Context: an optimization exercise on an open-source flow, tuned for small area, a short achievable clock period and few clock cycles. The choices shown serve that exercise and are no tape-out recipe.
Where RTL was checked, it was by simulation tests only, not by an equivalence proof against the original.
Not every run is shown, and edits may drop behaviour that the tests do not exercise.
For runs 2 to 9, only the layout was checked, not whether the RTL still works.
Power figures rest on the tool's default switching activity, not on a simulated workload.

==> flow/design.v <==
module sdram_controller (
        input   clk,
        input   rst,
        output  sdram_cle,
        output  sdram_cs,
        output  sdram_cas,
        output  sdram_ras,
        output  sdram_we,
        output  [3:0]  sdram_dqm,
        output  [1:0]  sdram_ba,
        output  [12:0] sdram_a,
        input   [31:0] sdram_dqi,
        output  [31:0] sdram_dqo,
        input   [22:0] user_addr,    
        input   rw,                  
        input   [3:0]  sel_in,       
        input   [31:0] data_in,      
        output  [31:0] data_out,     
        output  busy,                
        input   in_valid,            
        output  out_valid            
    );
    localparam tCASL            = 16'd2;        
    localparam tPRE             = 16'd2;        
    localparam tACT             = 16'd2;        
    localparam tREF             = 16'd6;        
    localparam tRef_Counter     = 10'd750;     
    wire [22:0] addr;
    reg [22:0] remap_addr;
    wire [12:0] Mapped_RA;
    wire [1:0]  Mapped_BA;
    wire [7:0]  Mapped_CA;
    assign Mapped_RA = user_addr[22:10];
    assign Mapped_BA = {user_addr[8:7]};
    assign Mapped_CA = {user_addr[9],user_addr[6:0]};
    assign addr = {Mapped_RA, Mapped_BA, Mapped_CA};
    localparam CMD_UNSELECTED    = 4'b1000;
    localparam CMD_NOP           = 4'b0111;
    localparam CMD_ACTIVE        = 4'b0011;
    localparam CMD_READ          = 4'b0101;
    localparam CMD_WRITE         = 4'b0100;
    localparam CMD_TERMINATE     = 4'b0110;
    localparam CMD_PRECHARGE     = 4'b0010;
    localparam CMD_REFRESH       = 4'b0001;
    localparam CMD_LOAD_MODE_REG = 4'b0000;
    localparam Prefetch_Num = 4'd8;
    localparam SDRAM_DELAY = 4'd4;
    reg [3:0] Prefetch_Counter_r, Prefetch_Counter_w;
    reg [31:0] Prefetch_Data_Storage [0:Prefetch_Num-1];
    reg [22:0] Prefetch_Addr_Storage [0:Prefetch_Num-1];
    reg [Prefetch_Num-1:0] Prefetch_Valid_r, Prefetch_Valid_w;
    reg [31:0] Prefetch_Data_w;
    reg [22:0] Prefetch_Addr_w;
    reg        Prefetch_Store;
    reg [2:0]  Prefetch_Idx;
    reg [22:0] temp_addr_q, temp_addr_d, temp_addr_1_q, temp_addr_2_q, temp_addr_3_q;
    reg        temp_ok_q, temp_ok_d, temp_ok_1_q, temp_ok_2_q, temp_ok_3_q;
    reg [7:0]  hit_vec;
    reg [31:0] hit_data;
    localparam STATE_SIZE = 4;
    localparam INIT = 4'd0,
               WAIT = 4'd1,
               IDLE = 4'd6,
               REFRESH = 4'd7,
               ACTIVATE = 4'd8,
               READ = 4'd9,
               WRITE = 4'd11,
               PRECHARGE = 4'd12;
    reg cle_d, cle_q;
    reg [3:0] dqm_q, dqm_d;
    reg [3:0] cmd_d, cmd_q;
    reg [1:0] ba_d, ba_q;
    reg [12:0] a_d, a_q;
    reg [31:0] dq_d, dq_q;
    reg [31:0] dqi_d, dqi_q;
    assign sdram_cle = cle_q;
    assign sdram_cs = cmd_q[3];
    assign sdram_ras = cmd_q[2];
    assign sdram_cas = cmd_q[1];
    assign sdram_we = cmd_q[0];
    assign sdram_dqm = dqm_q;
    assign sdram_ba = ba_q;
    assign sdram_a = a_q;
    assign sdram_dqo = dq_q;
    reg [STATE_SIZE-1:0] state_d, state_q;
    reg [STATE_SIZE-1:0] next_state_d, next_state_q;
    reg [22:0] addr_d, addr_q;
    reg [31:0] data_d, data_q;
    reg [3:0]  sel_d, sel_q;
    reg out_valid_d, out_valid_q;
    reg [15:0] delay_ctr_d, delay_ctr_q;
    reg [9:0] refresh_ctr_d, refresh_ctr_q;
    reg refresh_flag_d, refresh_flag_q;
    reg ready_d, ready_q;
    reg saved_rw_d, saved_rw_q;
    reg [22:0] saved_addr_d, saved_addr_q;
    reg [31:0] saved_data_d, saved_data_q;
    reg [3:0]  saved_sel_d, saved_sel_q;
    reg rw_op_d, rw_op_q;
    reg [3:0] row_open_d, row_open_q;
    reg [12:0] row_addr_d[3:0], row_addr_q[3:0];
    reg [2:0] precharge_bank_d, precharge_bank_q;
    integer i;
    assign data_out = data_q;
    assign busy = !ready_q;
    assign out_valid = out_valid_q;
    always @* begin
        hit_data = 32'd0;
        for (i = Prefetch_Num - 1; i >= 0; i = i - 1) begin
            hit_vec[i] = Prefetch_Valid_r[i] && (saved_addr_q == Prefetch_Addr_Storage[i]);
            if (hit_vec[i])
                hit_data = Prefetch_Data_Storage[i];
        end
    end
    always @* begin
        dq_d = dq_q;
        dqi_d = sdram_dqi;
        cle_d = cle_q;
        cmd_d = CMD_NOP;  
        dqm_d = 4'b0000;
        ba_d = 2'd0;
        a_d = 13'd0;
        state_d = state_q;
        next_state_d = next_state_q;
        delay_ctr_d = delay_ctr_q;
        addr_d = addr_q;
        data_d = data_q;
        sel_d = sel_q;
        out_valid_d = 1'b0;
        precharge_bank_d = precharge_bank_q;
        rw_op_d = rw_op_q;
        remap_addr = 23'd0;
        row_open_d = row_open_q;
        Prefetch_Counter_w = Prefetch_Counter_r;
        Prefetch_Valid_w = Prefetch_Valid_r;
        Prefetch_Store = 1'b0;
        Prefetch_Idx = 3'd0;
        Prefetch_Addr_w = temp_addr_3_q;
        Prefetch_Data_w = dqi_q;
        temp_addr_d = temp_addr_q;
        temp_ok_d = 1'b0;
        for (i = 0; i < 4; i = i + 1)
            row_addr_d[i] = row_addr_q[i];
        refresh_flag_d = refresh_flag_q;
        refresh_ctr_d = refresh_ctr_q + 1'b1;
        if (refresh_ctr_q > tRef_Counter) begin
            refresh_ctr_d = 10'd0;
            refresh_flag_d = 1'b1;
        end
        saved_rw_d = saved_rw_q;
        saved_data_d = saved_data_q;
        saved_addr_d = saved_addr_q;
        saved_sel_d = saved_sel_q;
        ready_d = ready_q;
        if (ready_q && in_valid) begin
            saved_rw_d = rw;
            saved_data_d = data_in;
            saved_addr_d = addr;
            saved_sel_d = sel_in;
            ready_d = 1'b0;
        end
        case (state_q)
            INIT: begin
                Prefetch_Counter_w = 0;
                Prefetch_Valid_w = 8'd0;
                row_open_d = 4'b0;
                out_valid_d = 1'b0;
                a_d = {3'b000, 1'b0, 2'b00, 3'b010, 1'b0, 3'b000};
                ba_d = 2'b0;
                cle_d = 1'b1;
                state_d = WAIT;
                delay_ctr_d = 16'd0;
                next_state_d = IDLE;
                refresh_flag_d = 1'b0;
                refresh_ctr_d = 10'b1;
                ready_d = 1'b1;
            end
            WAIT: begin
                delay_ctr_d = delay_ctr_q - 1'b1;
                if (delay_ctr_q == 16'd0) begin
                    state_d = next_state_q;
                end
            end
            IDLE: begin
                Prefetch_Counter_w = 0;
                if (refresh_flag_q) begin  
                    state_d = PRECHARGE;
                    next_state_d = REFRESH;
                    precharge_bank_d = 3'b100;  
                    refresh_flag_d = 1'b0;  
                end else if (!ready_q) begin  
                    ready_d = 1'b1;  
                    rw_op_d = saved_rw_q;  
                    addr_d = saved_addr_q;
                    if (saved_rw_q) begin  
                        data_d = saved_data_q;
                        sel_d = saved_sel_q;
                        Prefetch_Valid_w = Prefetch_Valid_r & ~hit_vec;
                    end
                    if (row_open_q[saved_addr_q[9:8]]) begin
                        if (row_addr_q[saved_addr_q[9:8]] == saved_addr_q[22:10]) begin
                            if (saved_rw_q)
                                state_d = WRITE;
                            else if (|hit_vec) begin
                                data_d = hit_data;  
                                out_valid_d = 1'b1;
                                state_d = IDLE;
                            end
                            else begin
                                state_d = READ;
                            end
                        end else begin
                            state_d = PRECHARGE;  
                            precharge_bank_d = {1'b0, saved_addr_q[9:8]};
                            next_state_d = ACTIVATE;  
                        end
                    end else begin
                        state_d = ACTIVATE;  
                    end
                end
            end
            REFRESH: begin
                cmd_d = CMD_REFRESH;
                state_d = WAIT;
                delay_ctr_d = tREF;
                next_state_d = IDLE;
            end
            ACTIVATE: begin
                cmd_d = CMD_ACTIVE;
                a_d = addr_q[22:10];
                ba_d = addr_q[9:8];
                delay_ctr_d = tACT;
                state_d = WAIT;
                if (rw_op_q)
                    next_state_d = WRITE;
                else
                    next_state_d = READ;
                row_open_d[addr_q[9:8]] = 1'b1;  
                row_addr_d[addr_q[9:8]] = addr_q[22:10];
            end
            READ: begin
                if (Prefetch_Counter_r <= Prefetch_Num + SDRAM_DELAY - 1) begin
                    if (Prefetch_Counter_r == Prefetch_Num + SDRAM_DELAY - 1) begin
                        state_d = IDLE;
                        Prefetch_Counter_w = 0;
                        data_d = Prefetch_Data_Storage[0];  
                        out_valid_d = 1'b1;
                    end
                    else begin
                        Prefetch_Counter_w = Prefetch_Counter_r + 1;
                        state_d = READ;
                        if (Prefetch_Counter_r < Prefetch_Num) begin
                            remap_addr = {addr_q[22:10],addr_q[7],addr_q[9:8],addr_q[6:0]} + 4 * Prefetch_Counter_r;
                            temp_addr_d = {remap_addr[22:10],remap_addr[8:7],remap_addr[9],remap_addr[6:0]};
                            temp_ok_d = (temp_addr_d[22:8] == addr_q[22:8]);
                            if (temp_ok_d) begin
                                cmd_d = CMD_READ;
                                a_d = {2'b0, 1'b0, temp_addr_d[7:0], 2'b0};
                                ba_d = temp_addr_d[9:8];
                            end
                            else begin
                                a_d = a_q;
                                ba_d = ba_q;
                            end
                        end
                        else begin
                            temp_addr_d = temp_addr_q;
                            a_d = a_q;
                            ba_d = ba_q;
                        end
                    end
                    if (Prefetch_Counter_r >= SDRAM_DELAY) begin
                        Prefetch_Store = 1'b1;
                        Prefetch_Idx = Prefetch_Counter_r - SDRAM_DELAY;
                        Prefetch_Valid_w[Prefetch_Idx] = temp_ok_3_q;
                    end
                end
            end
            WRITE: begin
                cmd_d = CMD_WRITE;
                dq_d = data_q;
                dqm_d = ~sel_q;
                a_d = {2'b0, 1'b0, addr_q[7:0], 2'b00};
                ba_d = addr_q[9:8];
                state_d = IDLE;
            end
            PRECHARGE: begin
                cmd_d = CMD_PRECHARGE;
                a_d[10] = precharge_bank_q[2];  
                ba_d = precharge_bank_q[1:0];
                state_d = WAIT;
                delay_ctr_d = tPRE;
                if (precharge_bank_q[2]) begin
                    row_open_d = 4'b0000;  
                end else begin
                    row_open_d[precharge_bank_q[1:0]] = 1'b0;  
                end
            end
            default: state_d = INIT;
        endcase
    end
    always @(posedge clk) begin
        if(rst) begin
            cle_q <= 1'b0;
            state_q <= INIT;
            ready_q <= 1'b0;
            cmd_q <= CMD_NOP;
            out_valid_q <= 1'b0;
        end else begin
            cle_q <= cle_d;
            state_q <= state_d;
            ready_q <= ready_d;
            cmd_q <= cmd_d;
            out_valid_q <= out_valid_d;
        end
        saved_rw_q <= saved_rw_d;
        saved_data_q <= saved_data_d;
        saved_addr_q <= saved_addr_d;
        saved_sel_q <= saved_sel_d;
        dqm_q <= dqm_d;
        ba_q <= ba_d;
        a_q <= a_d;
        dq_q <= dq_d;
        dqi_q <= dqi_d;
        next_state_q <= next_state_d;
        refresh_flag_q <= refresh_flag_d;
        refresh_ctr_q <= refresh_ctr_d;
        data_q <= data_d;
        sel_q <= sel_d;
        addr_q <= addr_d;
        row_open_q <= row_open_d;
        for (i = 0; i < 4; i = i + 1)
            row_addr_q[i] <= row_addr_d[i];
        precharge_bank_q <= precharge_bank_d;
        rw_op_q <= rw_op_d;
        delay_ctr_q <= delay_ctr_d;
        Prefetch_Counter_r <= Prefetch_Counter_w;
        Prefetch_Valid_r <= Prefetch_Valid_w;
        if (Prefetch_Store) begin
            Prefetch_Addr_Storage[Prefetch_Idx] <= Prefetch_Addr_w;
            Prefetch_Data_Storage[Prefetch_Idx] <= Prefetch_Data_w;
        end
        temp_addr_q <= temp_addr_d;
        temp_addr_1_q <= temp_addr_q;
        temp_addr_2_q <= temp_addr_1_q;
        temp_addr_3_q <= temp_addr_2_q;
        temp_ok_q <= temp_ok_d;
        temp_ok_1_q <= temp_ok_q;
        temp_ok_2_q <= temp_ok_1_q;
        temp_ok_3_q <= temp_ok_2_q;
    end
endmodule
`default_nettype none
module user_proj_sdram (
    input  wire        wb_clk_i,
    input  wire        wb_rst_i,
    input  wire        wbs_stb_i,
    input  wire        wbs_cyc_i,
    input  wire        wbs_we_i,
    input  wire [3:0]  wbs_sel_i,
    input  wire [31:0] wbs_dat_i,
    input  wire [31:0] wbs_adr_i,
    output wire        wbs_ack_o,
    output wire [31:0] wbs_dat_o,
    output wire        sdram_cke,
    output wire        sdram_cs_n,
    output wire        sdram_ras_n,
    output wire        sdram_cas_n,
    output wire        sdram_we_n,
    output wire [3:0]  sdram_dqm,
    output wire [1:0]  sdram_ba,
    output wire [12:0] sdram_a,
    input  wire [31:0] sdram_dqi,
    output wire [31:0] sdram_dqo
);
    wire clk;
    wire rst;
    wire valid;
    wire [22:0] ctrl_addr;
    wire ctrl_busy;
    wire ctrl_in_valid, ctrl_out_valid, ctrl_out_valid_wb;
    reg ctrl_in_valid_q;
    assign ctrl_out_valid_wb = ctrl_out_valid;
    assign valid = wbs_stb_i && wbs_cyc_i;
    assign ctrl_in_valid = wbs_we_i ? valid : ~ctrl_in_valid_q && valid;
    assign wbs_ack_o = (wbs_we_i) ? ~ctrl_busy && valid : ctrl_out_valid_wb;
    assign ctrl_addr = wbs_adr_i[22:0];
    assign clk = wb_clk_i;
    assign rst = wb_rst_i;
    always @(posedge clk) begin
        if (rst) begin
            ctrl_in_valid_q <= 1'b0;
        end
        else begin
            if (~wbs_we_i && valid && ~ctrl_busy && ctrl_in_valid_q == 1'b0)
                ctrl_in_valid_q <= 1'b1;
            else if (ctrl_out_valid)
                ctrl_in_valid_q <= 1'b0;
        end
    end
    sdram_controller user_sdram_controller (
        .clk(clk),
        .rst(rst),
        .sdram_cle(sdram_cke),
        .sdram_cs(sdram_cs_n),
        .sdram_cas(sdram_cas_n),
        .sdram_ras(sdram_ras_n),
        .sdram_we(sdram_we_n),
        .sdram_dqm(sdram_dqm),
        .sdram_ba(sdram_ba),
        .sdram_a(sdram_a),
        .sdram_dqi(sdram_dqi),
        .sdram_dqo(sdram_dqo),
        .user_addr(ctrl_addr),
        .rw(wbs_we_i),
        .sel_in(wbs_sel_i),
        .data_in(wbs_dat_i),
        .data_out(wbs_dat_o),
        .busy(ctrl_busy),
        .in_valid(ctrl_in_valid),
        .out_valid(ctrl_out_valid)
    );
endmodule
`default_nettype wire
==> flow/run.sh <==
#!/bin/bash
# synth_recipe.tcl (not shown) runs the flow's synth.tcl, then flattens the netlist and writes it again
# the make line also repeats each setting of config.mk as NAME=value (left out here)
make -C /OpenROAD-flow-scripts/flow DESIGN_CONFIG=/design/flow/config.mk WORK_HOME=/design/flow/orfs CLKGATE_MAP_FILE= SYNTH_SCRIPT=/design/flow/synth_recipe.tcl finish
==> flow/config.mk <==
export PLATFORM = sky130hd
export DESIGN_NAME = user_proj_sdram
export DESIGN_NICKNAME = user_proj_sdram
export VERILOG_FILES = /design/flow/design.v
export SDC_FILE = /design/flow/constraint.sdc
export NUM_CORES = 4
export LEC_CHECK = 0
export CAP_MARGIN = 20
export CORE_MARGIN = 2
export CORE_UTILIZATION = 40
export SLEW_MARGIN = 20
==> flow/constraint.sdc <==
create_clock -name core_clock -period 4.5 [get_ports {wb_clk_i}]
set_input_delay 0.9000 -clock core_clock [delete_from_list [all_inputs] [get_ports {wb_clk_i}]]
set_output_delay 0.9000 -clock core_clock [all_outputs]
set_load 0.01 [all_outputs]
Figure 1. PDN straps and rails (run 1).
Scale bar: 100 um. Pins as bars on the die edge. Tap cells in gray.
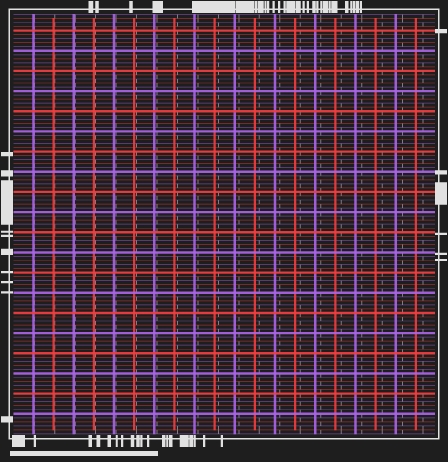
VSS -> purple
VDD -> red
signal pins = 194
tap cells = 1,060
rows = 104
met1 rails = 105
Die Width: 289 um
VDD IR max: 242 uV

Figure 2. Placed cells, one color a class (run 1).
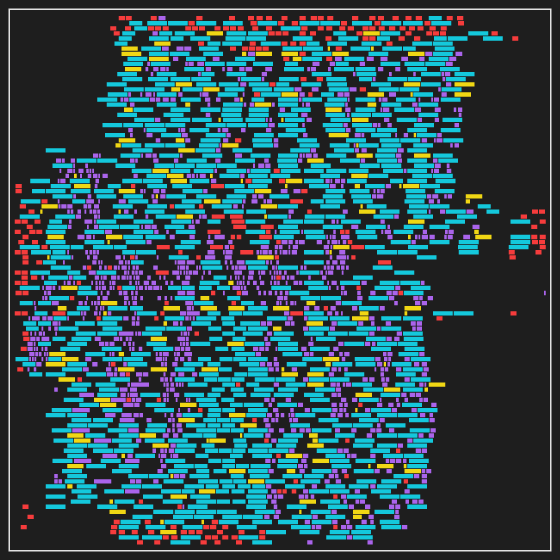
clock drivers and dummy loads -> yellow  # cells 162
remaining logic cells -> purple  # cells 1,075
registers -> cyan  # cells 852
remaining buffers and delay cells -> red  # cells 258

==> impl_metrics.yaml, run 1 <==
placement:
  io_buffer_count: 183
  dpl_cell_area_mm2: 0.0359
clock_tree:
  cts.sinks: 852
  htree_num_levels: 3
  clock-root-buffer: "clkbuf_16"
  post-cts-setup-buffer-count: 0
  cts_buffer_depth: 3
finish:
  synthToLayoutAreaGrowth_pct: 20.0
  nets: 2396
  finish.utilization_pct: 48.4
route:
  antenna_left: 0
  drtPass1Iterations: 5
  drt_iter0_markers: 1909
critical_path:
  r2r_slack_ps: 800
  cp-start-kind: "flop"
  worst_setup_path_end_kind: "flop"
  crit_type: "reg -> reg"
  worstPathMaxFanout: 33
  slowest_delay_ps: 820
global_routing:
  antenna_found_initial: 2
  grt_max_degree: 56
  grt_pass1_wl_mm: 119
  grt_overflow: 0
  grt_usage_pct: 19.3
synthesis:
  yosys_warnings: 4
  syn_area_mm2: 0.0324
  synth-seq-area-share_pct: 74.9
  syn_inst: 2028
  ys_seq_elements: 852
power:
  finalPower_mw: 18.5
  powerDensity_mw_per_mm2: 477
job:
  cap_violations: 0
timing:
  holdWs_ps: 326
  tightest_slew_ps: 1030
  hold_viol: 0
  setup_slack_ps: 804
  slew_violations: 0
floorplanning:
  std_cell_rows: 104
outcome:
  status: "complete, no violations"
worst_hold_path:
  hp-class: "reg -> reg"
Testbench counts for the RTL of run 1, summed over its fixed seeds: cycles 117,199.
Figure 3. Clock network drawn from the DEF (run 1).
Scale bar: 100 um.
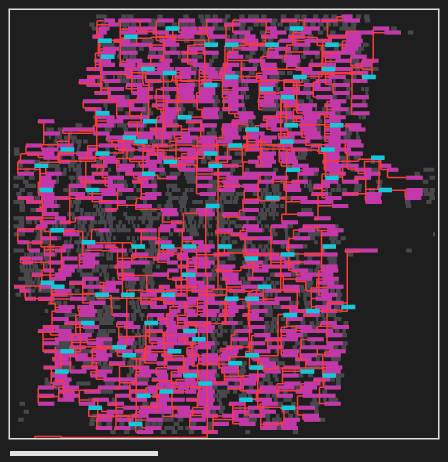
clock-net drivers -> cyan  # count 87
flip-flops -> magenta  # count 852
clock wires -> red  # length 9,770 um
routed clock nets = 88
Worst-Skew Late Latency: 630 ps
P_clk: 7.33 mW
Clock Power Share: 39.6%
clk_skew: 14.2 ps

run 1: power by group:
part,switching (mW),internal [mW],total (mW)
clock network,3.01,4.32,7.33
logic,1.06,0.732,1.79
registers,0.401,9.01,9.41
total,4.47,14.1,18.5
run 1: worst max-delay path: cells and delay by family (launching register included):
family                    cells  cell delay, ps
AOI/OAI and AO/OA             3             520
xor gates and xnor gates      1             140
buffers and inverters         3             780
DFF                           1             780
and+or+nand+nor               4            1250
run 1: cell families (layout without fill, tap and decap cells):
kind of cell,after synthesis,count (layout),share of synthesized area (%)
adder cells (fa/ha/maj),17,17,0.680
AO/OA/AOI/OAI,303,303,6.69
flip-flops,852,852,74.9
XOR/XNOR,239,239,6.55
multiplexers,51,51,2.22
AND/OR/NAND/NOR,434,434,7.03
other,1,3,0.0116
buffers and inverters,131,450,1.89
run 1: path summary, 6_finish.rpt:
kind / from / to
worst max-delay path: user_sdram_controller.saved_addr_q[8] / user_sdram_controller.data_q[0]
worst min-delay path: user_sdram_controller.temp_addr_2_q[8] / user_sdram_controller.temp_addr_3_q[8]
worst max register to register: user_sdram_controller.saved_addr_q[8] / user_sdram_controller.data_q[0]
worst min register to register: user_sdram_controller.temp_addr_2_q[8] / user_sdram_controller.temp_addr_3_q[8]
run 1: final cells by class:
cell class,instances,area (um^2)
clock inverter,39,359
timing repair buffer,258,2610
clock buffer,123,2590
fill,6849,41500
antenna,2,5.00
inverter,30,113
tap,1060,1330
multi-input combinational,1045,7620
sequential,852,24300
run 1: placed cells by master, fill, tap and decap left out, types with 13 or more instances in the layout:
| master | synthesis | routed |
|---|---|---|
| ha_1 | 16 | 16 |
| inv_1 | 30 | 29 |
| a22oi_1 | 33 | 33 |
| nand2_1 | 94 | 93 |
| nor2_1 | 86 | 79 |
| edfxtp_1 | 721 | 721 |
| nand4_1 | 43 | 43 |
| clkbuf_1 | 69 | 16 |
| nor4_1 | 36 | 36 |
| nor3_1 | 25 | 23 |
| o21ai_1 | 31 | 32 |
| and3_1 | 24 | 21 |
| o221ai_1 | 32 | 32 |
| buf_4 | 2 | 58 |
| a21oi_1 | 64 | 63 |
| clkbuf_8 | 0 | 13 |
| clkbuf_16 | 0 | 94 |
| xnor2_1 | 140 | 140 |
| clkdlybuf4s50_1 | 0 | 183 |
| nor3b_1 | 34 | 32 |
| xor2_1 | 95 | 95 |
| nand3_1 | 41 | 41 |
| buf_12 | 2 | 17 |
| a32o_1 | 30 | 30 |
| a32oi_1 | 32 | 32 |
| dfxtp_1 | 131 | 131 |
| o21ai_0 | 32 | 31 |
| mux2_2 | 32 | 32 |
run 1: registers in the layout, summed over array words and instances (netlist names), 8 cells and up:
| name | cells |
|---|---|
| user_sdram_controller.addr_q | 23 |
| user_sdram_controller.Prefetch_Addr_Storage | 184 |
| user_sdram_controller.a_q | 13 |
| user_sdram_controller.temp_addr_q | 23 |
| user_sdram_controller.refresh_ctr_q | 10 |
| user_sdram_controller.temp_addr_2_q | 23 |
| user_sdram_controller.saved_data_q | 32 |
| user_sdram_controller.data_q | 32 |
| user_sdram_controller.delay_ctr_q | 16 |
| user_sdram_controller.saved_addr_q | 23 |
| user_sdram_controller.Prefetch_Valid_r | 8 |
| user_sdram_controller.temp_addr_1_q | 23 |
| user_sdram_controller.dqi_q | 32 |
| user_sdram_controller.row_addr_q | 52 |
| user_sdram_controller.Prefetch_Data_Storage | 256 |
| user_sdram_controller.dq_q | 32 |
| user_sdram_controller.temp_addr_3_q | 23 |
run 1: layer usage:
layer  global-route usage (%)  vias up  routed length, um
met2                     31.8      664              39400
li1                         -     8303                  -
met3                     3.14      113               4950
met1                     26.2     9377              35100
met4                     6.03        0               1750
met5                        0        -                  0
Figure 4. Full-chip view from the flow's report step (run 1).
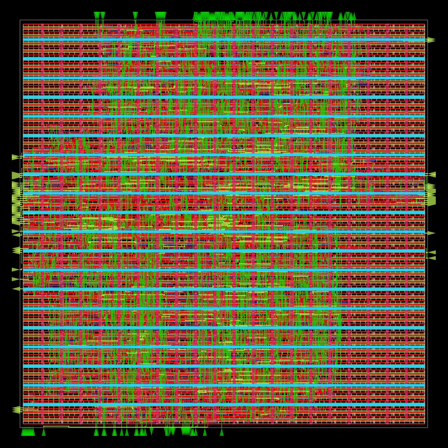

--- run 2 (changed files replaced; the others as in run 1) ---
==> flow/design.v <==
`default_nettype none
module sdram_controller (
    input  wire        clk,
    input  wire        rst,
    input  wire        req,
    input  wire        we,
    input  wire [3:0]  sel,
    input  wire [22:0] adr,
    input  wire [31:0] dat_i,
    output wire        ack,
    output wire [31:0] dat_o,
    output wire        sdram_cke,
    output wire        sdram_cs_n,
    output wire        sdram_ras_n,
    output wire        sdram_cas_n,
    output wire        sdram_we_n,
    output wire [3:0]  sdram_dqm,
    output wire [1:0]  sdram_ba,
    output wire [12:0] sdram_a,
    input  wire [31:0] sdram_dqi,
    output wire [31:0] sdram_dqo
);
    localparam [3:0] CMD_NOP       = 4'b0111;
    localparam [3:0] CMD_ACTIVE    = 4'b0011;
    localparam [3:0] CMD_READ      = 4'b0101;
    localparam [3:0] CMD_WRITE     = 4'b0100;
    localparam [3:0] CMD_PRECHARGE = 4'b0010;
    localparam [3:0] CMD_REFRESH   = 4'b0001;
    localparam [9:0] REF_AT = 10'd760;
    reg  [3:0]  open_q;
    reg  [12:0] row_q [0:3];
    reg  [2:0]  tact_q [0:3];    
    reg  [1:0]  tpre_q [0:3];    
    reg  [1:0]  twr_q  [0:3];    
    reg  [1:0]  tany_q;          
    reg  [2:0]  tref_q;          
    reg  [9:0]  rcnt_q;
    reg         rreq_q;
    reg         wb_v_q;
    reg  [22:0] wb_adr_q;
    reg  [31:0] wb_dat_q;
    reg  [3:0]  wb_sel_q;
    reg         av_q, bv_q;
    reg  [22:0] atag_q, btag_q;
    reg         eon_q, pdem_q;
    reg  [22:0] p0_q, p1_q, d0_q, d1_q;
    reg  [22:0] h1_q, h2_q, h3_q;
    reg  [1:0]  hcnt_q;
    integer i;
    wire rd = req & ~we;
    wire wr = req & we;
    wire hit_b = bv_q & (adr == btag_q);
    wire hit_a = av_q & (adr == atag_q);
    wire [1:0]  wbb = wb_adr_q[13:12];
    wire [12:0] wbr = {wb_adr_q[1:0], wb_adr_q[22:14]};
    wire [1:0]  p0b = p0_q[13:12];
    wire [12:0] p0r = {p0_q[1:0], p0_q[22:14]};
    wire wb_rowok = open_q[wbb] & (row_q[wbb] == wbr);
    wire p0_rowok = open_q[p0b] & (row_q[p0b] == p0r);
    reg        all_pre_ok, all_ref_ok;
    always @* begin
        all_pre_ok = 1'b1;
        all_ref_ok = (tref_q == 3'd7);
        for (i = 0; i < 4; i = i + 1) begin
            if (open_q[i] && (tact_q[i] < 3'd5 || twr_q[i] < 2'd2))
                all_pre_ok = 1'b0;
            if (open_q[i] || tpre_q[i] < 2'd2)
                all_ref_ok = 1'b0;
        end
    end
    reg  [3:0]  cmd;
    reg  [1:0]  cba;
    reg  [12:0] ca;
    reg         issue_rd, wb_go;
    reg         do_act, do_pre, do_pre_all, do_ref;
    reg         need_row;
    reg  [1:0]  nb;
    reg  [12:0] nr;
    always @* begin
        cmd = CMD_NOP;
        cba = 2'd0;
        ca = 13'd0;
        issue_rd = 1'b0;
        wb_go = 1'b0;
        do_act = 1'b0;
        do_pre = 1'b0;
        do_pre_all = 1'b0;
        do_ref = 1'b0;
        need_row = 1'b0;
        nb = wbb;
        nr = wbr;
        if (rreq_q) begin
            if (|open_q) begin
                if (all_pre_ok) begin
                    cmd = CMD_PRECHARGE;
                    ca[10] = 1'b1;
                    do_pre_all = 1'b1;
                end
            end else if (all_ref_ok) begin
                cmd = CMD_REFRESH;
                do_ref = 1'b1;
            end
        end else if (wb_v_q) begin
            if (wb_rowok) begin
                if (tact_q[wbb] >= 3'd2) begin
                    cmd = CMD_WRITE;
                    cba = wbb;
                    ca = {3'b000, wb_adr_q[11:2]};
                    wb_go = 1'b1;
                end
            end else
                need_row = 1'b1;
        end else if (eon_q) begin
            nb = p0b;
            nr = p0r;
            if (p0_rowok) begin
                if (tact_q[p0b] >= 3'd2) begin
                    cmd = CMD_READ;
                    cba = p0b;
                    ca = {3'b000, p0_q[11:2]};
                    issue_rd = 1'b1;
                end
            end else if (pdem_q)
                need_row = 1'b1;
        end
        if (need_row) begin
            cba = nb;
            if (open_q[nb]) begin
                if (tact_q[nb] >= 3'd5 && twr_q[nb] >= 2'd2) begin
                    cmd = CMD_PRECHARGE;
                    do_pre = 1'b1;
                end
            end else if (tpre_q[nb] >= 2'd2 && tact_q[nb] == 3'd7 &&
                         tany_q >= 2'd2 && tref_q == 3'd7) begin
                cmd = CMD_ACTIVE;
                ca = nr;
                do_act = 1'b1;
            end
        end
    end
    wire wb_free = ~wb_v_q | wb_go;
    wire wr_acc = wr & wb_free;
    wire rd_ack = rd & hit_b;
    wire miss = rd & ~hit_b & ~hit_a & ~(issue_rd & (adr == p0_q));
    assign ack = rd_ack | wr_acc;
    assign dat_o = sdram_dqi;
    assign sdram_cke = 1'b1;
    assign {sdram_cs_n, sdram_ras_n, sdram_cas_n, sdram_we_n} = cmd;
    assign sdram_ba = cba;
    assign sdram_a = ca;
    assign sdram_dqo = wb_dat_q;
    assign sdram_dqm = ~wb_sel_q;
    wire        dual = (hcnt_q == 2'd3) && (adr != h1_q + 23'd4) && (h1_q == h3_q + 23'd4);
    wire [22:0] t_p1 = dual ? h1_q + 23'd4 : adr + 23'd4;
    wire [22:0] t_d0 = dual ? adr - h2_q : 23'd8;
    wire [22:0] t_d1 = dual ? 23'd4 : 23'd8;
    always @(posedge clk) begin
        if (rst) begin
            open_q <= 4'd0;
            for (i = 0; i < 4; i = i + 1) begin
                tact_q[i] <= 3'd7;
                tpre_q[i] <= 2'd2;
                twr_q[i] <= 2'd2;
            end
            tany_q <= 2'd2;
            tref_q <= 3'd7;
            rcnt_q <= 10'd0;
            rreq_q <= 1'b0;
            wb_v_q <= 1'b0;
            av_q <= 1'b0;
            bv_q <= 1'b0;
            eon_q <= 1'b0;
            pdem_q <= 1'b0;
            hcnt_q <= 2'd0;
        end else begin
            for (i = 0; i < 4; i = i + 1) begin
                if (tact_q[i] != 3'd7) tact_q[i] <= tact_q[i] + 3'd1;
                if (tpre_q[i] != 2'd2) tpre_q[i] <= tpre_q[i] + 2'd1;
                if (twr_q[i] != 2'd2) twr_q[i] <= twr_q[i] + 2'd1;
            end
            if (tany_q != 2'd2) tany_q <= tany_q + 2'd1;
            if (tref_q != 3'd7) tref_q <= tref_q + 3'd1;
            if (do_act) begin
                open_q[nb] <= 1'b1;
                tact_q[nb] <= 3'd1;
                tany_q <= 2'd1;
            end
            if (do_pre) begin
                open_q[nb] <= 1'b0;
                tpre_q[nb] <= 2'd1;
            end
            if (do_pre_all) begin
                open_q <= 4'd0;
                for (i = 0; i < 4; i = i + 1)
                    tpre_q[i] <= 2'd1;
            end
            if (wb_go)
                twr_q[wbb] <= 2'd1;
            if (do_ref) begin
                tref_q <= 3'd1;
                rcnt_q <= 10'd0;
                rreq_q <= 1'b0;
            end else begin
                rcnt_q <= rcnt_q + 10'd1;
                if (rcnt_q == REF_AT)
                    rreq_q <= 1'b1;
            end
            if (wr_acc)
                wb_v_q <= 1'b1;
            else if (wb_go)
                wb_v_q <= 1'b0;
            av_q <= issue_rd & ~wr_acc;
            bv_q <= av_q & ~wr_acc;
            if (wr_acc) begin
                eon_q <= 1'b0;
                hcnt_q <= 2'd0;
            end else if (miss) begin
                eon_q <= 1'b1;
                pdem_q <= 1'b1;
            end else if (issue_rd) begin
                pdem_q <= 1'b0;
            end
            if (rd_ack && hcnt_q != 2'd3)
                hcnt_q <= hcnt_q + 2'd1;
        end
        if (do_act)
            row_q[nb] <= nr;
        if (wr_acc) begin
            wb_adr_q <= adr;
            wb_dat_q <= dat_i;
            wb_sel_q <= sel;
        end
        atag_q <= p0_q;
        btag_q <= atag_q;
        if (miss) begin
            p0_q <= adr;
            p1_q <= t_p1;
            d0_q <= t_d0;
            d1_q <= t_d1;
        end else if (issue_rd) begin
            p0_q <= p1_q;
            p1_q <= p0_q + d0_q;
            d0_q <= d1_q;
            d1_q <= d0_q;
        end
        if (rd_ack) begin
            h1_q <= adr;
            h2_q <= h1_q;
            h3_q <= h2_q;
        end
    end
endmodule
`default_nettype wire
`default_nettype none
module user_proj_sdram (
    input  wire        wb_clk_i,
    input  wire        wb_rst_i,
    input  wire        wbs_stb_i,
    input  wire        wbs_cyc_i,
    input  wire        wbs_we_i,
    input  wire [3:0]  wbs_sel_i,
    input  wire [31:0] wbs_dat_i,
    input  wire [31:0] wbs_adr_i,
    output wire        wbs_ack_o,
    output wire [31:0] wbs_dat_o,
    output wire        sdram_cke,
    output wire        sdram_cs_n,
    output wire        sdram_ras_n,
    output wire        sdram_cas_n,
    output wire        sdram_we_n,
    output wire [3:0]  sdram_dqm,
    output wire [1:0]  sdram_ba,
    output wire [12:0] sdram_a,
    input  wire [31:0] sdram_dqi,
    output wire [31:0] sdram_dqo
);
    sdram_controller u_ctrl (
        .clk      (wb_clk_i),
        .rst      (wb_rst_i),
        .req      (wbs_stb_i & wbs_cyc_i),
        .we       (wbs_we_i),
        .sel      (wbs_sel_i),
        .adr      (wbs_adr_i[22:0]),
        .dat_i    (wbs_dat_i),
        .ack      (wbs_ack_o),
        .dat_o    (wbs_dat_o),
        .sdram_cke(sdram_cke),
        .sdram_cs_n(sdram_cs_n),
        .sdram_ras_n(sdram_ras_n),
        .sdram_cas_n(sdram_cas_n),
        .sdram_we_n(sdram_we_n),
        .sdram_dqm(sdram_dqm),
        .sdram_ba (sdram_ba),
        .sdram_a  (sdram_a),
        .sdram_dqi(sdram_dqi),
        .sdram_dqo(sdram_dqo)
    );
endmodule
`default_nettype wire
Figure 5. Full-chip view from the flow's report step (run 2).
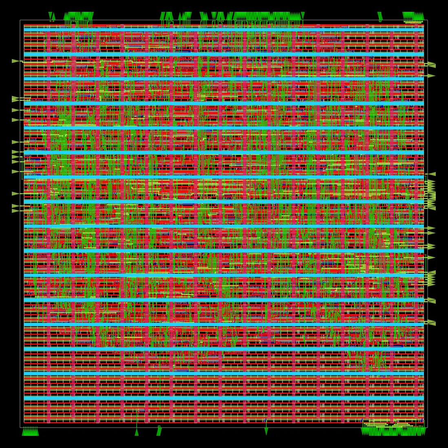
Routed WL: 53.1 mm
final core utilization: 48.3%

Figure 6. Placed cells, one color a class (run 2).
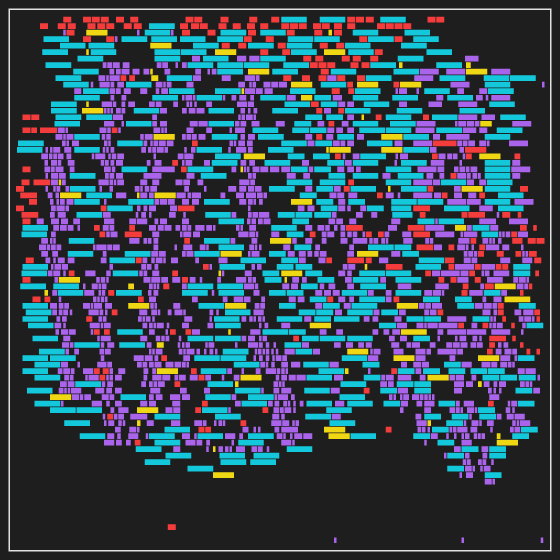
registers -> cyan  # cells 369
remaining logic cells -> purple  # cells 1,197
remaining buffers and delay cells -> red  # cells 235
clock drivers and dummy loads -> yellow  # cells 75

Figure 7. Routed metal, one color a layer (run 2).
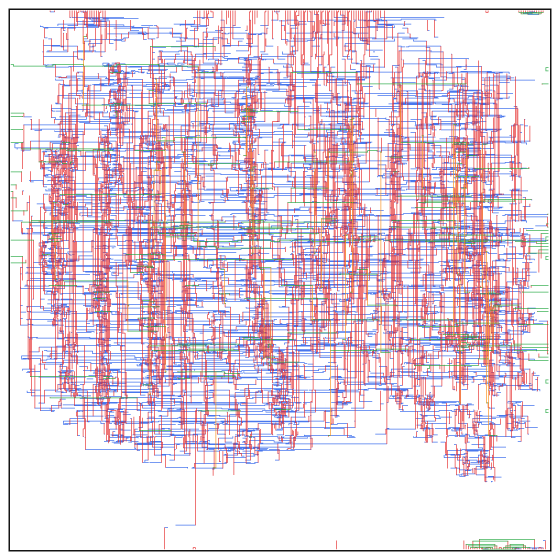
M3 -> green  # wire length 2,720 um
M1 -> blue  # wire length 24.2 mm
M4 -> orange  # wire length 1,620 um
M2 -> red  # wire length 24.6 mm

Figure 8. Clock network drawn from the DEF (run 2).
Scale bar: 50 um.
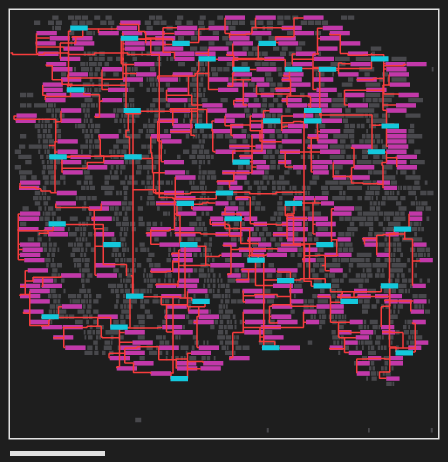
clock wires -> red  # length 5,030 um
flip-flops -> magenta  # count 369
clock-net drivers -> cyan  # count 41
flops lie = widely spread
routed clock nets = 42
Clock Power Share: 37.9%
clk_skew: 17.5 ps
Worst-Skew Late Latency: 570 ps
P_clk: 3.26 mW

==> run 2 against run 1 <==
Die area shrank 39%. Cell area shrank 39%. Still clean on timing, DRC and antenna. Final cell count decreased by 25%. Core utilization down 0.062 points.
==> impl_metrics.yaml, run 2 <==
finish:
  top_regs: "u_ctrl.row_q (44), u_ctrl.wb_dat_q (32)"
  nFillCells: 4344
  synthToLayoutAreaGrowth_pct: 19.7
  diodes: 0
  largest_reg_flops: 44
  final_cell_mix: "264 x edfxtp_1, 129 x xnor2_1, 103 x dfxtp_1, 101 x buf_4, 100 x nand2_1"
  nets: 2020
  top_register: "u_ctrl.row_q"
clock_tree:
  htree_num_levels: 2
  cts_buffer_depth: 3
  cts.sinks: 369
  clock-root-buffer: "clkbuf_16"
outcome:
  status: "complete, no violations"
job:
  cap_violations: 0
route:
  drt_iter0_markers: 1041
  drtPass1Iterations: 5
critical_path:
  slowest_delay_ps: 600
  worstPathMaxFanout: 6
synthesis:
  synth-seq-area-share_pct: 51.0
  yosys.area_share.simple_pct: 11.4
  yosys_warnings: 1
  syn_inst: 1684
  synth_xor_area_share_pct: 10.3
  ys_seq_elements: 369
  muxShareOfSynthArea_pct: 8.30
  synth_top_family_by_area: "simple AND/OR/NAND/NOR gates"
global_routing:
  grt_pass1_wl_mm: 79.5
  grt_max_degree: 69
  grt_usage_pct: 20.6
timing:
  tightest_slew_ps: 897
  setup_slack_ps: 16.4
  slew_violations: 0
  hold_viol: 0
power:
  finalPower_mw: 8.61
  powerDensity_mw_per_mm2: 366
  irDropWorstVdd_uv: 201
worst_hold_path:
  hp-class: "reg -> reg"
placement:
  dpl_cell_area_mm2: 0.0220
  io_buffer_count: 116
floorplanning:
  std_cell_rows: 81
  die_w_um: 226
run 2: changes by cell type after synthesis, moves of 26 or more:
cell and change:
buf_4 +39, nor3b_1 -29, a32o_1 -28, mux2i_1 +47, edfxtp_1 -457, a32oi_1 -32
ha_1 +53, dfxtp_1 -26, inv_1 +43, o221ai_1 -30
run 2: timing repair:
item                       CTS  global route
gates resized for setup     87            13
pin swaps                    6             7
cloned                       1             1
setup buffers                8             2
setup endpoints to repair   17            15
run 2: kinds of logic (layout without fill, tap and decap cells):
logic type      Yosys count  count (layout)
buf+inv                 193             383
other cells               2               4
simple gates            417             417
compound gates          280             280
flops                   369             369
mux                     121             121
xor+xnor                231             231
fa+ha+maj                71              71
run 2: layer usage:
metal	GRT usage (%)	part of all wire [%]	wire (um)	up-vias
li1	-	-	-	6482
met1	28.6	45	24200	6718
met2	33.1	46	24600	408
met3	2.89	5.1	2720	94
met4	7.28	3.0	1620	0
met5	0	0	0	-
run 2: final timing paths:
path	start	end	slack, ps	cells after the start
setup / recovery	flop	sdram_ras_n	20	12
hold / removal	u_ctrl.atag_q[21]	u_ctrl.btag_q[21]	360	0
setup reg to reg	u_ctrl.h1_q[2]	u_ctrl.p1_q[14]	390	11
hold reg to reg	u_ctrl.atag_q[21]	u_ctrl.btag_q[21]	360	0
run 2: through the flow:
step | hold slack, ps | util [%]
5_1_grt | 361 | 48.3
3_5_place_dp | 345 | 45.1
4_1_cts | 360 | 48.2
2_1_floorplan | 331 | -
6_report | 362 | 48.3
3_3_place_gp | 341 | 45.1
run 2: layout make-up:
cell class,count,area [um^2],share of cell area (%)
well taps,664,831,3.53
repair buffers,235,2220,9.44
clock inverters,21,159,0.675
flip-flops and latches,369,10000,42.6
multi-input cells,1124,8890,37.8
inverters,73,275,1.17
clock buffers,54,1130,4.78
run 2: where the power goes:
group	switching, mW	internal [mW]
clock network	1.38	1.88
registers	0.161	3.83
logic	0.680	0.678
run 2: worst max-delay path: cells and delay by family, from the launching register on:
| family | cells | cell delay, ps |
|---|---|---|
| AOI/OAI and AO/OA | 2 | 240 |
| muxes | 1 | 550 |
| xor gates and xnor gates | 1 | 180 |
| DFF | 1 | 390 |
| and+or+nand+nor | 4 | 1060 |
| buffers and inverters | 4 | 610 |
Figure 9. PDN straps and rails (run 2).
Scale bar: 50 um. Pins as bars on the die edge. Tap cells in gray.
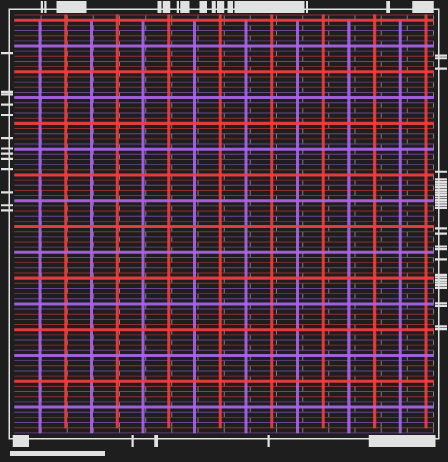

## Run 3: files that changed since run 2, shown whole
==> flow/design.v <==
`default_nettype none
module sdram_controller (
    input  wire        clk,
    input  wire        rst,
    input  wire        req,
    input  wire        we,
    input  wire [3:0]  sel,
    input  wire [22:0] adr,
    input  wire [31:0] dat_i,
    output wire        ack,
    output wire [31:0] dat_o,
    output wire        sdram_cke,
    output wire        sdram_cs_n,
    output wire        sdram_ras_n,
    output wire        sdram_cas_n,
    output wire        sdram_we_n,
    output wire [3:0]  sdram_dqm,
    output wire [1:0]  sdram_ba,
    output wire [12:0] sdram_a,
    input  wire [31:0] sdram_dqi,
    output wire [31:0] sdram_dqo
);
    localparam [3:0] CMD_NOP       = 4'b0111;
    localparam [3:0] CMD_ACTIVE    = 4'b0011;
    localparam [3:0] CMD_READ      = 4'b0101;
    localparam [3:0] CMD_WRITE     = 4'b0100;
    localparam [3:0] CMD_PRECHARGE = 4'b0010;
    localparam [3:0] CMD_REFRESH   = 4'b0001;
    localparam [9:0] REF_AT = 10'd760;
    reg  [3:0]  cmd_q;
    reg  [1:0]  ba_q;
    reg  [12:0] a_q;
    reg  [31:0] dqo_q;
    reg  [3:0]  dqm_q;
    reg  [3:0]  open_q;
    reg  [12:0] row_q [0:3];
    reg  [2:0]  tact_q [0:3];    
    reg  [2:0]  tref_q;          
    reg  [9:0]  rcnt_q;
    reg         rreq_q;
    reg         cv_q, av_q, bv_q;           
    reg  [22:0] ctag_q, atag_q, btag_q;
    reg         rpend_q;                    
    reg         eon_q;
    reg  [22:0] p0_q, p1_q;
    reg  [7:0]  d0_q, d1_q;
    reg  [22:0] h1_q;
    reg  [11:0] h2_q;
    reg         hseq_q;                     
    reg  [1:0]  hcnt_q;
    integer i;
    wire rd = req & ~we;
    wire wr = req & we;
    wire hit_b = bv_q & (adr == btag_q);
    wire [1:0]  xb = adr[13:12];
    wire [12:0] xr = {adr[1:0], adr[22:14]};
    wire [1:0]  pb = p0_q[13:12];
    wire [12:0] pr = {p0_q[1:0], p0_q[22:14]};
    wire last_act = (cmd_q == CMD_ACTIVE);
    wire last_pre = (cmd_q == CMD_PRECHARGE);
    wire last_wr  = (cmd_q == CMD_WRITE);
    reg [3:0] rw_ok, pre_ok, act_ok, row_hit_x;
    reg       all_pre_ok, ref_ok;
    always @* begin
        all_pre_ok = ~last_wr;
        ref_ok = (tref_q == 3'd7) & ~last_pre & ~(|open_q);
        for (i = 0; i < 4; i = i + 1) begin
            rw_ok[i]  = open_q[i] & (tact_q[i] >= 3'd2);
            pre_ok[i] = (tact_q[i] >= 3'd5) & ~(last_wr & ba_q == i);
            act_ok[i] = (tact_q[i] == 3'd7) & ~last_pre & ~last_act & (tref_q == 3'd7);
            row_hit_x[i] = (row_q[i] == xr);
            if (open_q[i] && tact_q[i] < 3'd5)
                all_pre_ok = 1'b0;
        end
    end
    wire x_rowok = open_q[xb] & row_hit_x[xb];
    wire x_go    = rw_ok[xb] & row_hit_x[xb] & ~rreq_q;
    wire p_go    = eon_q & rw_ok[pb] & (row_q[pb] == pr) & ~rreq_q;
    wire wr_acc = wr & x_go;
    wire rd_ack = rd & hit_b;
    wire miss   = rd & ~hit_b & ~rpend_q;
    assign ack = rd_ack | wr_acc;
    assign dat_o = sdram_dqi;
    reg  [3:0]  cmd_d;
    reg  [1:0]  ba_d;
    reg  [12:0] a_d;
    reg         do_act, do_pre, do_pre_all, do_ref, dir_rd, spec_rd;
    always @* begin
        cmd_d = CMD_NOP;
        ba_d = xb;
        a_d = {3'b000, adr[11:2]};
        do_act = 1'b0;
        do_pre = 1'b0;
        do_pre_all = 1'b0;
        do_ref = 1'b0;
        dir_rd = 1'b0;
        spec_rd = 1'b0;
        if (rreq_q) begin
            a_d[10] = 1'b1;
            if (|open_q) begin
                if (all_pre_ok) begin
                    cmd_d = CMD_PRECHARGE;
                    do_pre_all = 1'b1;
                end
            end else if (ref_ok) begin
                cmd_d = CMD_REFRESH;
                do_ref = 1'b1;
            end
        end else if (wr | miss) begin
            if (x_rowok) begin
                if (x_go) begin
                    cmd_d = wr ? CMD_WRITE : CMD_READ;
                    dir_rd = rd;
                end
            end else if (open_q[xb]) begin
                if (pre_ok[xb]) begin
                    cmd_d = CMD_PRECHARGE;
                    do_pre = 1'b1;
                end
            end else if (act_ok[xb]) begin
                cmd_d = CMD_ACTIVE;
                a_d = xr;
                do_act = 1'b1;
            end
        end else if (p_go) begin
            cmd_d = CMD_READ;
            ba_d = pb;
            a_d = {3'b000, p0_q[11:2]};
            spec_rd = 1'b1;
        end
    end
    assign sdram_cke = 1'b1;
    assign {sdram_cs_n, sdram_ras_n, sdram_cas_n, sdram_we_n} = cmd_q;
    assign sdram_ba = ba_q;
    assign sdram_a = a_q;
    assign sdram_dqo = dqo_q;
    assign sdram_dqm = dqm_q;
    wire        dual = (hcnt_q == 2'd3) & hseq_q & (adr != h1_q + 23'd4);
    wire [22:0] t_p0 = dual ? h1_q + 23'd4 : adr + 23'd4;
    wire [7:0]  t_dx = adr[7:0] - h2_q[7:0];
    wire [22:0] t_p1 = dual ? adr + {15'd0, t_dx} : adr + 23'd8;
    wire [7:0]  t_d0 = dual ? 8'd4 : 8'd8;
    wire [7:0]  t_d1 = dual ? t_dx : 8'd8;
    always @(posedge clk) begin
        if (rst) begin
            cmd_q <= CMD_NOP;
            open_q <= 4'd0;
            for (i = 0; i < 4; i = i + 1)
                tact_q[i] <= 3'd7;
            tref_q <= 3'd7;
            rcnt_q <= 10'd0;
            rreq_q <= 1'b0;
            cv_q <= 1'b0;
            av_q <= 1'b0;
            bv_q <= 1'b0;
            rpend_q <= 1'b0;
            eon_q <= 1'b0;
            hcnt_q <= 2'd0;
        end else begin
            cmd_q <= cmd_d;
            for (i = 0; i < 4; i = i + 1)
                if (tact_q[i] != 3'd7) tact_q[i] <= tact_q[i] + 3'd1;
            if (tref_q != 3'd7) tref_q <= tref_q + 3'd1;
            if (do_act) begin
                open_q[xb] <= 1'b1;
                tact_q[xb] <= 3'd1;
            end
            if (do_pre)
                open_q[xb] <= 1'b0;
            if (do_pre_all)
                open_q <= 4'd0;
            if (do_ref) begin
                tref_q <= 3'd1;
                rcnt_q <= 10'd0;
                rreq_q <= 1'b0;
            end else begin
                rcnt_q <= rcnt_q + 10'd1;
                if (rcnt_q == REF_AT)
                    rreq_q <= 1'b1;
            end
            cv_q <= (dir_rd | spec_rd);
            av_q <= cv_q & ~wr_acc;
            bv_q <= av_q & ~wr_acc;
            rpend_q <= (rpend_q | dir_rd) & ~rd_ack & ~wr_acc;
            if (wr_acc) begin
                eon_q <= 1'b0;
                hcnt_q <= 2'd0;
            end else if (dir_rd)
                eon_q <= 1'b1;
            if (rd_ack && hcnt_q != 2'd3)
                hcnt_q <= hcnt_q + 2'd1;
        end
        ba_q <= ba_d;
        a_q <= a_d;
        dqo_q <= dat_i;
        dqm_q <= ~sel;
        if (do_act)
            row_q[xb] <= xr;
        ctag_q <= spec_rd ? p0_q : adr;
        atag_q <= ctag_q;
        btag_q <= atag_q;
        if (dir_rd) begin
            p0_q <= t_p0;
            p1_q <= t_p1;
            d0_q <= t_d0;
            d1_q <= t_d1;
        end else if (spec_rd) begin
            p0_q <= p1_q;
            p1_q <= p0_q + {15'd0, d0_q};
            d0_q <= d1_q;
            d1_q <= d0_q;
        end
        if (rd_ack) begin
            h1_q <= adr;
            h2_q <= h1_q[11:0];
            hseq_q <= (adr[11:0] == h2_q + 12'd4);
        end
    end
endmodule
`default_nettype wire
`default_nettype none
module user_proj_sdram (
    input  wire        wb_clk_i,
    input  wire        wb_rst_i,
    input  wire        wbs_stb_i,
    input  wire        wbs_cyc_i,
    input  wire        wbs_we_i,
    input  wire [3:0]  wbs_sel_i,
    input  wire [31:0] wbs_dat_i,
    input  wire [31:0] wbs_adr_i,
    output wire        wbs_ack_o,
    output wire [31:0] wbs_dat_o,
    output wire        sdram_cke,
    output wire        sdram_cs_n,
    output wire        sdram_ras_n,
    output wire        sdram_cas_n,
    output wire        sdram_we_n,
    output wire [3:0]  sdram_dqm,
    output wire [1:0]  sdram_ba,
    output wire [12:0] sdram_a,
    input  wire [31:0] sdram_dqi,
    output wire [31:0] sdram_dqo
);
    sdram_controller u_ctrl (
        .clk      (wb_clk_i),
        .rst      (wb_rst_i),
        .req      (wbs_stb_i & wbs_cyc_i),
        .we       (wbs_we_i),
        .sel      (wbs_sel_i),
        .adr      (wbs_adr_i[22:0]),
        .dat_i    (wbs_dat_i),
        .ack      (wbs_ack_o),
        .dat_o    (wbs_dat_o),
        .sdram_cke(sdram_cke),
        .sdram_cs_n(sdram_cs_n),
        .sdram_ras_n(sdram_ras_n),
        .sdram_cas_n(sdram_cas_n),
        .sdram_we_n(sdram_we_n),
        .sdram_dqm(sdram_dqm),
        .sdram_ba (sdram_ba),
        .sdram_a  (sdram_a),
        .sdram_dqi(sdram_dqi),
        .sdram_dqo(sdram_dqo)
    );
endmodule
`default_nettype wire
Figure 10. PDN straps and rails (run 3).
Scale bar: 50 um. Pins as bars on the die edge. Tap cells in gray.
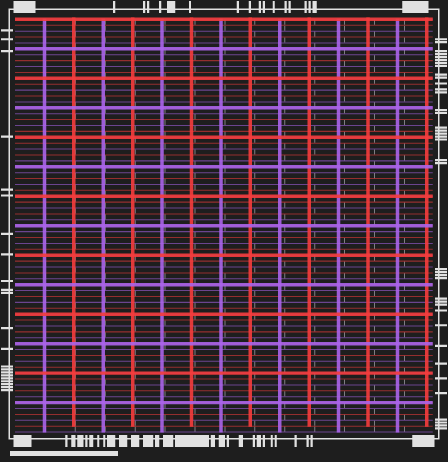
VSS -> purple
VDD -> red
rows = 70
met1 rails = 71
met5 straps = 14
signal pins = 194

Figure 11. Routed metal, one color a layer (run 3).
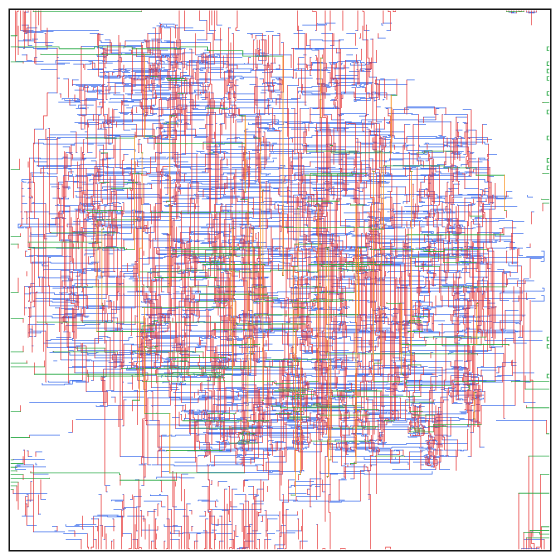
M1 -> blue  # wire length 18,200 um
M3 -> green  # wire length 2,840 um
M4 -> orange  # wire length 1,720 um
M2 -> red  # wire length 20.2 mm

==> run 3 against run 2 <==
Wire length decreased by 19%. Worst setup slack improved by 240 ps. Register-to-register slack improved by 30 ps. Still clean. Global-route usage increased by 1.6 points. Critical path depth decreased by 1. Synthesized cell count decreased by 16%. Worst hold slack got worse by 39 ps. Power decreased by 17%.
==> impl_metrics.yaml, run 3 <==
timing:
  fin_skew_ps: 16.1
  tightest_slew_ps: 804
  slew_violations: 0
  holdWs_ps: 323
  min_period_ps: 4240
  setup_slack_ps: 258
critical_path:
  r2r-end: "u_ctrl.p0_q[3]"
  critPathBufInv: 4
  rr_startpoint: "u_ctrl.h1_q[3]"
  crit_path_frequent_cell: "nand2_1"
  slowest_delay_ps: 440
  r2r_cells: 12
  crit_family: "buffers and inverters"
  worstPathMaxFanout: 6
global_routing:
  grt_usage_pct: 22.2
  grt_pass1_wl_mm: 65.8
  grt_max_degree: 37
job:
  cap_violations: 0
synthesis:
  async_flop_share_pct: 0
  syn_inst: 1413
  yosys_warnings: 1
  synth-seq-area-share_pct: 49.9
route:
  drtPass1Iterations: 5
  postRouteWirelength_mm: 42.9
  drt_iter0_markers: 734
clock_tree:
  post-cts-setup-buffer-count: 0
  htree_num_levels: 2
  cts.sinks: 302
  cts.repair.resized: 6
  cts_buffer_depth: 3
  clock-root-buffer: "clkbuf_16"
  worstSkewPairLatency_ps: 540
worst_hold_path:
  holdPathEnd: "u_ctrl.btag_q[19]"
  hp-start: "u_ctrl.atag_q[19]"
  whs_path_depth: 0
  hp-class: "reg -> reg"
finish:
  final_cell_mix: "160 x dfxtp_1, 142 x edfxtp_1, 130 x buf_4, 114 x clkdlybuf4s50_1, 111 x nand2_1"
  top_regs: "u_ctrl.row_q (44), u_ctrl.dqo_q (32)"
  nets: 1764
  fin_cells: 2102
  diodes: 0
  top_register: "u_ctrl.row_q"
  finish.utilization_pct: 51.0
placement:
  io_buffer_count: 116
  dpl_cell_area_mm2: 0.0175
outcome:
  status: "complete, no violations"
power:
  finalPower_mw: 7.12
  irDropWorstVdd_uv: 349
  powerDensity_mw_per_mm2: 380
floorplanning:
  std_cell_rows: 70
Figure 12. Placed cells, one color a class (run 3).
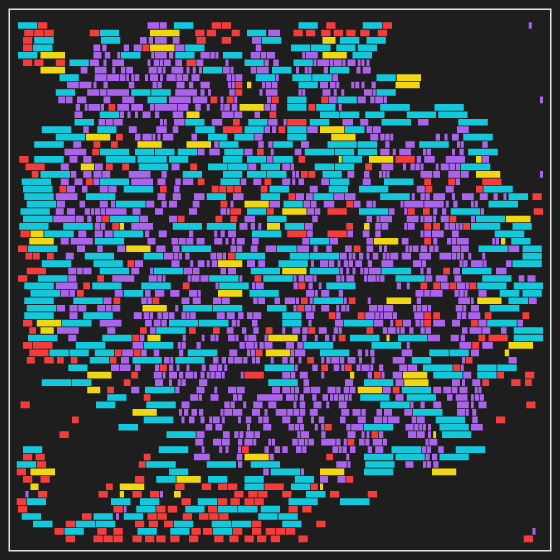
registers -> cyan  # cells 302
remaining logic cells -> purple  # cells 1,007
clock drivers and dummy loads -> yellow  # cells 64
remaining buffers and delay cells -> red  # cells 261

Figure 13. Full-chip view from the flow's report step (run 3).
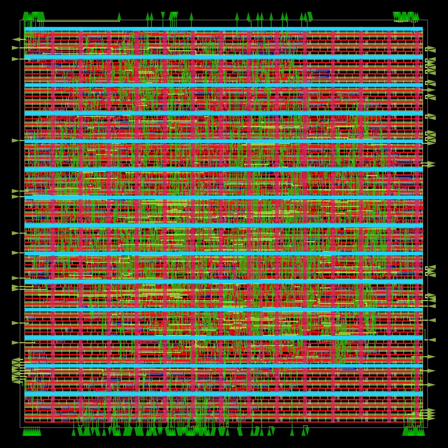
fin area: 0.0187 mm^2
Die Width: 197 um
die height: 197 um

[run 3: area by class of cell]
| type | count | area (um^2) |
|---|---|---|
| Inverter | 64 | 240 |
| Sequential cell | 302 | 7470 |
| Timing Repair Buffer | 261 | 2430 |
| Clock inverter | 13 | 123 |
| Fill cell | 3280 | 18000 |
| Multi-Input combinational cell | 943 | 6760 |
| Tap cell | 468 | 586 |
| Clock buffer | 51 | 1120 |
[run 3: where the power goes]
part / internal (mW) / switching, mW
combinational: 0.502 / 0.484
sequential: 3.00 / 0.101
clock: 1.86 / 1.18
[run 3: cells by family (layout without fill, tap and decap cells)]
family                     Yosys count  count (layout)  share of synthesized area, %
adders and majority gates           51              51                          4.41
AOI/OAI and AO/OA                  252             252                          11.1
other                                2               4                        0.0502
DFF                                302             302                          49.9
muxes                               59              59                          5.43
and+or+nand+nor                    393             393                          13.1
xor gates and xnor gates           184             184                          10.8
buffers and inverters              170             389                          5.29
[run 3: per-layer routing]
metal / track usage (%) / up-vias / wire length (um)
met5: 0 / - / 0
li1: - / 5409 / -
met4: 10.1 / 0 / 1720
met3: 4.10 / 85 / 2840
met2: 36.6 / 391 / 20200
met1: 28.5 / 5466 / 18200
[run 3: worst max-delay path by stage]
stage	startpoint	end	slack [ps]	cells past startpoint
floorplan	wbs_adr_i[0]	u_ctrl.p1_q[18]	160	18
global route	wbs_adr_i[0]	u_ctrl.p1_q[11]	30	18
detailed placement	wbs_adr_i[0]	u_ctrl.d1_q[3]	-460	13
finish	wbs_adr_i[1]	wbs_ack_o	260	11
global placement	wbs_adr_i[0]	u_ctrl.d1_q[3]	-450	13
CTS	wbs_adr_i[1]	wbs_ack_o	250	11
Figure 14. Clock network drawn from the DEF (run 3).
Scale bar: 50 um.
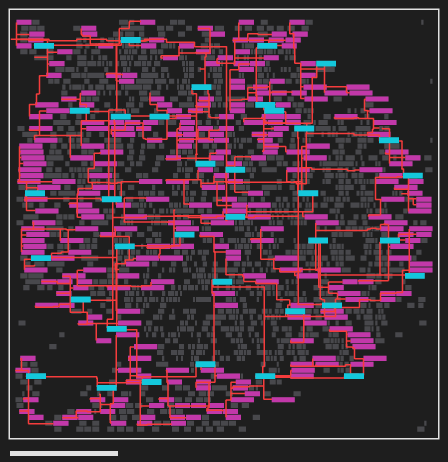

--- run 4 (diff from run 3) ---
--- a/flow/design.v
+++ b/flow/design.v
@@ -38,20 +38,19 @@
     reg  [2:0]  tref_q;          
     reg  [9:0]  rcnt_q;
     reg         rreq_q;
-    reg         cv_q, av_q, bv_q;           
-    reg  [22:0] ctag_q, atag_q, btag_q;
+    reg         av_q, bv_q;
+    reg  [11:0] atag_q, btag_q;
     reg         rpend_q;                    
     reg         eon_q;
     reg  [22:0] p0_q, p1_q;
-    reg  [7:0]  d0_q, d1_q;
+    reg  [7:0]  d0_q, d1_q;                 
     reg  [22:0] h1_q;
-    reg  [11:0] h2_q;
+    reg  [7:0]  h2_q;
     reg         hseq_q;                     
     reg  [1:0]  hcnt_q;
     integer i;
     wire rd = req & ~we;
     wire wr = req & we;
-    wire hit_b = bv_q & (adr == btag_q);
     wire [1:0]  xb = adr[13:12];
     wire [12:0] xr = {adr[1:0], adr[22:14]};
     wire [1:0]  pb = p0_q[13:12];
@@ -74,6 +73,7 @@
         end
     end
     wire x_rowok = open_q[xb] & row_hit_x[xb];
+    wire hit_b   = bv_q & (adr[13:2] == btag_q) & row_hit_x[xb];
     wire x_go    = rw_ok[xb] & row_hit_x[xb] & ~rreq_q;
     wire p_go    = eon_q & rw_ok[pb] & (row_q[pb] == pr) & ~rreq_q;
     wire wr_acc = wr & x_go;
@@ -135,12 +135,14 @@
     assign sdram_a = a_q;
     assign sdram_dqo = dqo_q;
     assign sdram_dqm = dqm_q;
-    wire        dual = (hcnt_q == 2'd3) & hseq_q & (adr != h1_q + 23'd4);
-    wire [22:0] t_p0 = dual ? h1_q + 23'd4 : adr + 23'd4;
-    wire [7:0]  t_dx = adr[7:0] - h2_q[7:0];
-    wire [22:0] t_p1 = dual ? adr + {15'd0, t_dx} : adr + 23'd8;
-    wire [7:0]  t_d0 = dual ? 8'd4 : 8'd8;
-    wire [7:0]  t_d1 = dual ? t_dx : 8'd8;
+    wire        dual = (hcnt_q == 2'd3) & hseq_q & (adr[11:2] != h1_q[11:2] + 10'd1);
+    wire [7:0]  t_dx = adr[9:2] - h2_q;
+    wire [22:0] t_p0 = dual ? {h1_q[22:12], h1_q[11:2] + 10'd1, h1_q[1:0]}
+                            : {adr[22:12], adr[11:2] + 10'd1, adr[1:0]};
+    wire [22:0] t_p1 = dual ? {adr[22:12], adr[11:2] + {2'd0, t_dx}, adr[1:0]}
+                            : {adr[22:12], adr[11:2] + 10'd2, adr[1:0]};
+    wire [7:0]  t_d0 = dual ? 8'd1 : 8'd2;
+    wire [7:0]  t_d1 = dual ? t_dx : 8'd2;
     always @(posedge clk) begin
         if (rst) begin
             cmd_q <= CMD_NOP;
@@ -150,7 +152,6 @@
             tref_q <= 3'd7;
             rcnt_q <= 10'd0;
             rreq_q <= 1'b0;
-            cv_q <= 1'b0;
             av_q <= 1'b0;
             bv_q <= 1'b0;
             rpend_q <= 1'b0;
@@ -178,8 +179,7 @@
                 if (rcnt_q == REF_AT)
                     rreq_q <= 1'b1;
             end
-            cv_q <= (dir_rd | spec_rd);
-            av_q <= cv_q & ~wr_acc;
+            av_q <= (cmd_q == CMD_READ) & ~wr_acc;
             bv_q <= av_q & ~wr_acc;
             rpend_q <= (rpend_q | dir_rd) & ~rd_ack & ~wr_acc;
             if (wr_acc) begin
@@ -196,8 +196,7 @@
         dqm_q <= ~sel;
         if (do_act)
             row_q[xb] <= xr;
-        ctag_q <= spec_rd ? p0_q : adr;
-        atag_q <= ctag_q;
+        atag_q <= {ba_q, a_q[9:0]};
         btag_q <= atag_q;
         if (dir_rd) begin
             p0_q <= t_p0;
@@ -206,14 +205,14 @@
             d1_q <= t_d1;
         end else if (spec_rd) begin
             p0_q <= p1_q;
-            p1_q <= p0_q + {15'd0, d0_q};
+            p1_q <= {p0_q[22:12], p0_q[11:2] + {2'd0, d0_q}, p0_q[1:0]};
             d0_q <= d1_q;
             d1_q <= d0_q;
         end
         if (rd_ack) begin
             h1_q <= adr;
-            h2_q <= h1_q[11:0];
-            hseq_q <= (adr[11:0] == h2_q + 12'd4);
+            h2_q <= h1_q[9:2];
+            hseq_q <= (adr[9:2] == h2_q + 8'd1);
         end
     end
 endmodule
--- a/flow/config.mk
+++ b/flow/config.mk
@@ -8,4 +8,5 @@
 export CAP_MARGIN = 20
 export CORE_MARGIN = 2
 export CORE_UTILIZATION = 40
+export SETUP_SLACK_MARGIN = 1.5
 export SLEW_MARGIN = 20
Figure 15. Clock network drawn from the DEF (run 4).
Scale bar: 50 um.
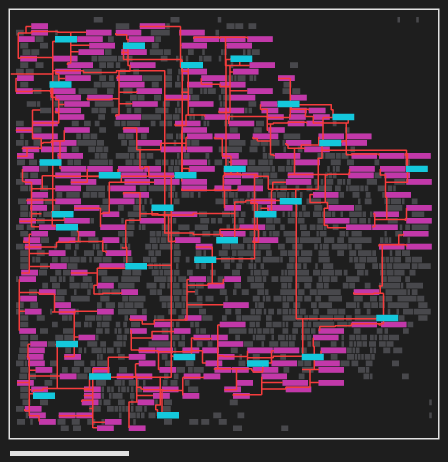
clock wires -> red  # length 3,380 um
flip-flops -> magenta  # count 252
clock-net drivers -> cyan  # count 29
flops lie = widely spread
Clock Power Share: 38.3%
P_clk: 2.25 mW

Figure 16. Full-chip view from the flow's report step (run 4).
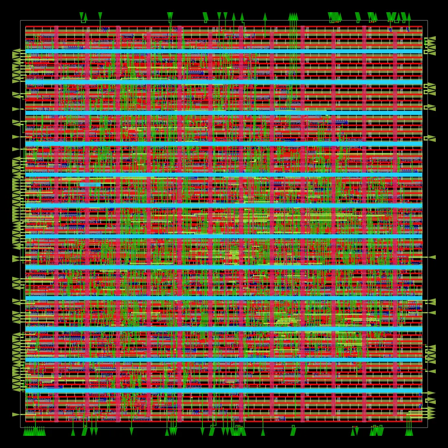
final core utilization: 53.3%
# rows: 64

==> run 4 against run 3 <==
Synthesized area shrank 18%. Clock skew shrank 4.6 ps. Synthesized cell count shrank 22%. Non-clock buffer count shrank 29. Wire length shrank 26%. Clock power shrank 26%. Power shrank 18%. Cell area shrank 13%. Critical endpoint unchanged. Highest routed layer is now met5.
==> impl_metrics.yaml, run 4 <==
outcome:
  status: "complete, no violations"
timing:
  setup_slack_ps: 1020
  min_period_ps: 3480
  tightest_slew_ps: 830
  slew_violations: 0
  rsz0062_at_grt: "true"
  fin_skew_ps: 11.5
floorplanning:
  die_w_um: 180
  die_h_um: 180
finish:
  top_register: "u_ctrl.row_q"
  diodes: 0
  stdcell_area_mm2: 0.0162
  final_cell_mix: "138 x edfxtp_1, 114 x dfxtp_1, 104 x xnor2_1, 95 x nand2_1, 92 x clkdlybuf4s50_1"
  top_regs: "u_ctrl.row_q (44), u_ctrl.dqo_q (32)"
  nets: 1434
placement:
  place_ws_ps: 47.8
  dpl_cell_area_mm2: 0.0142
  place_hpwl_mm: 22.3
  io_buffer_count: 116
clock_tree:
  worstSkewPairLatency_ps: 570
  cts_buffer_depth: 3
  cts.sinks: 252
synthesis:
  yosys_warnings: 1
  synth_edf_count: 138
  synthTopCellsByCount: "138 x edfxtp_1, 114 x dfxtp_1, 110 x xnor2_1"
  syn_inst: 1104
  async_flop_share_pct: 0
  synth-seq-area-share_pct: 52.1
route:
  met3_wirelength_mm: 1.85
  drtPass1Iterations: 6
  drt_iter0_markers: 601
  via_per_inst: 5.25
  top_layer_used: "met5"
  wl_met2_mm: 15.3
job:
  cap_violations: 0
power:
  irDropWorstVdd_uv: 269
  powerDensity_mw_per_mm2: 362
global_routing:
  grt_max_degree: 34
  grt_pass1_wl_mm: 49.9
critical_path:
  cp-startpoint: "wbs_adr_i[18]"
  r2r_cells: 9
  worstPathMaxFanout: 3
  rr_startpoint: "u_ctrl.row_q[2][7]"
  r2r-end: "u_ctrl.p0_q[13]"
  critical_path.endpoint: "wbs_ack_o"
worst_hold_path:
  hp-class: "reg -> reg"
Figure 17. Routed metal, one color a layer (run 4).
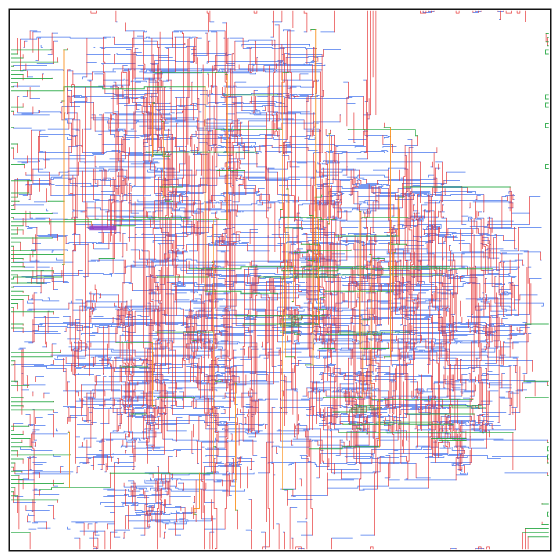
M5 -> purple  # wire length 7.40 um
M2 -> red  # wire length 15,300 um
M3 -> green  # wire length 1,850 um
M4 -> orange  # wire length 1,050 um
M1 -> blue  # wire length 13,600 um
Tot GR Track Use: 19.4%
Routed wire per std cell: 18.8 um
Routed WL: 31.8 mm
vias: 8,902

Figure 18. PDN straps and rails (run 4).
Scale bar: 50 um. Pins as bars on the die edge. Tap cells in gray.
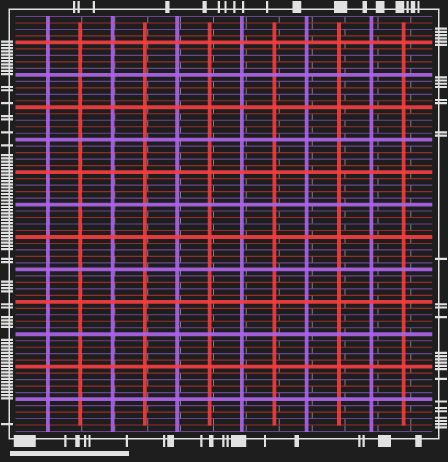
VDD -> red
VSS -> purple
met1 rails = 65
met4 straps = 12

[run 4: cell types whose count changed after synthesis, moves of 11 or more]
| cell | delta |
|---|---|
| clkbuf_1 | -15 |
| dfxtp_1 | -46 |
| inv_1 | -23 |
| mux2_2 | -22 |
| nand2_1 | -11 |
| nor2_1 | -34 |
| nor4_1 | -15 |
| o21ai_0 | -18 |
| o22ai_1 | -11 |
| or3_1 | -16 |
| xor2_1 | -58 |
[run 4: worst min-delay path by stage]
stage,from,endpoint,depth (start not counted)
final,u_ctrl.atag_q[11],u_ctrl.btag_q[11],0
after global routing,u_ctrl.atag_q[9],u_ctrl.btag_q[9],0
after CTS,u_ctrl.atag_q[4],u_ctrl.btag_q[4],0
after detailed placement,u_ctrl.atag_q[9],u_ctrl.btag_q[9],0
after global placement,u_ctrl.atag_q[7],u_ctrl.btag_q[7],0
after floorplan,u_ctrl.atag_q[0],u_ctrl.btag_q[0],0
[run 4: kinds of logic after synthesis]
logic type / after synthesis / synth area share (%)
simple gates: 289 / 11.6
flops: 252 / 52.1
compound gates: 203 / 11.0
xor+xnor: 133 / 9.56
buf+inv: 131 / 5.38
fa+ha+maj: 50 / 5.26
mux: 44 / 5.05
other cells: 2 / 0.0609
[run 4: per-layer routing]
| metal | global-route usage, % | vias up |
|---|---|---|
| li1 | - | 4283 |
| met2 | 32.4 | 272 |
| met1 | 25.0 | 4283 |
| met5 | 0 | - |
| met3 | 4.01 | 62 |
| met4 | 6.60 | 2 |
[run 4: critical path: stages]
cell	delay (ps)
buf_6	100
xor2_2	170
or4_4	540
nor3_4	190
o21ai_2	120
o22ai_2	220
nand3_2	110
nand2_2	120
buf_6	100
[run 4: where the power goes]
group | leakage, nW | total (mW) | internal [mW] | switching [mW]
registers | 2.19 | 2.67 | 2.55 | 0.115
clock network | 0.449 | 2.25 | 1.32 | 0.931
logic | 3.50 | 0.952 | 0.498 | 0.454
[run 4: metrics by stage]
stage / hold WS (ps) / instances / utilization (%) / power, mW
after floorplan: 310 / 1106 / - / 3.31
after global routing: 335 / 1696 / 53.3 / 6.15
after detailed placement: 312 / 1591 / 46.8 / 3.60
after global placement: 311 / 1591 / 46.8 / 3.58
final: 325 / 1696 / 53.3 / 5.87
after CTS: 325 / 1681 / 51.9 / 5.89
[run 4: what timing repair did]
action                                 in CTS  in global routing
endpoints found under the hold margin       0                  0
pin swaps                                  37                 34
setup buffers                              35                 15
resized for setup                         122                 74
setup endpoints to repair                 233                157
cloned                                      3                  0
[run 4: final cells by class]
cell class / instances / area (um^2)
Fill cell: 2668 / 14200
Sequential cell: 252 / 6430
Multi-Input combinational cell: 723 / 5970
Timing Repair Buffer: 232 / 2250
Clock buffer: 47 / 868
Tap cell: 396 / 495
Inverter: 41 / 163
Clock inverter: 5 / 41.3
Figure 19. Placed cells, one color a class (run 4).
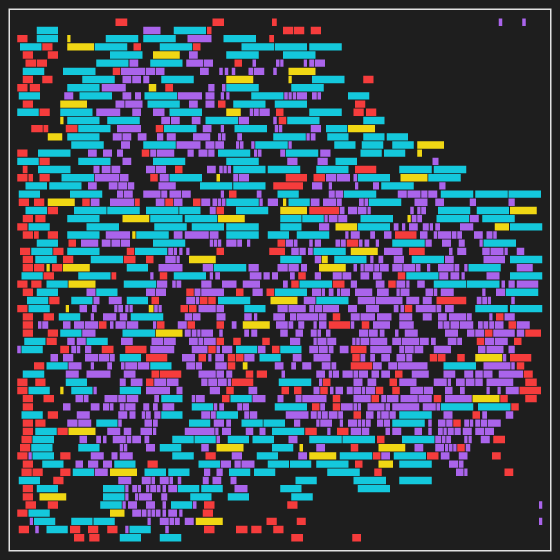

--- run 5 (diff from run 4) ---
--- a/flow/config.mk
+++ b/flow/config.mk
@@ -8,5 +8,4 @@
 export CAP_MARGIN = 20
 export CORE_MARGIN = 2
 export CORE_UTILIZATION = 40
-export SETUP_SLACK_MARGIN = 1.5
 export SLEW_MARGIN = 20
Figure 20. Placed cells, one color a class (run 5).
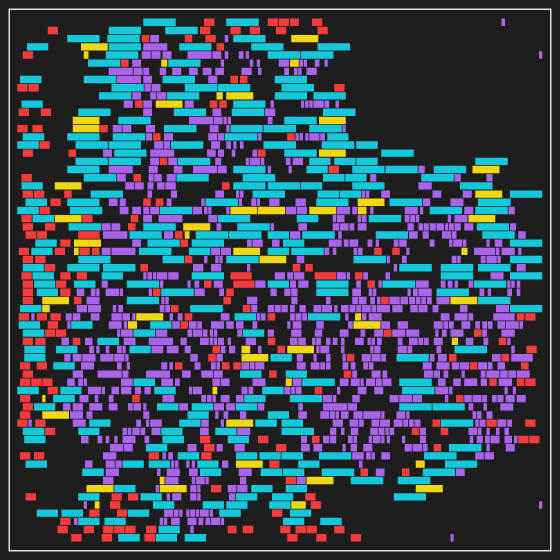
remaining logic cells -> purple  # cells 764
remaining buffers and delay cells -> red  # cells 195
clock drivers and dummy loads -> yellow  # cells 54
registers -> cyan  # cells 252
sequential share of cell area: 42.5%
Placeable Area: 0.0304 mm^2

Figure 21. Clock network drawn from the DEF (run 5).
Scale bar: 50 um.
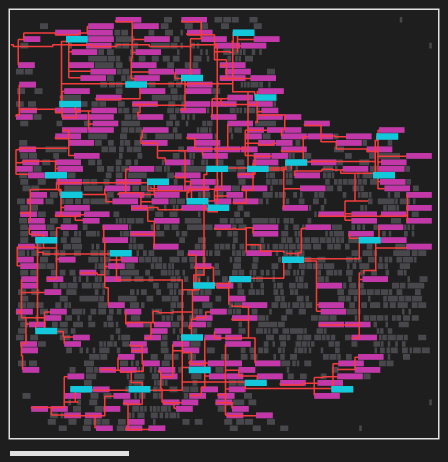
clock-net drivers -> cyan  # count 29
clock wires -> red  # length 3,320 um
flip-flops -> magenta  # count 252
flops lie = widely spread
routed clock nets = 30
Worst-Skew Late Latency: 550 ps
P_clk: 2.37 mW
clk_skew: 12.5 ps
Clock Power Share: 40.2%

==> run 5 against run 4 <==
Still clean. Clock skew grew 1.0 ps. Worst hold slack is essentially flat. Synthesized cell count stayed put. Cell area fell by 6.7%. Final cell count is 2.1% lower. Largest power group unchanged.
==> impl_metrics.yaml, run 5 <==
outcome:
  status: "complete, no violations"
timing:
  min_period_ps: 4220
  slew_violations: 0
route:
  drt_iter0_markers: 592
  vias: 8638
  drtPass1Iterations: 5
  via_per_inst: 5.20
  wl_per_cell_um: 18.2
global_routing:
  grt_usage_pct: 18.4
  grt_max_degree: 39
  grt_pass1_wl_mm: 47.3
finish:
  top_register: "u_ctrl.row_q"
  stdcell_area_mm2: 0.0151
  fin_cells: 1661
  final_cell_mix: "138 x edfxtp_1, 114 x dfxtp_1, 114 x clkdlybuf4s50_1, 110 x xnor2_1, 100 x nand2_1"
  diodes: 0
  top_regs: "u_ctrl.row_q (44), u_ctrl.dqo_q (32)"
  nFillCells: 2763
  seq_area_mm2: 0.00643
power:
  irDropWorstVdd_uv: 292
  powerDensity_mw_per_mm2: 390
synthesis:
  synth_edf_count: 138
  yosys_warnings: 1
  synth_compound_area_share_pct: 11.0
  synth_xor_area_share_pct: 9.56
  synth_top_family_by_area: "simple AND/OR/NAND/NOR gates"
  syn_inst: 1104
clock_tree:
  cts_buffer_depth: 3
placement:
  place_hpwl_mm: 22.1
  dpl_cell_area_mm2: 0.0141
critical_path:
  cp-startpoint: "wbs_adr_i[14]"
  critical_path.endpoint: "wbs_ack_o"
  r2r_cells: 10
floorplanning:
  std_cell_rows: 64
  die_w_um: 180
  die_h_um: 180
Figure 22. Routed metal, one color a layer (run 5).
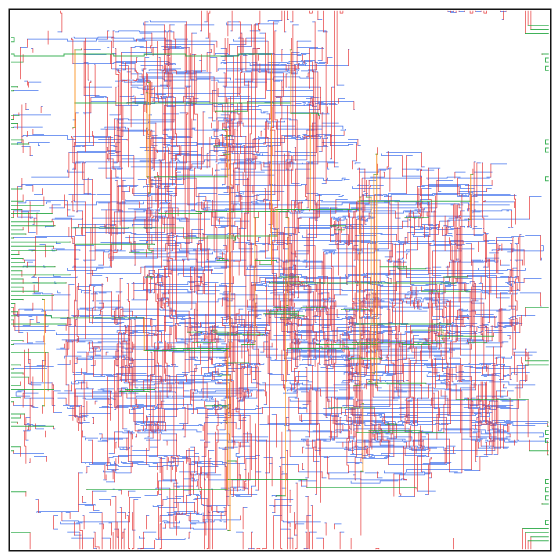
M1 -> blue  # wire length 13,300 um
M2 -> red  # wire length 14,300 um
M3 -> green  # wire length 1,670 um
M4 -> orange  # wire length 896 um

Figure 23. PDN straps and rails (run 5).
Scale bar: 50 um. Pins as bars on the die edge. Tap cells in gray.
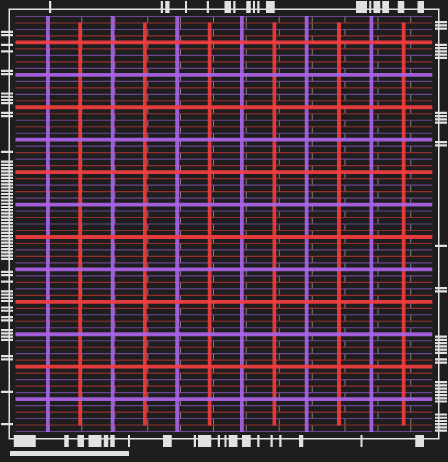
VDD -> red
VSS -> purple
signal pins = 194
met5 straps = 12
tap cells = 396
met1 rails = 65

run 5: cell counts after synthesis:
No cell type changed its count.
run 5: logic make-up (layout without fill, tap and decap cells):
family          Yosys count  after routing
xor+xnor                133            133
mux                      44             44
buf+inv                 131            290
flops                   252            252
compound gates          203            203
fa+ha+maj                50             50
simple gates            289            289
other cells               2              4
run 5: worst min path at each step:
stage / slack, ps / endpoint / depth (start not counted)
2_1_floorplan: 310 / u_ctrl.btag_q[0] / 0
3_3_place_gp: 310 / u_ctrl.btag_q[11] / 0
3_5_place_dp: 310 / u_ctrl.btag_q[2] / 0
4_1_cts: 330 / u_ctrl.btag_q[11] / 0
5_1_grt: 330 / u_ctrl.btag_q[8] / 0
6_report: 320 / u_ctrl.btag_q[11] / 0
run 5: timing repair:
action,in CTS,in global routing
buffers inserted,0,0
endpoints found under the setup margin,1,0
resized for setup,3,0
run 5: where the power goes:
| group | switching, mW | internal [mW] |
|---|---|---|
| Clock | 0.986 | 1.38 |
| Sequential | 0.112 | 2.55 |
| Combinational | 0.409 | 0.448 |
| Total | 1.51 | 4.38 |
run 5: area by class of cell:
type / count / area share [%]
timing repair buffer: 195 / 11.9
clock buffer: 36 / 5.74
inverter: 41 / 1.02
clock inverter: 18 / 0.786
multi-input combinational: 723 / 34.8
tap: 396 / 3.28
sequential: 252 / 42.5
run 5: layer usage:
| metal | vias to the layer above | part of all wire, % | global-route usage, % |
|---|---|---|---|
| li1 | 4215 | - | - |
| met1 | 4124 | 44 | 24.1 |
| met2 | 244 | 47 | 30.7 |
| met3 | 55 | 5.5 | 3.34 |
| met4 | 0 | 3.0 | 5.92 |
| met5 | - | 0 | 0 |
run 5: per-stage QoR:
| stage | utilization (%) | worst slack, ps | hold slack (ps) |
|---|---|---|---|
| 2_1_floorplan | - | 556 | 310 |
| 3_5_place_dp | 46.4 | -66.1 | 312 |
| 3_3_place_gp | 46.4 | -74.1 | 310 |
| 5_1_grt | 49.7 | 109 | 333 |
| 6_report | 49.7 | 280 | 325 |
| 4_1_cts | 49.7 | 240 | 326 |
run 5: critical path, stage by stage:
cell and delay, ps:
clkdlybuf4s50_1 630, buf_4 200, xnor2_1 120, nand4_1 160, nor3_1 260, buf_4 170
o21ai_1 90, o22ai_1 220, nand3_1 130, nand2_1 160, dlygate4sd2_1 280
Figure 24. Full-chip view from the flow's report step (run 5).
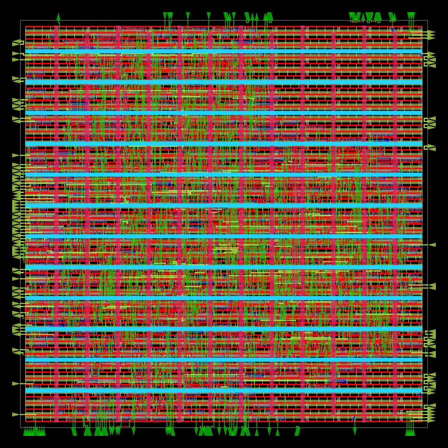

--- run 6 (diff from run 5) ---
--- a/flow/design.v
+++ b/flow/design.v
@@ -42,9 +42,9 @@
     reg  [11:0] atag_q, btag_q;
     reg         rpend_q;                    
     reg         eon_q;
-    reg  [22:0] p0_q, p1_q;
-    reg  [7:0]  d0_q, d1_q;                 
-    reg  [22:0] h1_q;
+    reg  [11:0] p0_q, p1_q;                 
+    reg  [5:0]  d0_q, d1_q;                 
+    reg  [11:0] h1_q;
     reg  [7:0]  h2_q;
     reg         hseq_q;                     
     reg  [1:0]  hcnt_q;
@@ -53,8 +53,7 @@
     wire wr = req & we;
     wire [1:0]  xb = adr[13:12];
     wire [12:0] xr = {adr[1:0], adr[22:14]};
-    wire [1:0]  pb = p0_q[13:12];
-    wire [12:0] pr = {p0_q[1:0], p0_q[22:14]};
+    wire [1:0]  pb = p0_q[11:10];
     wire last_act = (cmd_q == CMD_ACTIVE);
     wire last_pre = (cmd_q == CMD_PRECHARGE);
     wire last_wr  = (cmd_q == CMD_WRITE);
@@ -75,7 +74,7 @@
     wire x_rowok = open_q[xb] & row_hit_x[xb];
     wire hit_b   = bv_q & (adr[13:2] == btag_q) & row_hit_x[xb];
     wire x_go    = rw_ok[xb] & row_hit_x[xb] & ~rreq_q;
-    wire p_go    = eon_q & rw_ok[pb] & (row_q[pb] == pr) & ~rreq_q;
+    wire p_go    = eon_q & rw_ok[pb] & ~rreq_q;
     wire wr_acc = wr & x_go;
     wire rd_ack = rd & hit_b;
     wire miss   = rd & ~hit_b & ~rpend_q;
@@ -125,7 +124,7 @@
         end else if (p_go) begin
             cmd_d = CMD_READ;
             ba_d = pb;
-            a_d = {3'b000, p0_q[11:2]};
+            a_d = {3'b000, p0_q[9:0]};
             spec_rd = 1'b1;
         end
     end
@@ -135,14 +134,13 @@
     assign sdram_a = a_q;
     assign sdram_dqo = dqo_q;
     assign sdram_dqm = dqm_q;
-    wire        dual = (hcnt_q == 2'd3) & hseq_q & (adr[11:2] != h1_q[11:2] + 10'd1);
+    wire        dual = (hcnt_q == 2'd3) & hseq_q & (adr[11:2] != h1_q[9:0] + 10'd1);
     wire [7:0]  t_dx = adr[9:2] - h2_q;
-    wire [22:0] t_p0 = dual ? {h1_q[22:12], h1_q[11:2] + 10'd1, h1_q[1:0]}
-                            : {adr[22:12], adr[11:2] + 10'd1, adr[1:0]};
-    wire [22:0] t_p1 = dual ? {adr[22:12], adr[11:2] + {2'd0, t_dx}, adr[1:0]}
-                            : {adr[22:12], adr[11:2] + 10'd2, adr[1:0]};
-    wire [7:0]  t_d0 = dual ? 8'd1 : 8'd2;
-    wire [7:0]  t_d1 = dual ? t_dx : 8'd2;
+    wire [11:0] t_p0 = dual ? {h1_q[11:10], h1_q[9:0] + 10'd1}
+                            : {adr[13:12], adr[11:2] + 10'd1};
+    wire [11:0] t_p1 = {adr[13:12], adr[11:2] + (dual ? {4'd0, t_dx[5:0]} : 10'd2)};
+    wire [5:0]  t_d0 = dual ? 6'd1 : 6'd2;
+    wire [5:0]  t_d1 = dual ? t_dx[5:0] : 6'd2;
     always @(posedge clk) begin
         if (rst) begin
             cmd_q <= CMD_NOP;
@@ -205,13 +203,13 @@
             d1_q <= t_d1;
         end else if (spec_rd) begin
             p0_q <= p1_q;
-            p1_q <= {p0_q[22:12], p0_q[11:2] + {2'd0, d0_q}, p0_q[1:0]};
+            p1_q <= {p0_q[11:10], p0_q[9:0] + {4'd0, d0_q}};
             d0_q <= d1_q;
             d1_q <= d0_q;
         end
         if (rd_ack) begin
-            h1_q <= adr;
-            h2_q <= h1_q[9:2];
+            h1_q <= adr[13:2];
+            h2_q <= h1_q[7:0];
             hseq_q <= (adr[9:2] == h2_q + 8'd1);
         end
     end
--- a/flow/config.mk
+++ b/flow/config.mk
@@ -8,4 +8,5 @@
 export CAP_MARGIN = 20
 export CORE_MARGIN = 2
 export CORE_UTILIZATION = 40
+export SETUP_SLACK_MARGIN = 1.5
 export SLEW_MARGIN = 20
Figure 25. Full-chip view from the flow's report step (run 6).
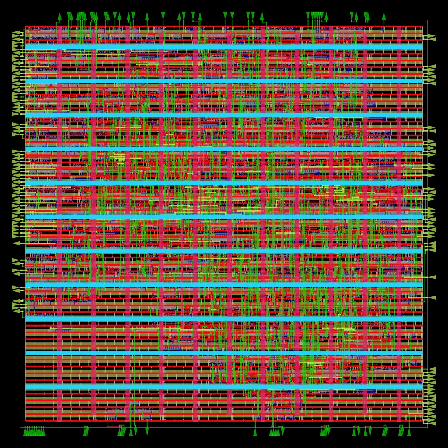
# rows: 58
fin area: 0.0135 mm^2
boundary pin count: 194
die area: 0.0266 mm^2

Figure 26. Placed cells, one color a class (run 6).
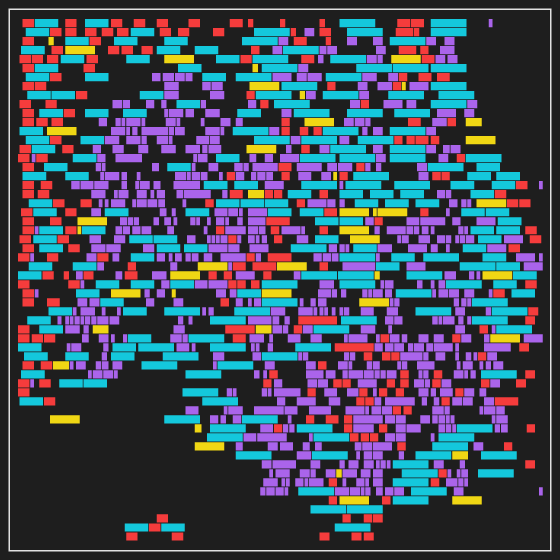
registers -> cyan  # cells 213
clock drivers and dummy loads -> yellow  # cells 43
remaining buffers and delay cells -> red  # cells 230
remaining logic cells -> purple  # cells 611
final core utilization: 53.7%
Placeable Area: 0.0250 mm^2
sequential share of cell area: 39.2%

==> run 6 against run 5 <==
Critical path depth down 1. Combinational power down 2%. Cell area shrank 11%. Sequential share of layout area decreased by 3.3 points. Still clean on timing, DRC and antenna. Die area fell by 17%. Non-clock buffer count grew 35. Critical endpoint unchanged.
==> impl_metrics.yaml, run 6 <==
outcome:
  status: "complete, no violations"
global_routing:
  grt_max_degree: 37
  grt_pass1_vias: 7003
  grt_pass1_wl_mm: 37.5
  antenna_found_initial: 0
power:
  irDropWorstVdd_uv: 321
  p_int_mw: 3.75
  powerDensity_mw_per_mm2: 374
  power_leakage_nw: 5.36
  p_clk_share_pct: 37.9
  seqPwrFrac_pct: 45.3
  power_frac_comb_pct: 16.8
  p_sw_mw: 1.27
  p_sw_share_pct: 25.3
synthesis:
  ys_seq_elements: 213
  yosys_warnings: 1
  synth_top_area_share_pct: 30.0
  syn_inst: 901
  synth_edf_count: 101
  avgSynthCellArea_um2: 11.2
  async_flop_share_pct: 0
  synth.distinct_cells: 75
clock_tree:
  cts_buffer_depth: 3
  worstSkewPairLatency_ps: 510
timing:
  slew_violations: 0
  setup_slack_ps: 917
  fin_skew_ps: 11.3
  min_period_ps: 3580
finish:
  nets: 1228
  fin_cells: 1427
  top_regs: "u_ctrl.row_q (44), u_ctrl.dqo_q (32)"
  final_cell_mix: "112 x dfxtp_1, 101 x edfxtp_1, 93 x buf_4, 92 x clkdlybuf4s50_1, 68 x xor2_1"
  top_register: "u_ctrl.row_q"
  nFillCells: 2183
  diodes: 0
critical_path:
  cp_slowest_cell: "nor4_2"
  slowest_delay_ps: 350
  crit_type: "in -> out"
  crit_path_frequent_cell: "buf_6"
  critPathBufInv: 3
  crit_family: "simple AND/OR/NAND/NOR gates"
  cp-start-kind: "primary input"
  worst_setup_path_end_kind: "primary output"
  crit_path_cell_trace: "buf_6 > xor2_2 > nor4_2 > nand3_1 > a22oi_4 > buf_6 > nand3_4 > nor3_4 > or2_4 > buf_6"
route:
  via_per_inst: 4.96
  wl_per_cell_um: 16.7
  antenna_left: 0
  drtPass1Iterations: 5
  drt_iter0_markers: 427
placement:
  place_hpwl_mm: 16.4
  place_ws_ps: -62.9
floorplanning:
  die_h_um: 163
  die_w_um: 163
Figure 27. Routed metal, one color a layer (run 6).
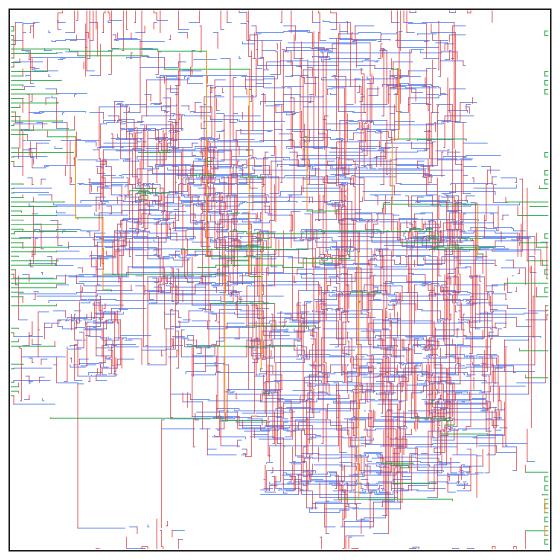
M4 -> orange  # wire length 405 um
M1 -> blue  # wire length 11,200 um
M3 -> green  # wire length 1,380 um
M2 -> red  # wire length 10,900 um
vias: 7,083
Routed WL: 23.8 mm
Tot GR Track Use: 17.9%

Figure 28. PDN straps and rails (run 6).
Scale bar: 50 um. Pins as bars on the die edge. Tap cells in gray.
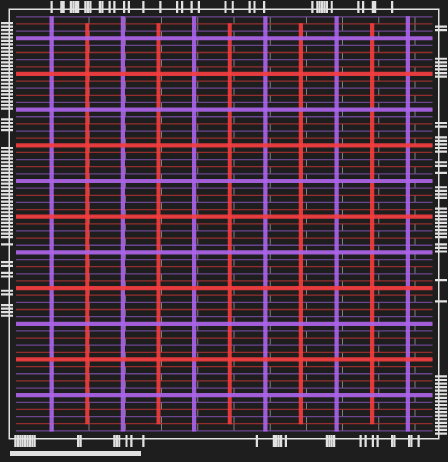
VSS -> purple
VDD -> red
tap cells = 330
met1 rails = 59
met4 straps = 11
rows = 58

==> run 6: stage by stage <==
step                instance area (um^2)  hold WS, ps  util, %  TNS, ps  power, mW
CTS                                13100          324     52.4        0       5.07
global placement                   11800          311     47.1    -56.1       3.07
floorplan                          10300          310        -        0       2.83
detailed placement                 11800          312     47.1    -62.9       3.09
global route                       13500          325     53.7        0       5.29
finish                             13500          323     53.7        0       5.02
==> run 6: cell families (layout without fill, tap and decap cells) <==
| group | Yosys count | after routing | synth area share (%) |
|---|---|---|---|
| xor gates and xnor gates | 126 | 126 | 11.0 |
| DFF | 213 | 213 | 52.1 |
| AOI/OAI and AO/OA | 142 | 142 | 9.13 |
| buffers and inverters | 120 | 313 | 6.90 |
| and+or+nand+nor | 230 | 231 | 12.1 |
| adders and majority gates | 43 | 43 | 5.54 |
| muxes | 25 | 25 | 3.08 |
| other | 2 | 4 | 0.0742 |
==> run 6: cell type report <==
| class | count | area (um^2) | area share [%] |
|---|---|---|---|
| Tap cell | 330 | 413 | 3.07 |
| Sequential cell | 213 | 5280 | 39.2 |
| Inverter | 40 | 154 | 1.14 |
| Multi-Input combinational cell | 571 | 4670 | 34.7 |
| Clock inverter | 6 | 31.3 | 0.233 |
| Clock buffer | 37 | 752 | 5.59 |
| Timing Repair Buffer | 230 | 2150 | 16.0 |
==> run 6: power groups by stage <==
stage	clock network, mW	logic, mW	registers (mW)
after floorplan	0	0.529	2.30
after global placement	0	0.769	2.30
after detailed placement	0	0.783	2.31
after CTS	1.97	0.824	2.27
after global routing	2.05	0.948	2.29
final	1.91	0.844	2.27
==> run 6: layer usage <==
layer / vias to the layer above / share of wire (%) / global-route usage [%]
li1: 3484 / - / -
met1: 3364 / 47 / 25.1
met2: 206 / 46 / 28.5
met3: 29 / 5.8 / 3.86
met4: 0 / 1.7 / 3.94
met5: - / 0 / 0
==> run 6: final timing paths <==
| check | cells past startpoint | slack (ps) | start | end |
|---|---|---|---|---|
| setup / recovery | 10 | 920 | wbs_adr_i[1] | wbs_ack_o |
| hold reg to reg | 0 | 320 | u_ctrl.atag_q[5] | u_ctrl.btag_q[5] |
| setup reg to reg | 15 | 930 | u_ctrl.h1_q[1] | u_ctrl.p1_q[9] |
| hold / removal | 0 | 320 | u_ctrl.atag_q[5] | u_ctrl.btag_q[5] |
==> run 6: timing repair <==
| action | CTS | global route |
|---|---|---|
| endpoints found under the setup margin | 165 | 119 |
| gates resized for setup | 129 | 32 |
| buffers inserted | 28 | 14 |
| cloned | 3 | 2 |
| pin swaps | 38 | 21 |
Figure 29. Clock network drawn from the DEF (run 6).
Scale bar: 50 um.
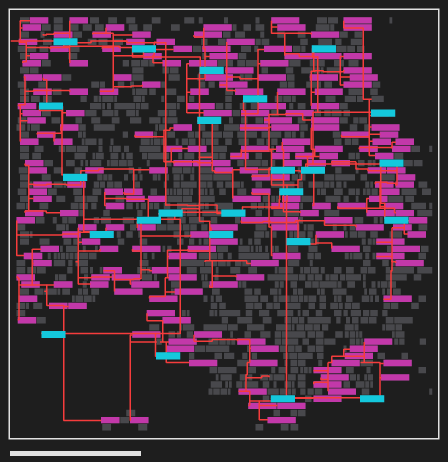

--- run 7 (diff from run 6) ---
--- a/flow/config.mk
+++ b/flow/config.mk
@@ -5,8 +5,9 @@
 export SDC_FILE = /design/flow/constraint.sdc
 export NUM_CORES = 4
 export LEC_CHECK = 0
+export ABC_CLOCK_PERIOD_IN_PS = 2500
 export CAP_MARGIN = 20
 export CORE_MARGIN = 2
-export CORE_UTILIZATION = 40
-export SETUP_SLACK_MARGIN = 1.5
+export CORE_UTILIZATION = 55
+export SETUP_SLACK_MARGIN = 2.0
 export SLEW_MARGIN = 20
Figure 30. Clock network drawn from the DEF (run 7).
Scale bar: 50 um.
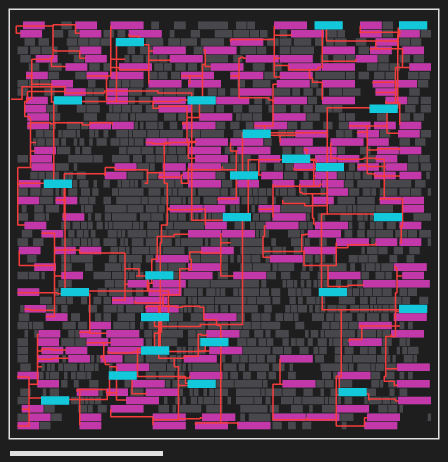
clock-net drivers -> cyan  # count 24
flip-flops -> magenta  # count 213
clock wires -> red  # length 2,820 um
routed clock nets = 25
flops lie = widely spread
P_clk: 2.02 mW
Worst-Skew Late Latency: 530 ps
clk_skew: 19.5 ps
Clock Power Share: 38.4%

Figure 31. Placed cells, one color a class (run 7).
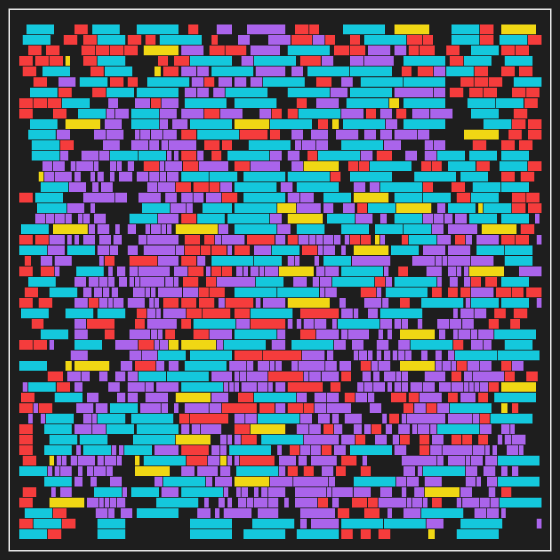
remaining logic cells -> purple  # cells 612
registers -> cyan  # cells 213
remaining buffers and delay cells -> red  # cells 271
clock drivers and dummy loads -> yellow  # cells 44
sequential share of cell area: 36.9%
# rows: 49

==> run 7 against run 6 <==
Sequential cell count unchanged. Register-to-register slack improved by 70 ps. Power increased by 4.5%. Clock power increased by 6%. Worst setup slack improved by 43 ps. Largest power group unchanged. Core utilization increased by 26 points.
==> impl_metrics.yaml, run 7 <==
route:
  drtPass1Iterations: 5
  met3_wirelength_mm: 1.96
  wl_per_cell_um: 21.1
  top_layer_used: "met4"
  drt-met1-wl_mm: 11.4
synthesis:
  synth_edf_count: 101
  synth.distinct_cells: 75
  avgSynthCellArea_um2: 11.2
  async_flop_share_pct: 0
  ys_seq_elements: 213
critical_path:
  slowest_delay_ps: 310
  cp_slowest_cell: "nor4_2"
  worst_setup_path_end_kind: "primary output"
  crit_path_cell_trace: "buf_8 > buf_6 > xor2_2 > nor4_2 > nand3_2 > a21oi_4 > buf_6 > nand3_4 > nor3_4 > or2_4 > buf_6"
  cp-start-kind: "primary input"
timing:
  slew_violations: 0
finish:
  diodes: 0
  final_cell_mix: "110 x dfxtp_1, 101 x edfxtp_1, 94 x buf_4, 92 x clkdlybuf4s50_1, 62 x xor2_1"
  top_register: "u_ctrl.row_q"
  top_regs: "u_ctrl.row_q (44), u_ctrl.dqo_q (32)"
  nFillCells: 1081
outcome:
  status: "complete, no violations"
power:
  finalPower_mw: 5.25
  power_leakage_nw: 5.73
global_routing:
  antenna_found_initial: 0
  grt_max_degree: 30
Figure 32. PDN straps and rails (run 7).
Scale bar: 50 um. Pins as bars on the die edge. Tap cells in gray.
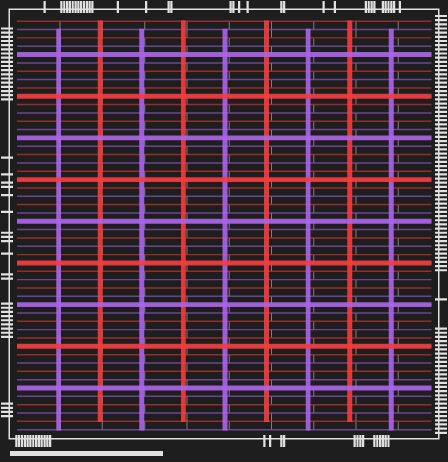
VSS -> purple
VDD -> red
met5 straps = 9
met4 straps = 9
tap cells = 229
rows = 49
Die Width: 140 um
Placeable Area: 0.0180 mm^2
die height: 140 um
VDD IR max: 398 uV

Figure 33. Full-chip view from the flow's report step (run 7).
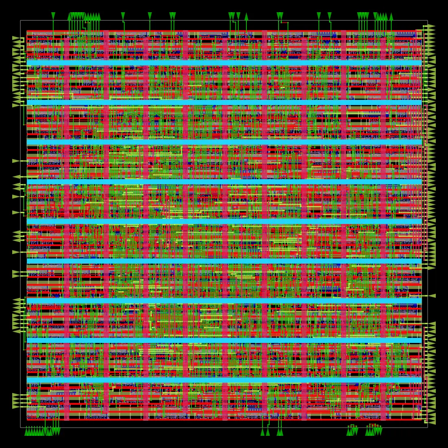
Routed WL: 28.9 mm
fin area: 0.0143 mm^2
final core utilization: 79.4%
Finished Layout Cells: 1,369
die area: 0.0195 mm^2

[run 7: cell types whose count changed in the layout (fill, tap and decap cells not counted), sizes merged]
cell | previous run | this run
buf | 123 | 162
bufbuf | 2 | 0
bufinv | 0 | 2
clkdlybuf4s15 | 0 | 2
clkinv | 5 | 10
dlygate4sd2 | 11 | 8
[run 7: repair_timing]
item | 4_1_cts | 5_1_grt
setup endpoints to repair | 176 | 177
gates cloned | 7 | 7
gates resized for setup | 182 | 83
buffers inserted | 51 | 30
pin swaps | 59 | 48
hold buffers | 0 | 0
[run 7: report_power, final]
part	switching, mW	leakage (nW)	total [mW]	internal [mW]
combinational	0.454	3.48	0.951	0.497
sequential	0.119	1.84	2.28	2.16
clock	0.800	0.405	2.02	1.22
[run 7: cells by family after synthesis]
kind of cell | Yosys count | share of synthesized area, %
flops | 213 | 52.1
other cells | 2 | 0.0742
simple gates | 230 | 12.1
xor+xnor | 126 | 11.0
buf+inv | 120 | 6.90
mux | 25 | 3.08
compound gates | 142 | 9.13
fa+ha+maj | 43 | 5.54
[run 7: layout make-up]
class                   count  area [um^2]  share of cell area [%]
clock buffers              32          708                    4.95
clock inverters            12          109                   0.760
inverters                  40          168                    1.17
multi-input cells         571         5010                    35.0
flip-flops and latches    213         5280                    36.9
well taps                 229          287                    2.00
repair buffers            271         2740                    19.2
repair inverters            1         11.3                  0.0787
[run 7: path summary, 6_finish.rpt]
check / endpoint / startpoint / slack [ps] / cells past startpoint
setup / recovery: wbs_ack_o / wbs_adr_i[16] / 960 / 11
hold reg to reg: u_ctrl.btag_q[2] / u_ctrl.atag_q[2] / 330 / 0
hold / removal: u_ctrl.btag_q[2] / u_ctrl.atag_q[2] / 330 / 0
setup reg to reg: u_ctrl.p1_q[9] / u_ctrl.h1_q[0] / 1000 / 14
[run 7: per-layer routing]
metal / vias to the layer above / GRT usage, %
met5: - / 0
met3: 107 / 4.23
met2: 345 / 45.8
li1: 3562 / -
met4: 0 / 11.4
met1: 3771 / 35.0
[run 7: metrics by stage]
step / util, % / instance area (um^2) / setup slack, ps / cells / setup TNS (ps)
floorplan: - / 10500 / 752 / 903 / 0
global placement: 65.1 / 11700 / -31.8 / 1230 / -31.8
detailed placement: 65.1 / 11700 / -68.7 / 1230 / -68.7
CTS: 75.3 / 13600 / 920 / 1332 / 0
global route: 79.4 / 14300 / 806 / 1369 / 0
finish: 79.4 / 14300 / 960 / 1369 / 0
[run 7: critical path: cells and delay by family]
family	cells	cell delay, ps
AND/OR/NAND/NOR	5	890
buffers and inverters	4	460
AO/OA/AOI/OAI	1	230
XOR/XNOR	1	160
Figure 34. Routed metal, one color a layer (run 7).
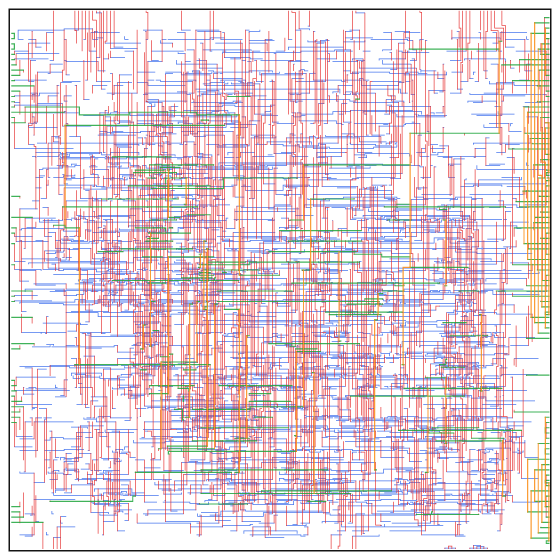

--- run 8 (diff from run 7) ---
--- a/flow/design.v
+++ b/flow/design.v
@@ -73,12 +73,20 @@
     end
     wire x_rowok = open_q[xb] & row_hit_x[xb];
     wire hit_b   = bv_q & (adr[13:2] == btag_q) & row_hit_x[xb];
+    wire       col_eq = (adr[11:2] == btag_q[9:0]);
+    reg  [3:0] ack_b;
+    always @* begin
+        for (i = 0; i < 4; i = i + 1)
+            ack_b[i] = (xb == i) & row_hit_x[i] &
+                       ((rd & col_eq & bv_q & (btag_q[11:10] == i)) |
+                        (wr & rw_ok[i] & ~rreq_q));
+    end
     wire x_go    = rw_ok[xb] & row_hit_x[xb] & ~rreq_q;
     wire p_go    = eon_q & rw_ok[pb] & ~rreq_q;
     wire wr_acc = wr & x_go;
     wire rd_ack = rd & hit_b;
     wire miss   = rd & ~hit_b & ~rpend_q;
-    assign ack = rd_ack | wr_acc;
+    assign ack = |ack_b;
     assign dat_o = sdram_dqi;
     reg  [3:0]  cmd_d;
     reg  [1:0]  ba_d;
==> flow/config.mk (replaced) <==
export PLATFORM = sky130hd
export DESIGN_NAME = user_proj_sdram
export DESIGN_NICKNAME = user_proj_sdram
export VERILOG_FILES = /design/flow/design.v
export SDC_FILE = /design/flow/constraint.sdc
export NUM_CORES = 4
export LEC_CHECK = 0
export ABC_AREA = 1
export CAP_MARGIN = 20
export CORE_MARGIN = 2
export CORE_UTILIZATION = 40
export SETUP_SLACK_MARGIN = 1.5
export SLEW_MARGIN = 20
Figure 35. Routed metal, one color a layer (run 8).
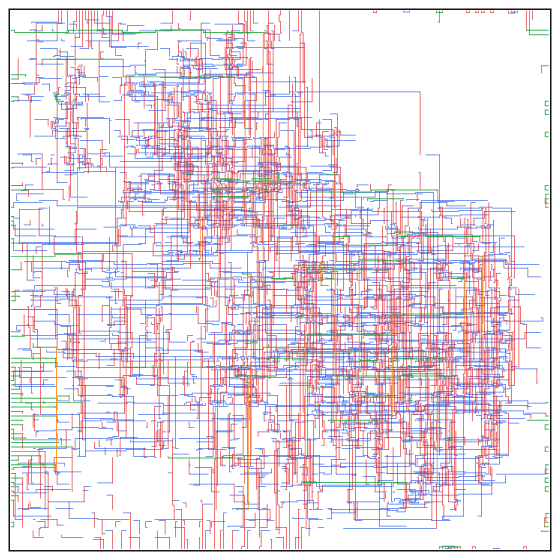
M4 -> orange  # wire length 611 um
M2 -> red  # wire length 12,600 um
M3 -> green  # wire length 1,370 um
M1 -> blue  # wire length 11,900 um

Figure 36. Full-chip view from the flow's report step (run 8).
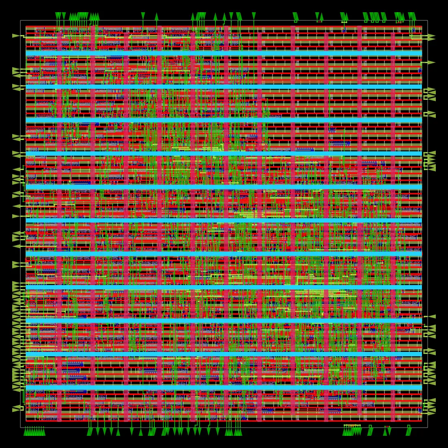
Routed WL: 26.5 mm
die area: 0.0275 mm^2
fin area: 0.0139 mm^2

==> run 8 against run 7 <==
Clock skew increased by 6.2 ps. Core utilization down 25 points. Combinational power shrank about 10%. Fmax grew 3.4%. Wire length down 8.5%. Critical path depth is 1 higher. Worst setup slack improved by 120 ps. Die area increased by 41%. Synthesized area increased by 3.3%. Cell area shrank 2.6%. Via count up 7.5%. Sequential power about the same. Critical path type unchanged.
==> impl_metrics.yaml, run 8 <==
power:
  power_leakage_nw: 5.88
  irDropWorstVdd_uv: 348
timing:
  setup_slack_ps: 1080
  setup_viol: 0
  fin_skew_ps: 25.7
  slew_violations: 0
  setup_tns_ps: 0
  min_period_ps: 3420
route:
  wl_per_cell_um: 15.4
  drtPass1Iterations: 5
clock_tree:
  cts.sinks: 213
  cts_hold_buf: 0
  clkTransAtPathRegs_ps: 60
  worstSkewPairLatency_ps: 530
floorplanning:
  std_cell_rows: 59
  core-area_mm2: 0.0258
  die_w_um: 166
  die_h_um: 166
outcome:
  status: "complete, no violations"
placement:
  io_buffer_count: 116
  dp_cells: 1589
  place_ws_ps: 247
critical_path:
  r2r-end: "u_ctrl.d1_q[3]"
  r2r_slack_ps: 1250
  critical_path.endpoint: "wbs_ack_o"
  worstPathMaxFanout: 4
  cp-startpoint: "wbs_adr_i[9]"
  worst_setup_path_end_kind: "primary output"
  rr_startpoint: "u_ctrl.h1_q[2]"
  cp-start-kind: "primary input"
finish:
  top_regs: "u_ctrl.row_q (44), u_ctrl.dqo_q (32)"
  final_cell_mix: "264 x nand2_1, 112 x dfxtp_1, 107 x inv_1, 101 x edfxtp_1, 93 x clkdlybuf4s50_1"
  diodes: 0
  fin_cells: 1715
synthesis:
  async_flop_share_pct: 0
  avgSynthCellArea_um2: 8.89
  synth_edf_count: 101
  ys_seq_elements: 213
global_routing:
  grt_max_degree: 29
  antenna_found_initial: 0
worst_hold_path:
  hp-start: "u_ctrl.atag_q[6]"
Figure 37. Clock network drawn from the DEF (run 8).
Scale bar: 50 um.
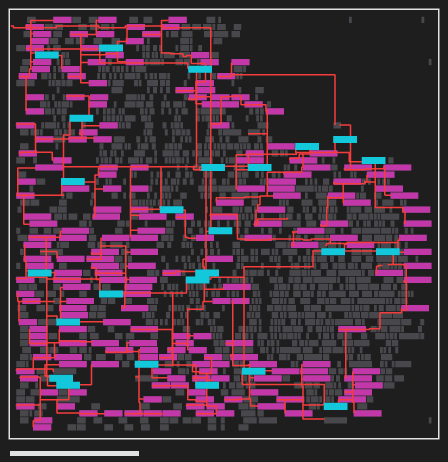
flip-flops -> magenta  # count 213
clock wires -> red  # length 2,790 um
clock-net drivers -> cyan  # count 25
routed clock nets = 26
flops lie = widely spread

Figure 38. Placed cells, one color a class (run 8).
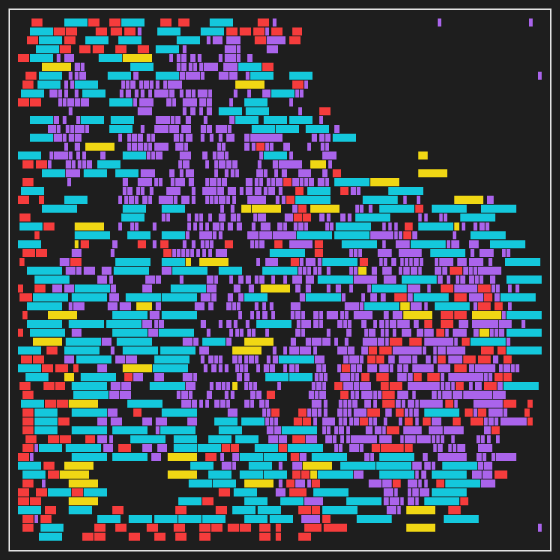
registers -> cyan  # cells 213
remaining logic cells -> purple  # cells 904
clock drivers and dummy loads -> yellow  # cells 43
remaining buffers and delay cells -> red  # cells 220

run 8: cell count changes in the layout (fill, tap and decap cells not counted), moves of 14 or more:
cell / previous run / this run
buf_4: 94 / 73
buf_6: 49 / 32
inv_1: 38 / 107
nand2_1: 46 / 264
nand3_1: 22 / 43
nor2_1: 42 / 80
o21ai_0: 17 / 65
xnor2_1: 39 / 25
run 8: stage by stage:
stage	util, %	hold slack (ps)	power [mW]	area [um^2]
2_1_floorplan	-	310	2.84	10600
3_3_place_gp	46.1	311	3.08	11900
3_5_place_dp	46.1	312	3.10	11900
4_1_cts	52.1	321	5.17	13500
5_1_grt	54.0	318	5.43	13900
6_report	54.0	320	5.15	13900
run 8: cells by family after synthesis:
kind of cell    share of synthesized area [%]
compound gates                           7.67
xor+xnor                                 7.08
fa+ha+maj                                5.12
buf+inv                                  8.89
flops                                    50.4
mux                                    0.0957
other cells                            0.0718
simple gates                             20.6
run 8: how the worst min path moves through the flow:
| stage | depth (start not counted) | slack (ps) | end |
|---|---|---|---|
| final | 0 | 320 | u_ctrl.btag_q[6] |
| after global routing | 0 | 320 | u_ctrl.btag_q[6] |
| after CTS | 0 | 320 | u_ctrl.btag_q[6] |
| after detailed placement | 0 | 310 | u_ctrl.btag_q[8] |
| after global placement | 0 | 310 | u_ctrl.btag_q[9] |
| after floorplan | 0 | 310 | u_ctrl.btag_q[0] |
run 8: area by class of cell:
class | instances | area [um^2]
fill | 2375 | 11900
multi-input combinational | 775 | 4820
clock buffer | 34 | 790
inverter | 129 | 539
clock inverter | 9 | 65.1
timing repair buffer | 220 | 2030
sequential | 213 | 5280
tap | 335 | 419
run 8: power breakdown:
group | internal, mW | switching (mW) | total, mW
Clock | 1.23 | 0.804 | 2.04
Combinational | 0.382 | 0.472 | 0.854
Sequential | 2.16 | 0.0989 | 2.26
Total | 3.78 | 1.37 | 5.15
run 8: metal layers:
layer	share of wire, %	global-route usage (%)	up-vias
met5	0	0	-
met4	2.3	6.24	0
met3	5.2	3.37	42
met2	48	31.0	233
met1	45	24.4	3891
li1	-	-	4206
run 8: critical path, stage by stage:
cell and delay [ps]:
buf_8 100, inv_6 50, or2_4 100, nand4_1 100, nor2_1 140, nand3b_1 220
nor2_2 170, nand2_2 120, o32ai_4 230, nand2_1 80, nand4_1 140, buf_2 160
run 8: repair_timing:
item                       4_1_cts  5_1_grt
setup endpoints to repair      164      114
gates cloned                     3        1
setup buffers                   54       25
pin swaps                       54       50
gates resized for setup        142       76
Figure 39. PDN straps and rails (run 8).
Scale bar: 50 um. Pins as bars on the die edge. Tap cells in gray.
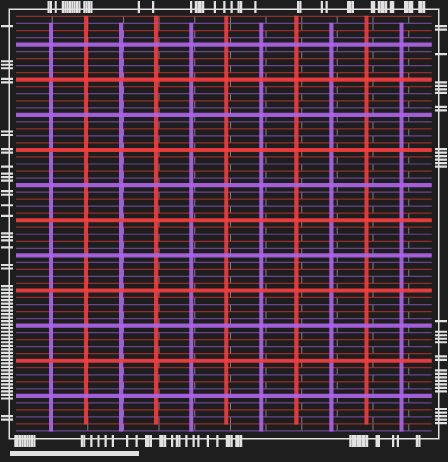

--- run 9 (diff from run 8) ---
--- a/flow/config.mk
+++ b/flow/config.mk
@@ -5,7 +5,6 @@
 export SDC_FILE = /design/flow/constraint.sdc
 export NUM_CORES = 4
 export LEC_CHECK = 0
-export ABC_AREA = 1
 export CAP_MARGIN = 20
 export CORE_MARGIN = 2
 export CORE_UTILIZATION = 40
Figure 40. PDN straps and rails (run 9).
Scale bar: 50 um. Pins as bars on the die edge. Tap cells in gray.
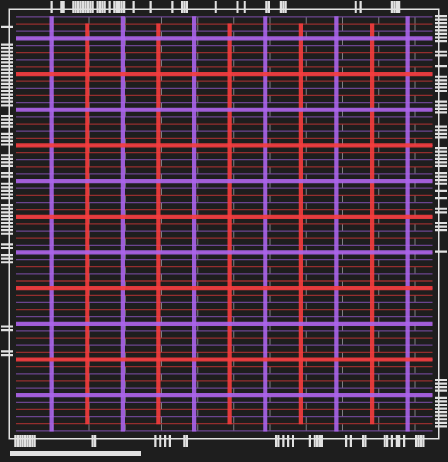
VDD -> red
VSS -> purple
met4 straps = 11
signal pins = 194
met5 straps = 11
rows = 58
Die Width: 163 um
die height: 163 um
VDD IR max: 312 uV
Placeable Area: 0.0250 mm^2

Figure 41. Routed metal, one color a layer (run 9).
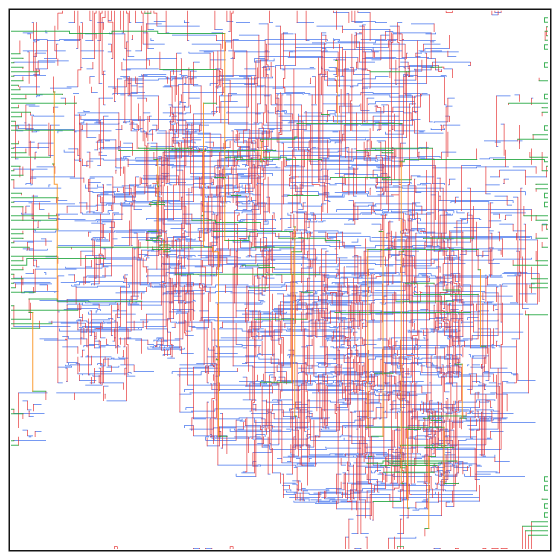
M2 -> red  # wire length 11,600 um
M1 -> blue  # wire length 11,600 um
M4 -> orange  # wire length 713 um
M3 -> green  # wire length 1,470 um

Figure 42. Full-chip view from the flow's report step (run 9).
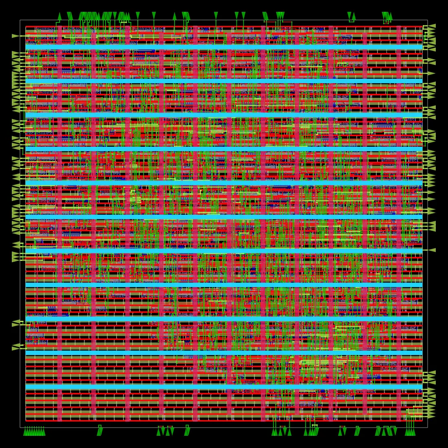
final core utilization: 55.6%
fin area: 0.0139 mm^2
Finished Layout Cells: 1,448
Routed WL: 25.4 mm

Figure 43. Placed cells, one color a class (run 9).
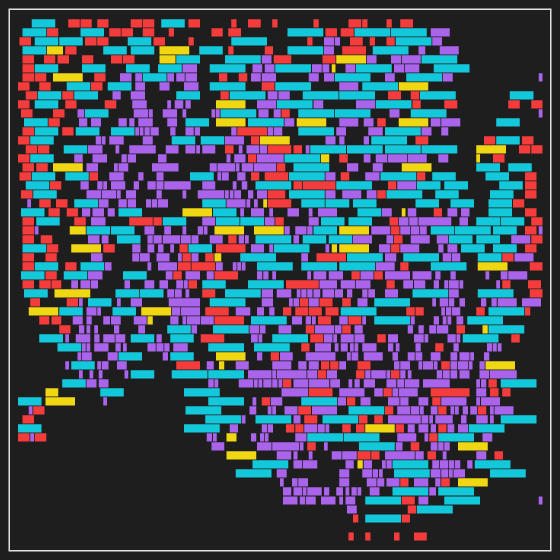
clock drivers and dummy loads -> yellow  # cells 45
registers -> cyan  # cells 213
remaining buffers and delay cells -> red  # cells 247
remaining logic cells -> purple  # cells 613
# rows: 58
sequential share of cell area: 37.9%

==> run 9 against run 8 <==
Highest routed layer unchanged. Critical path depth up 5. Fmax shrank 0.79%. Register-to-register slack got worse by 200 ps. Final cell count is 16% lower. Largest power group unchanged. Die area down 3.1%. Critical endpoint is now u_ctrl.p1_q[9].
==> impl_metrics.yaml, run 9 <==
outcome:
  status: "complete, no violations"
timing:
  min_period_ps: 3450
  fin_skew_ps: 14.6
  setup_slack_ps: 1050
  setup_viol: 0
route:
  wl_per_cell_um: 17.5
  drtPass1Iterations: 5
global_routing:
  grt_max_degree: 53
  antenna_found_initial: 0
critical_path:
  cp-start-kind: "flop"
  crit_family: "compound AO/OA/AOI/OAI gates"
  crit_path_cell_trace: "ha_4 > xnor2_2 > o211ai_1 > a21oi_1 > nand4_1 > o211ai_4 > buf_6 > buf_6 > nor2_4 > ha_4 > nand4b_1 > nor2_1 > o21ai_1 > a31oi_1 > buf_4 > a21o_1 > a31oi_1"
  cp_slowest_cell: "edfxtp_1"
  slowest_delay_ps: 500
  cp-startpoint: "u_ctrl.h1_q[0]"
  rr_startpoint: "u_ctrl.h1_q[0]"
  worstPathMaxFanout: 6
  r2r_cells: 17
  worst_setup_path_end_kind: "flop"
  critPathBufInv: 3
  r2r-end: "u_ctrl.p1_q[9]"
clock_tree:
  clkTransAtPathRegs_ps: 60
  worstSkewPairLatency_ps: 520
synthesis:
  synth_top_family_by_area: "simple AND/OR/NAND/NOR gates"
  ys_seq_elements: 213
  avgSynthCellArea_um2: 11.2
  synth_edf_count: 101
  muxShareOfSynthArea_pct: 3.09
  synth_xor_area_share_pct: 10.3
  async_flop_share_pct: 0
  synth_compound_area_share_pct: 10.4
  yosys.area_share.simple_pct: 11.9
  yosys.area_share.adder_pct: 5.29
power:
  seqPwrFrac_pct: 44.1
  p_sw_share_pct: 25.1
  finalPower_mw: 5.17
  power_leakage_nw: 5.57
  p_sw_mw: 1.30
  p_clk_share_pct: 39.4
placement:
  io_buffer_count: 116
  dp_cells: 1325
worst_hold_path:
  hp-start: "u_ctrl.atag_q[11]"
  holdPathEnd: "u_ctrl.btag_q[11]"
  whs_path_depth: 0
finish:
  nFillCells: 2140
  top_regs: "u_ctrl.row_q (44), u_ctrl.dqo_q (32)"
  diodes: 0
floorplanning:
  die_area_mm2: 0.0266
[run 9: cell count changes in the layout (fill, tap and decap cells not counted), sizes merged, moves of 28 or more]
cell / before / now
inv: 129 / 45
buf: 115 / 144
xnor2: 28 / 64
o21ai: 85 / 39
nor2: 98 / 50
nand2: 289 / 53
nand3: 57 / 29
[run 9: repair_timing]
item,in CTS,in global routing
buffers inserted,53,16
pin swaps,57,22
hold buffers,0,0
cloned,3,6
gates resized for setup,197,46
endpoints found under the setup margin,174,137
[run 9: kinds of logic after synthesis]
| family | count (synthesis) |
|---|---|
| AO/OA/AOI/OAI | 151 |
| adder cells (fa/ha/maj) | 41 |
| multiplexers | 24 |
| XOR/XNOR | 116 |
| buffers and inverters | 122 |
| flip-flops | 213 |
| other | 2 |
| AND/OR/NAND/NOR | 234 |
[run 9: worst reg2reg max path, cell delays in order, from the launching register on]
cell      delay [ps]
edfxtp_1         500
ha_4             310
xnor2_2          150
o211ai_1         100
a21oi_1          130
nand4_1          200
o211ai_4         360
buf_6            150
buf_6             90
nor2_4            40
ha_4             300
nand4b_1         110
nor2_1           140
o21ai_1           90
a31oi_1          200
buf_4            170
a21o_1           100
a31oi_1           70
[run 9: power groups by stage]
stage                     Sequential, mW  Clock [mW]  Combinational, mW
after detailed placement            2.32           0              0.773
after global routing                2.30        2.15              0.951
after CTS                           2.28        2.09              0.828
after floorplan                     2.31           0              0.535
final                               2.28        2.04              0.853
after global placement              2.31           0              0.755
[run 9: metal layers]
layer  routed length [um]  track usage [%]  up-vias  share of wire [%]
met1                11600             25.5     3551                 46
met4                  713             5.99        0                2.8
met5                    0                0        -                  0
met3                 1470             3.12       44                5.8
met2                11600             28.9      253                 46
li1                     -                -     3573                  -
[run 9: how the worst max path moves through the flow]
stage,endpoint,slack (ps),cells past startpoint
2_1_floorplan,u_ctrl.p1_q[8],940,16
3_3_place_gp,u_ctrl.p1_q[7],80,16
3_5_place_dp,u_ctrl.p1_q[7],40,16
4_1_cts,wbs_ack_o,1080,8
5_1_grt,u_ctrl.p1_q[9],800,17
6_report,u_ctrl.p1_q[9],1050,17
[run 9: metrics by stage]
stage | instance area [um^2] | hold WS, ps
2_1_floorplan | 10300 | 310
3_3_place_gp | 11700 | 310
3_5_place_dp | 11700 | 312
4_1_cts | 13500 | 323
5_1_grt | 13900 | 326
6_report | 13900 | 315
[run 9: final cells by class]
cell class / instances / area [um^2] / share of cell area (%)
multi-input cells: 570 / 4790 / 34.4
flip-flops and latches: 213 / 5280 / 37.9
clock inverters: 9 / 81.3 / 0.584
inverters: 43 / 161 / 1.16
clock buffers: 36 / 764 / 5.49
well taps: 330 / 413 / 2.96
repair buffers: 247 / 2440 / 17.5

[what the ideal ports hide]
The flow's constraints put no driver on any port. The routed layouts listed below were extracted and timed again, unchanged, in two steps. Step 1: set_driving_cell puts a clkbuf_16 on wb_clk_i and a buf_2 on each other input, an assumption about the parent block. Step 2 also shifts input and output timing later by t, the mid clock arrival at the registers, as if the neighbouring blocks saw the same clock. Three values: ideal ports, drivers, drivers and shift; two values: the first two.
run	shift t [ns]	setup slack, ns	worst data-port slew with drivers (ns)
run 1	0.685	0.804 / 0.804 / 0.804	0.10
run 2	0.609	0.016 / -0.036 / -0.139	0.08
run 3	0.589	0.258 / 0.236 / -0.276	0.08
run 4	0.613	1.019 / 0.976 / 0.653	0.07
run 5	0.594	0.280 / 0.257 / -0.056	0.07
run 6	0.554	0.917 / 0.877 / 0.442	0.06
run 7	0.567	0.960 / 0.921 / 0.493	0.13
run 8	0.567	1.076 / 1.034 / 0.680	0.07
run 9	0.555	1.049 / 1.036 / 0.598	0.07
Met with ideal ports but missed after step 2: setup timing in run 2, run 3 and run 5. For run 3, which loses most, drivers alone change the setup slack by -0.022 ns; drivers and shift together by -0.534 ns.
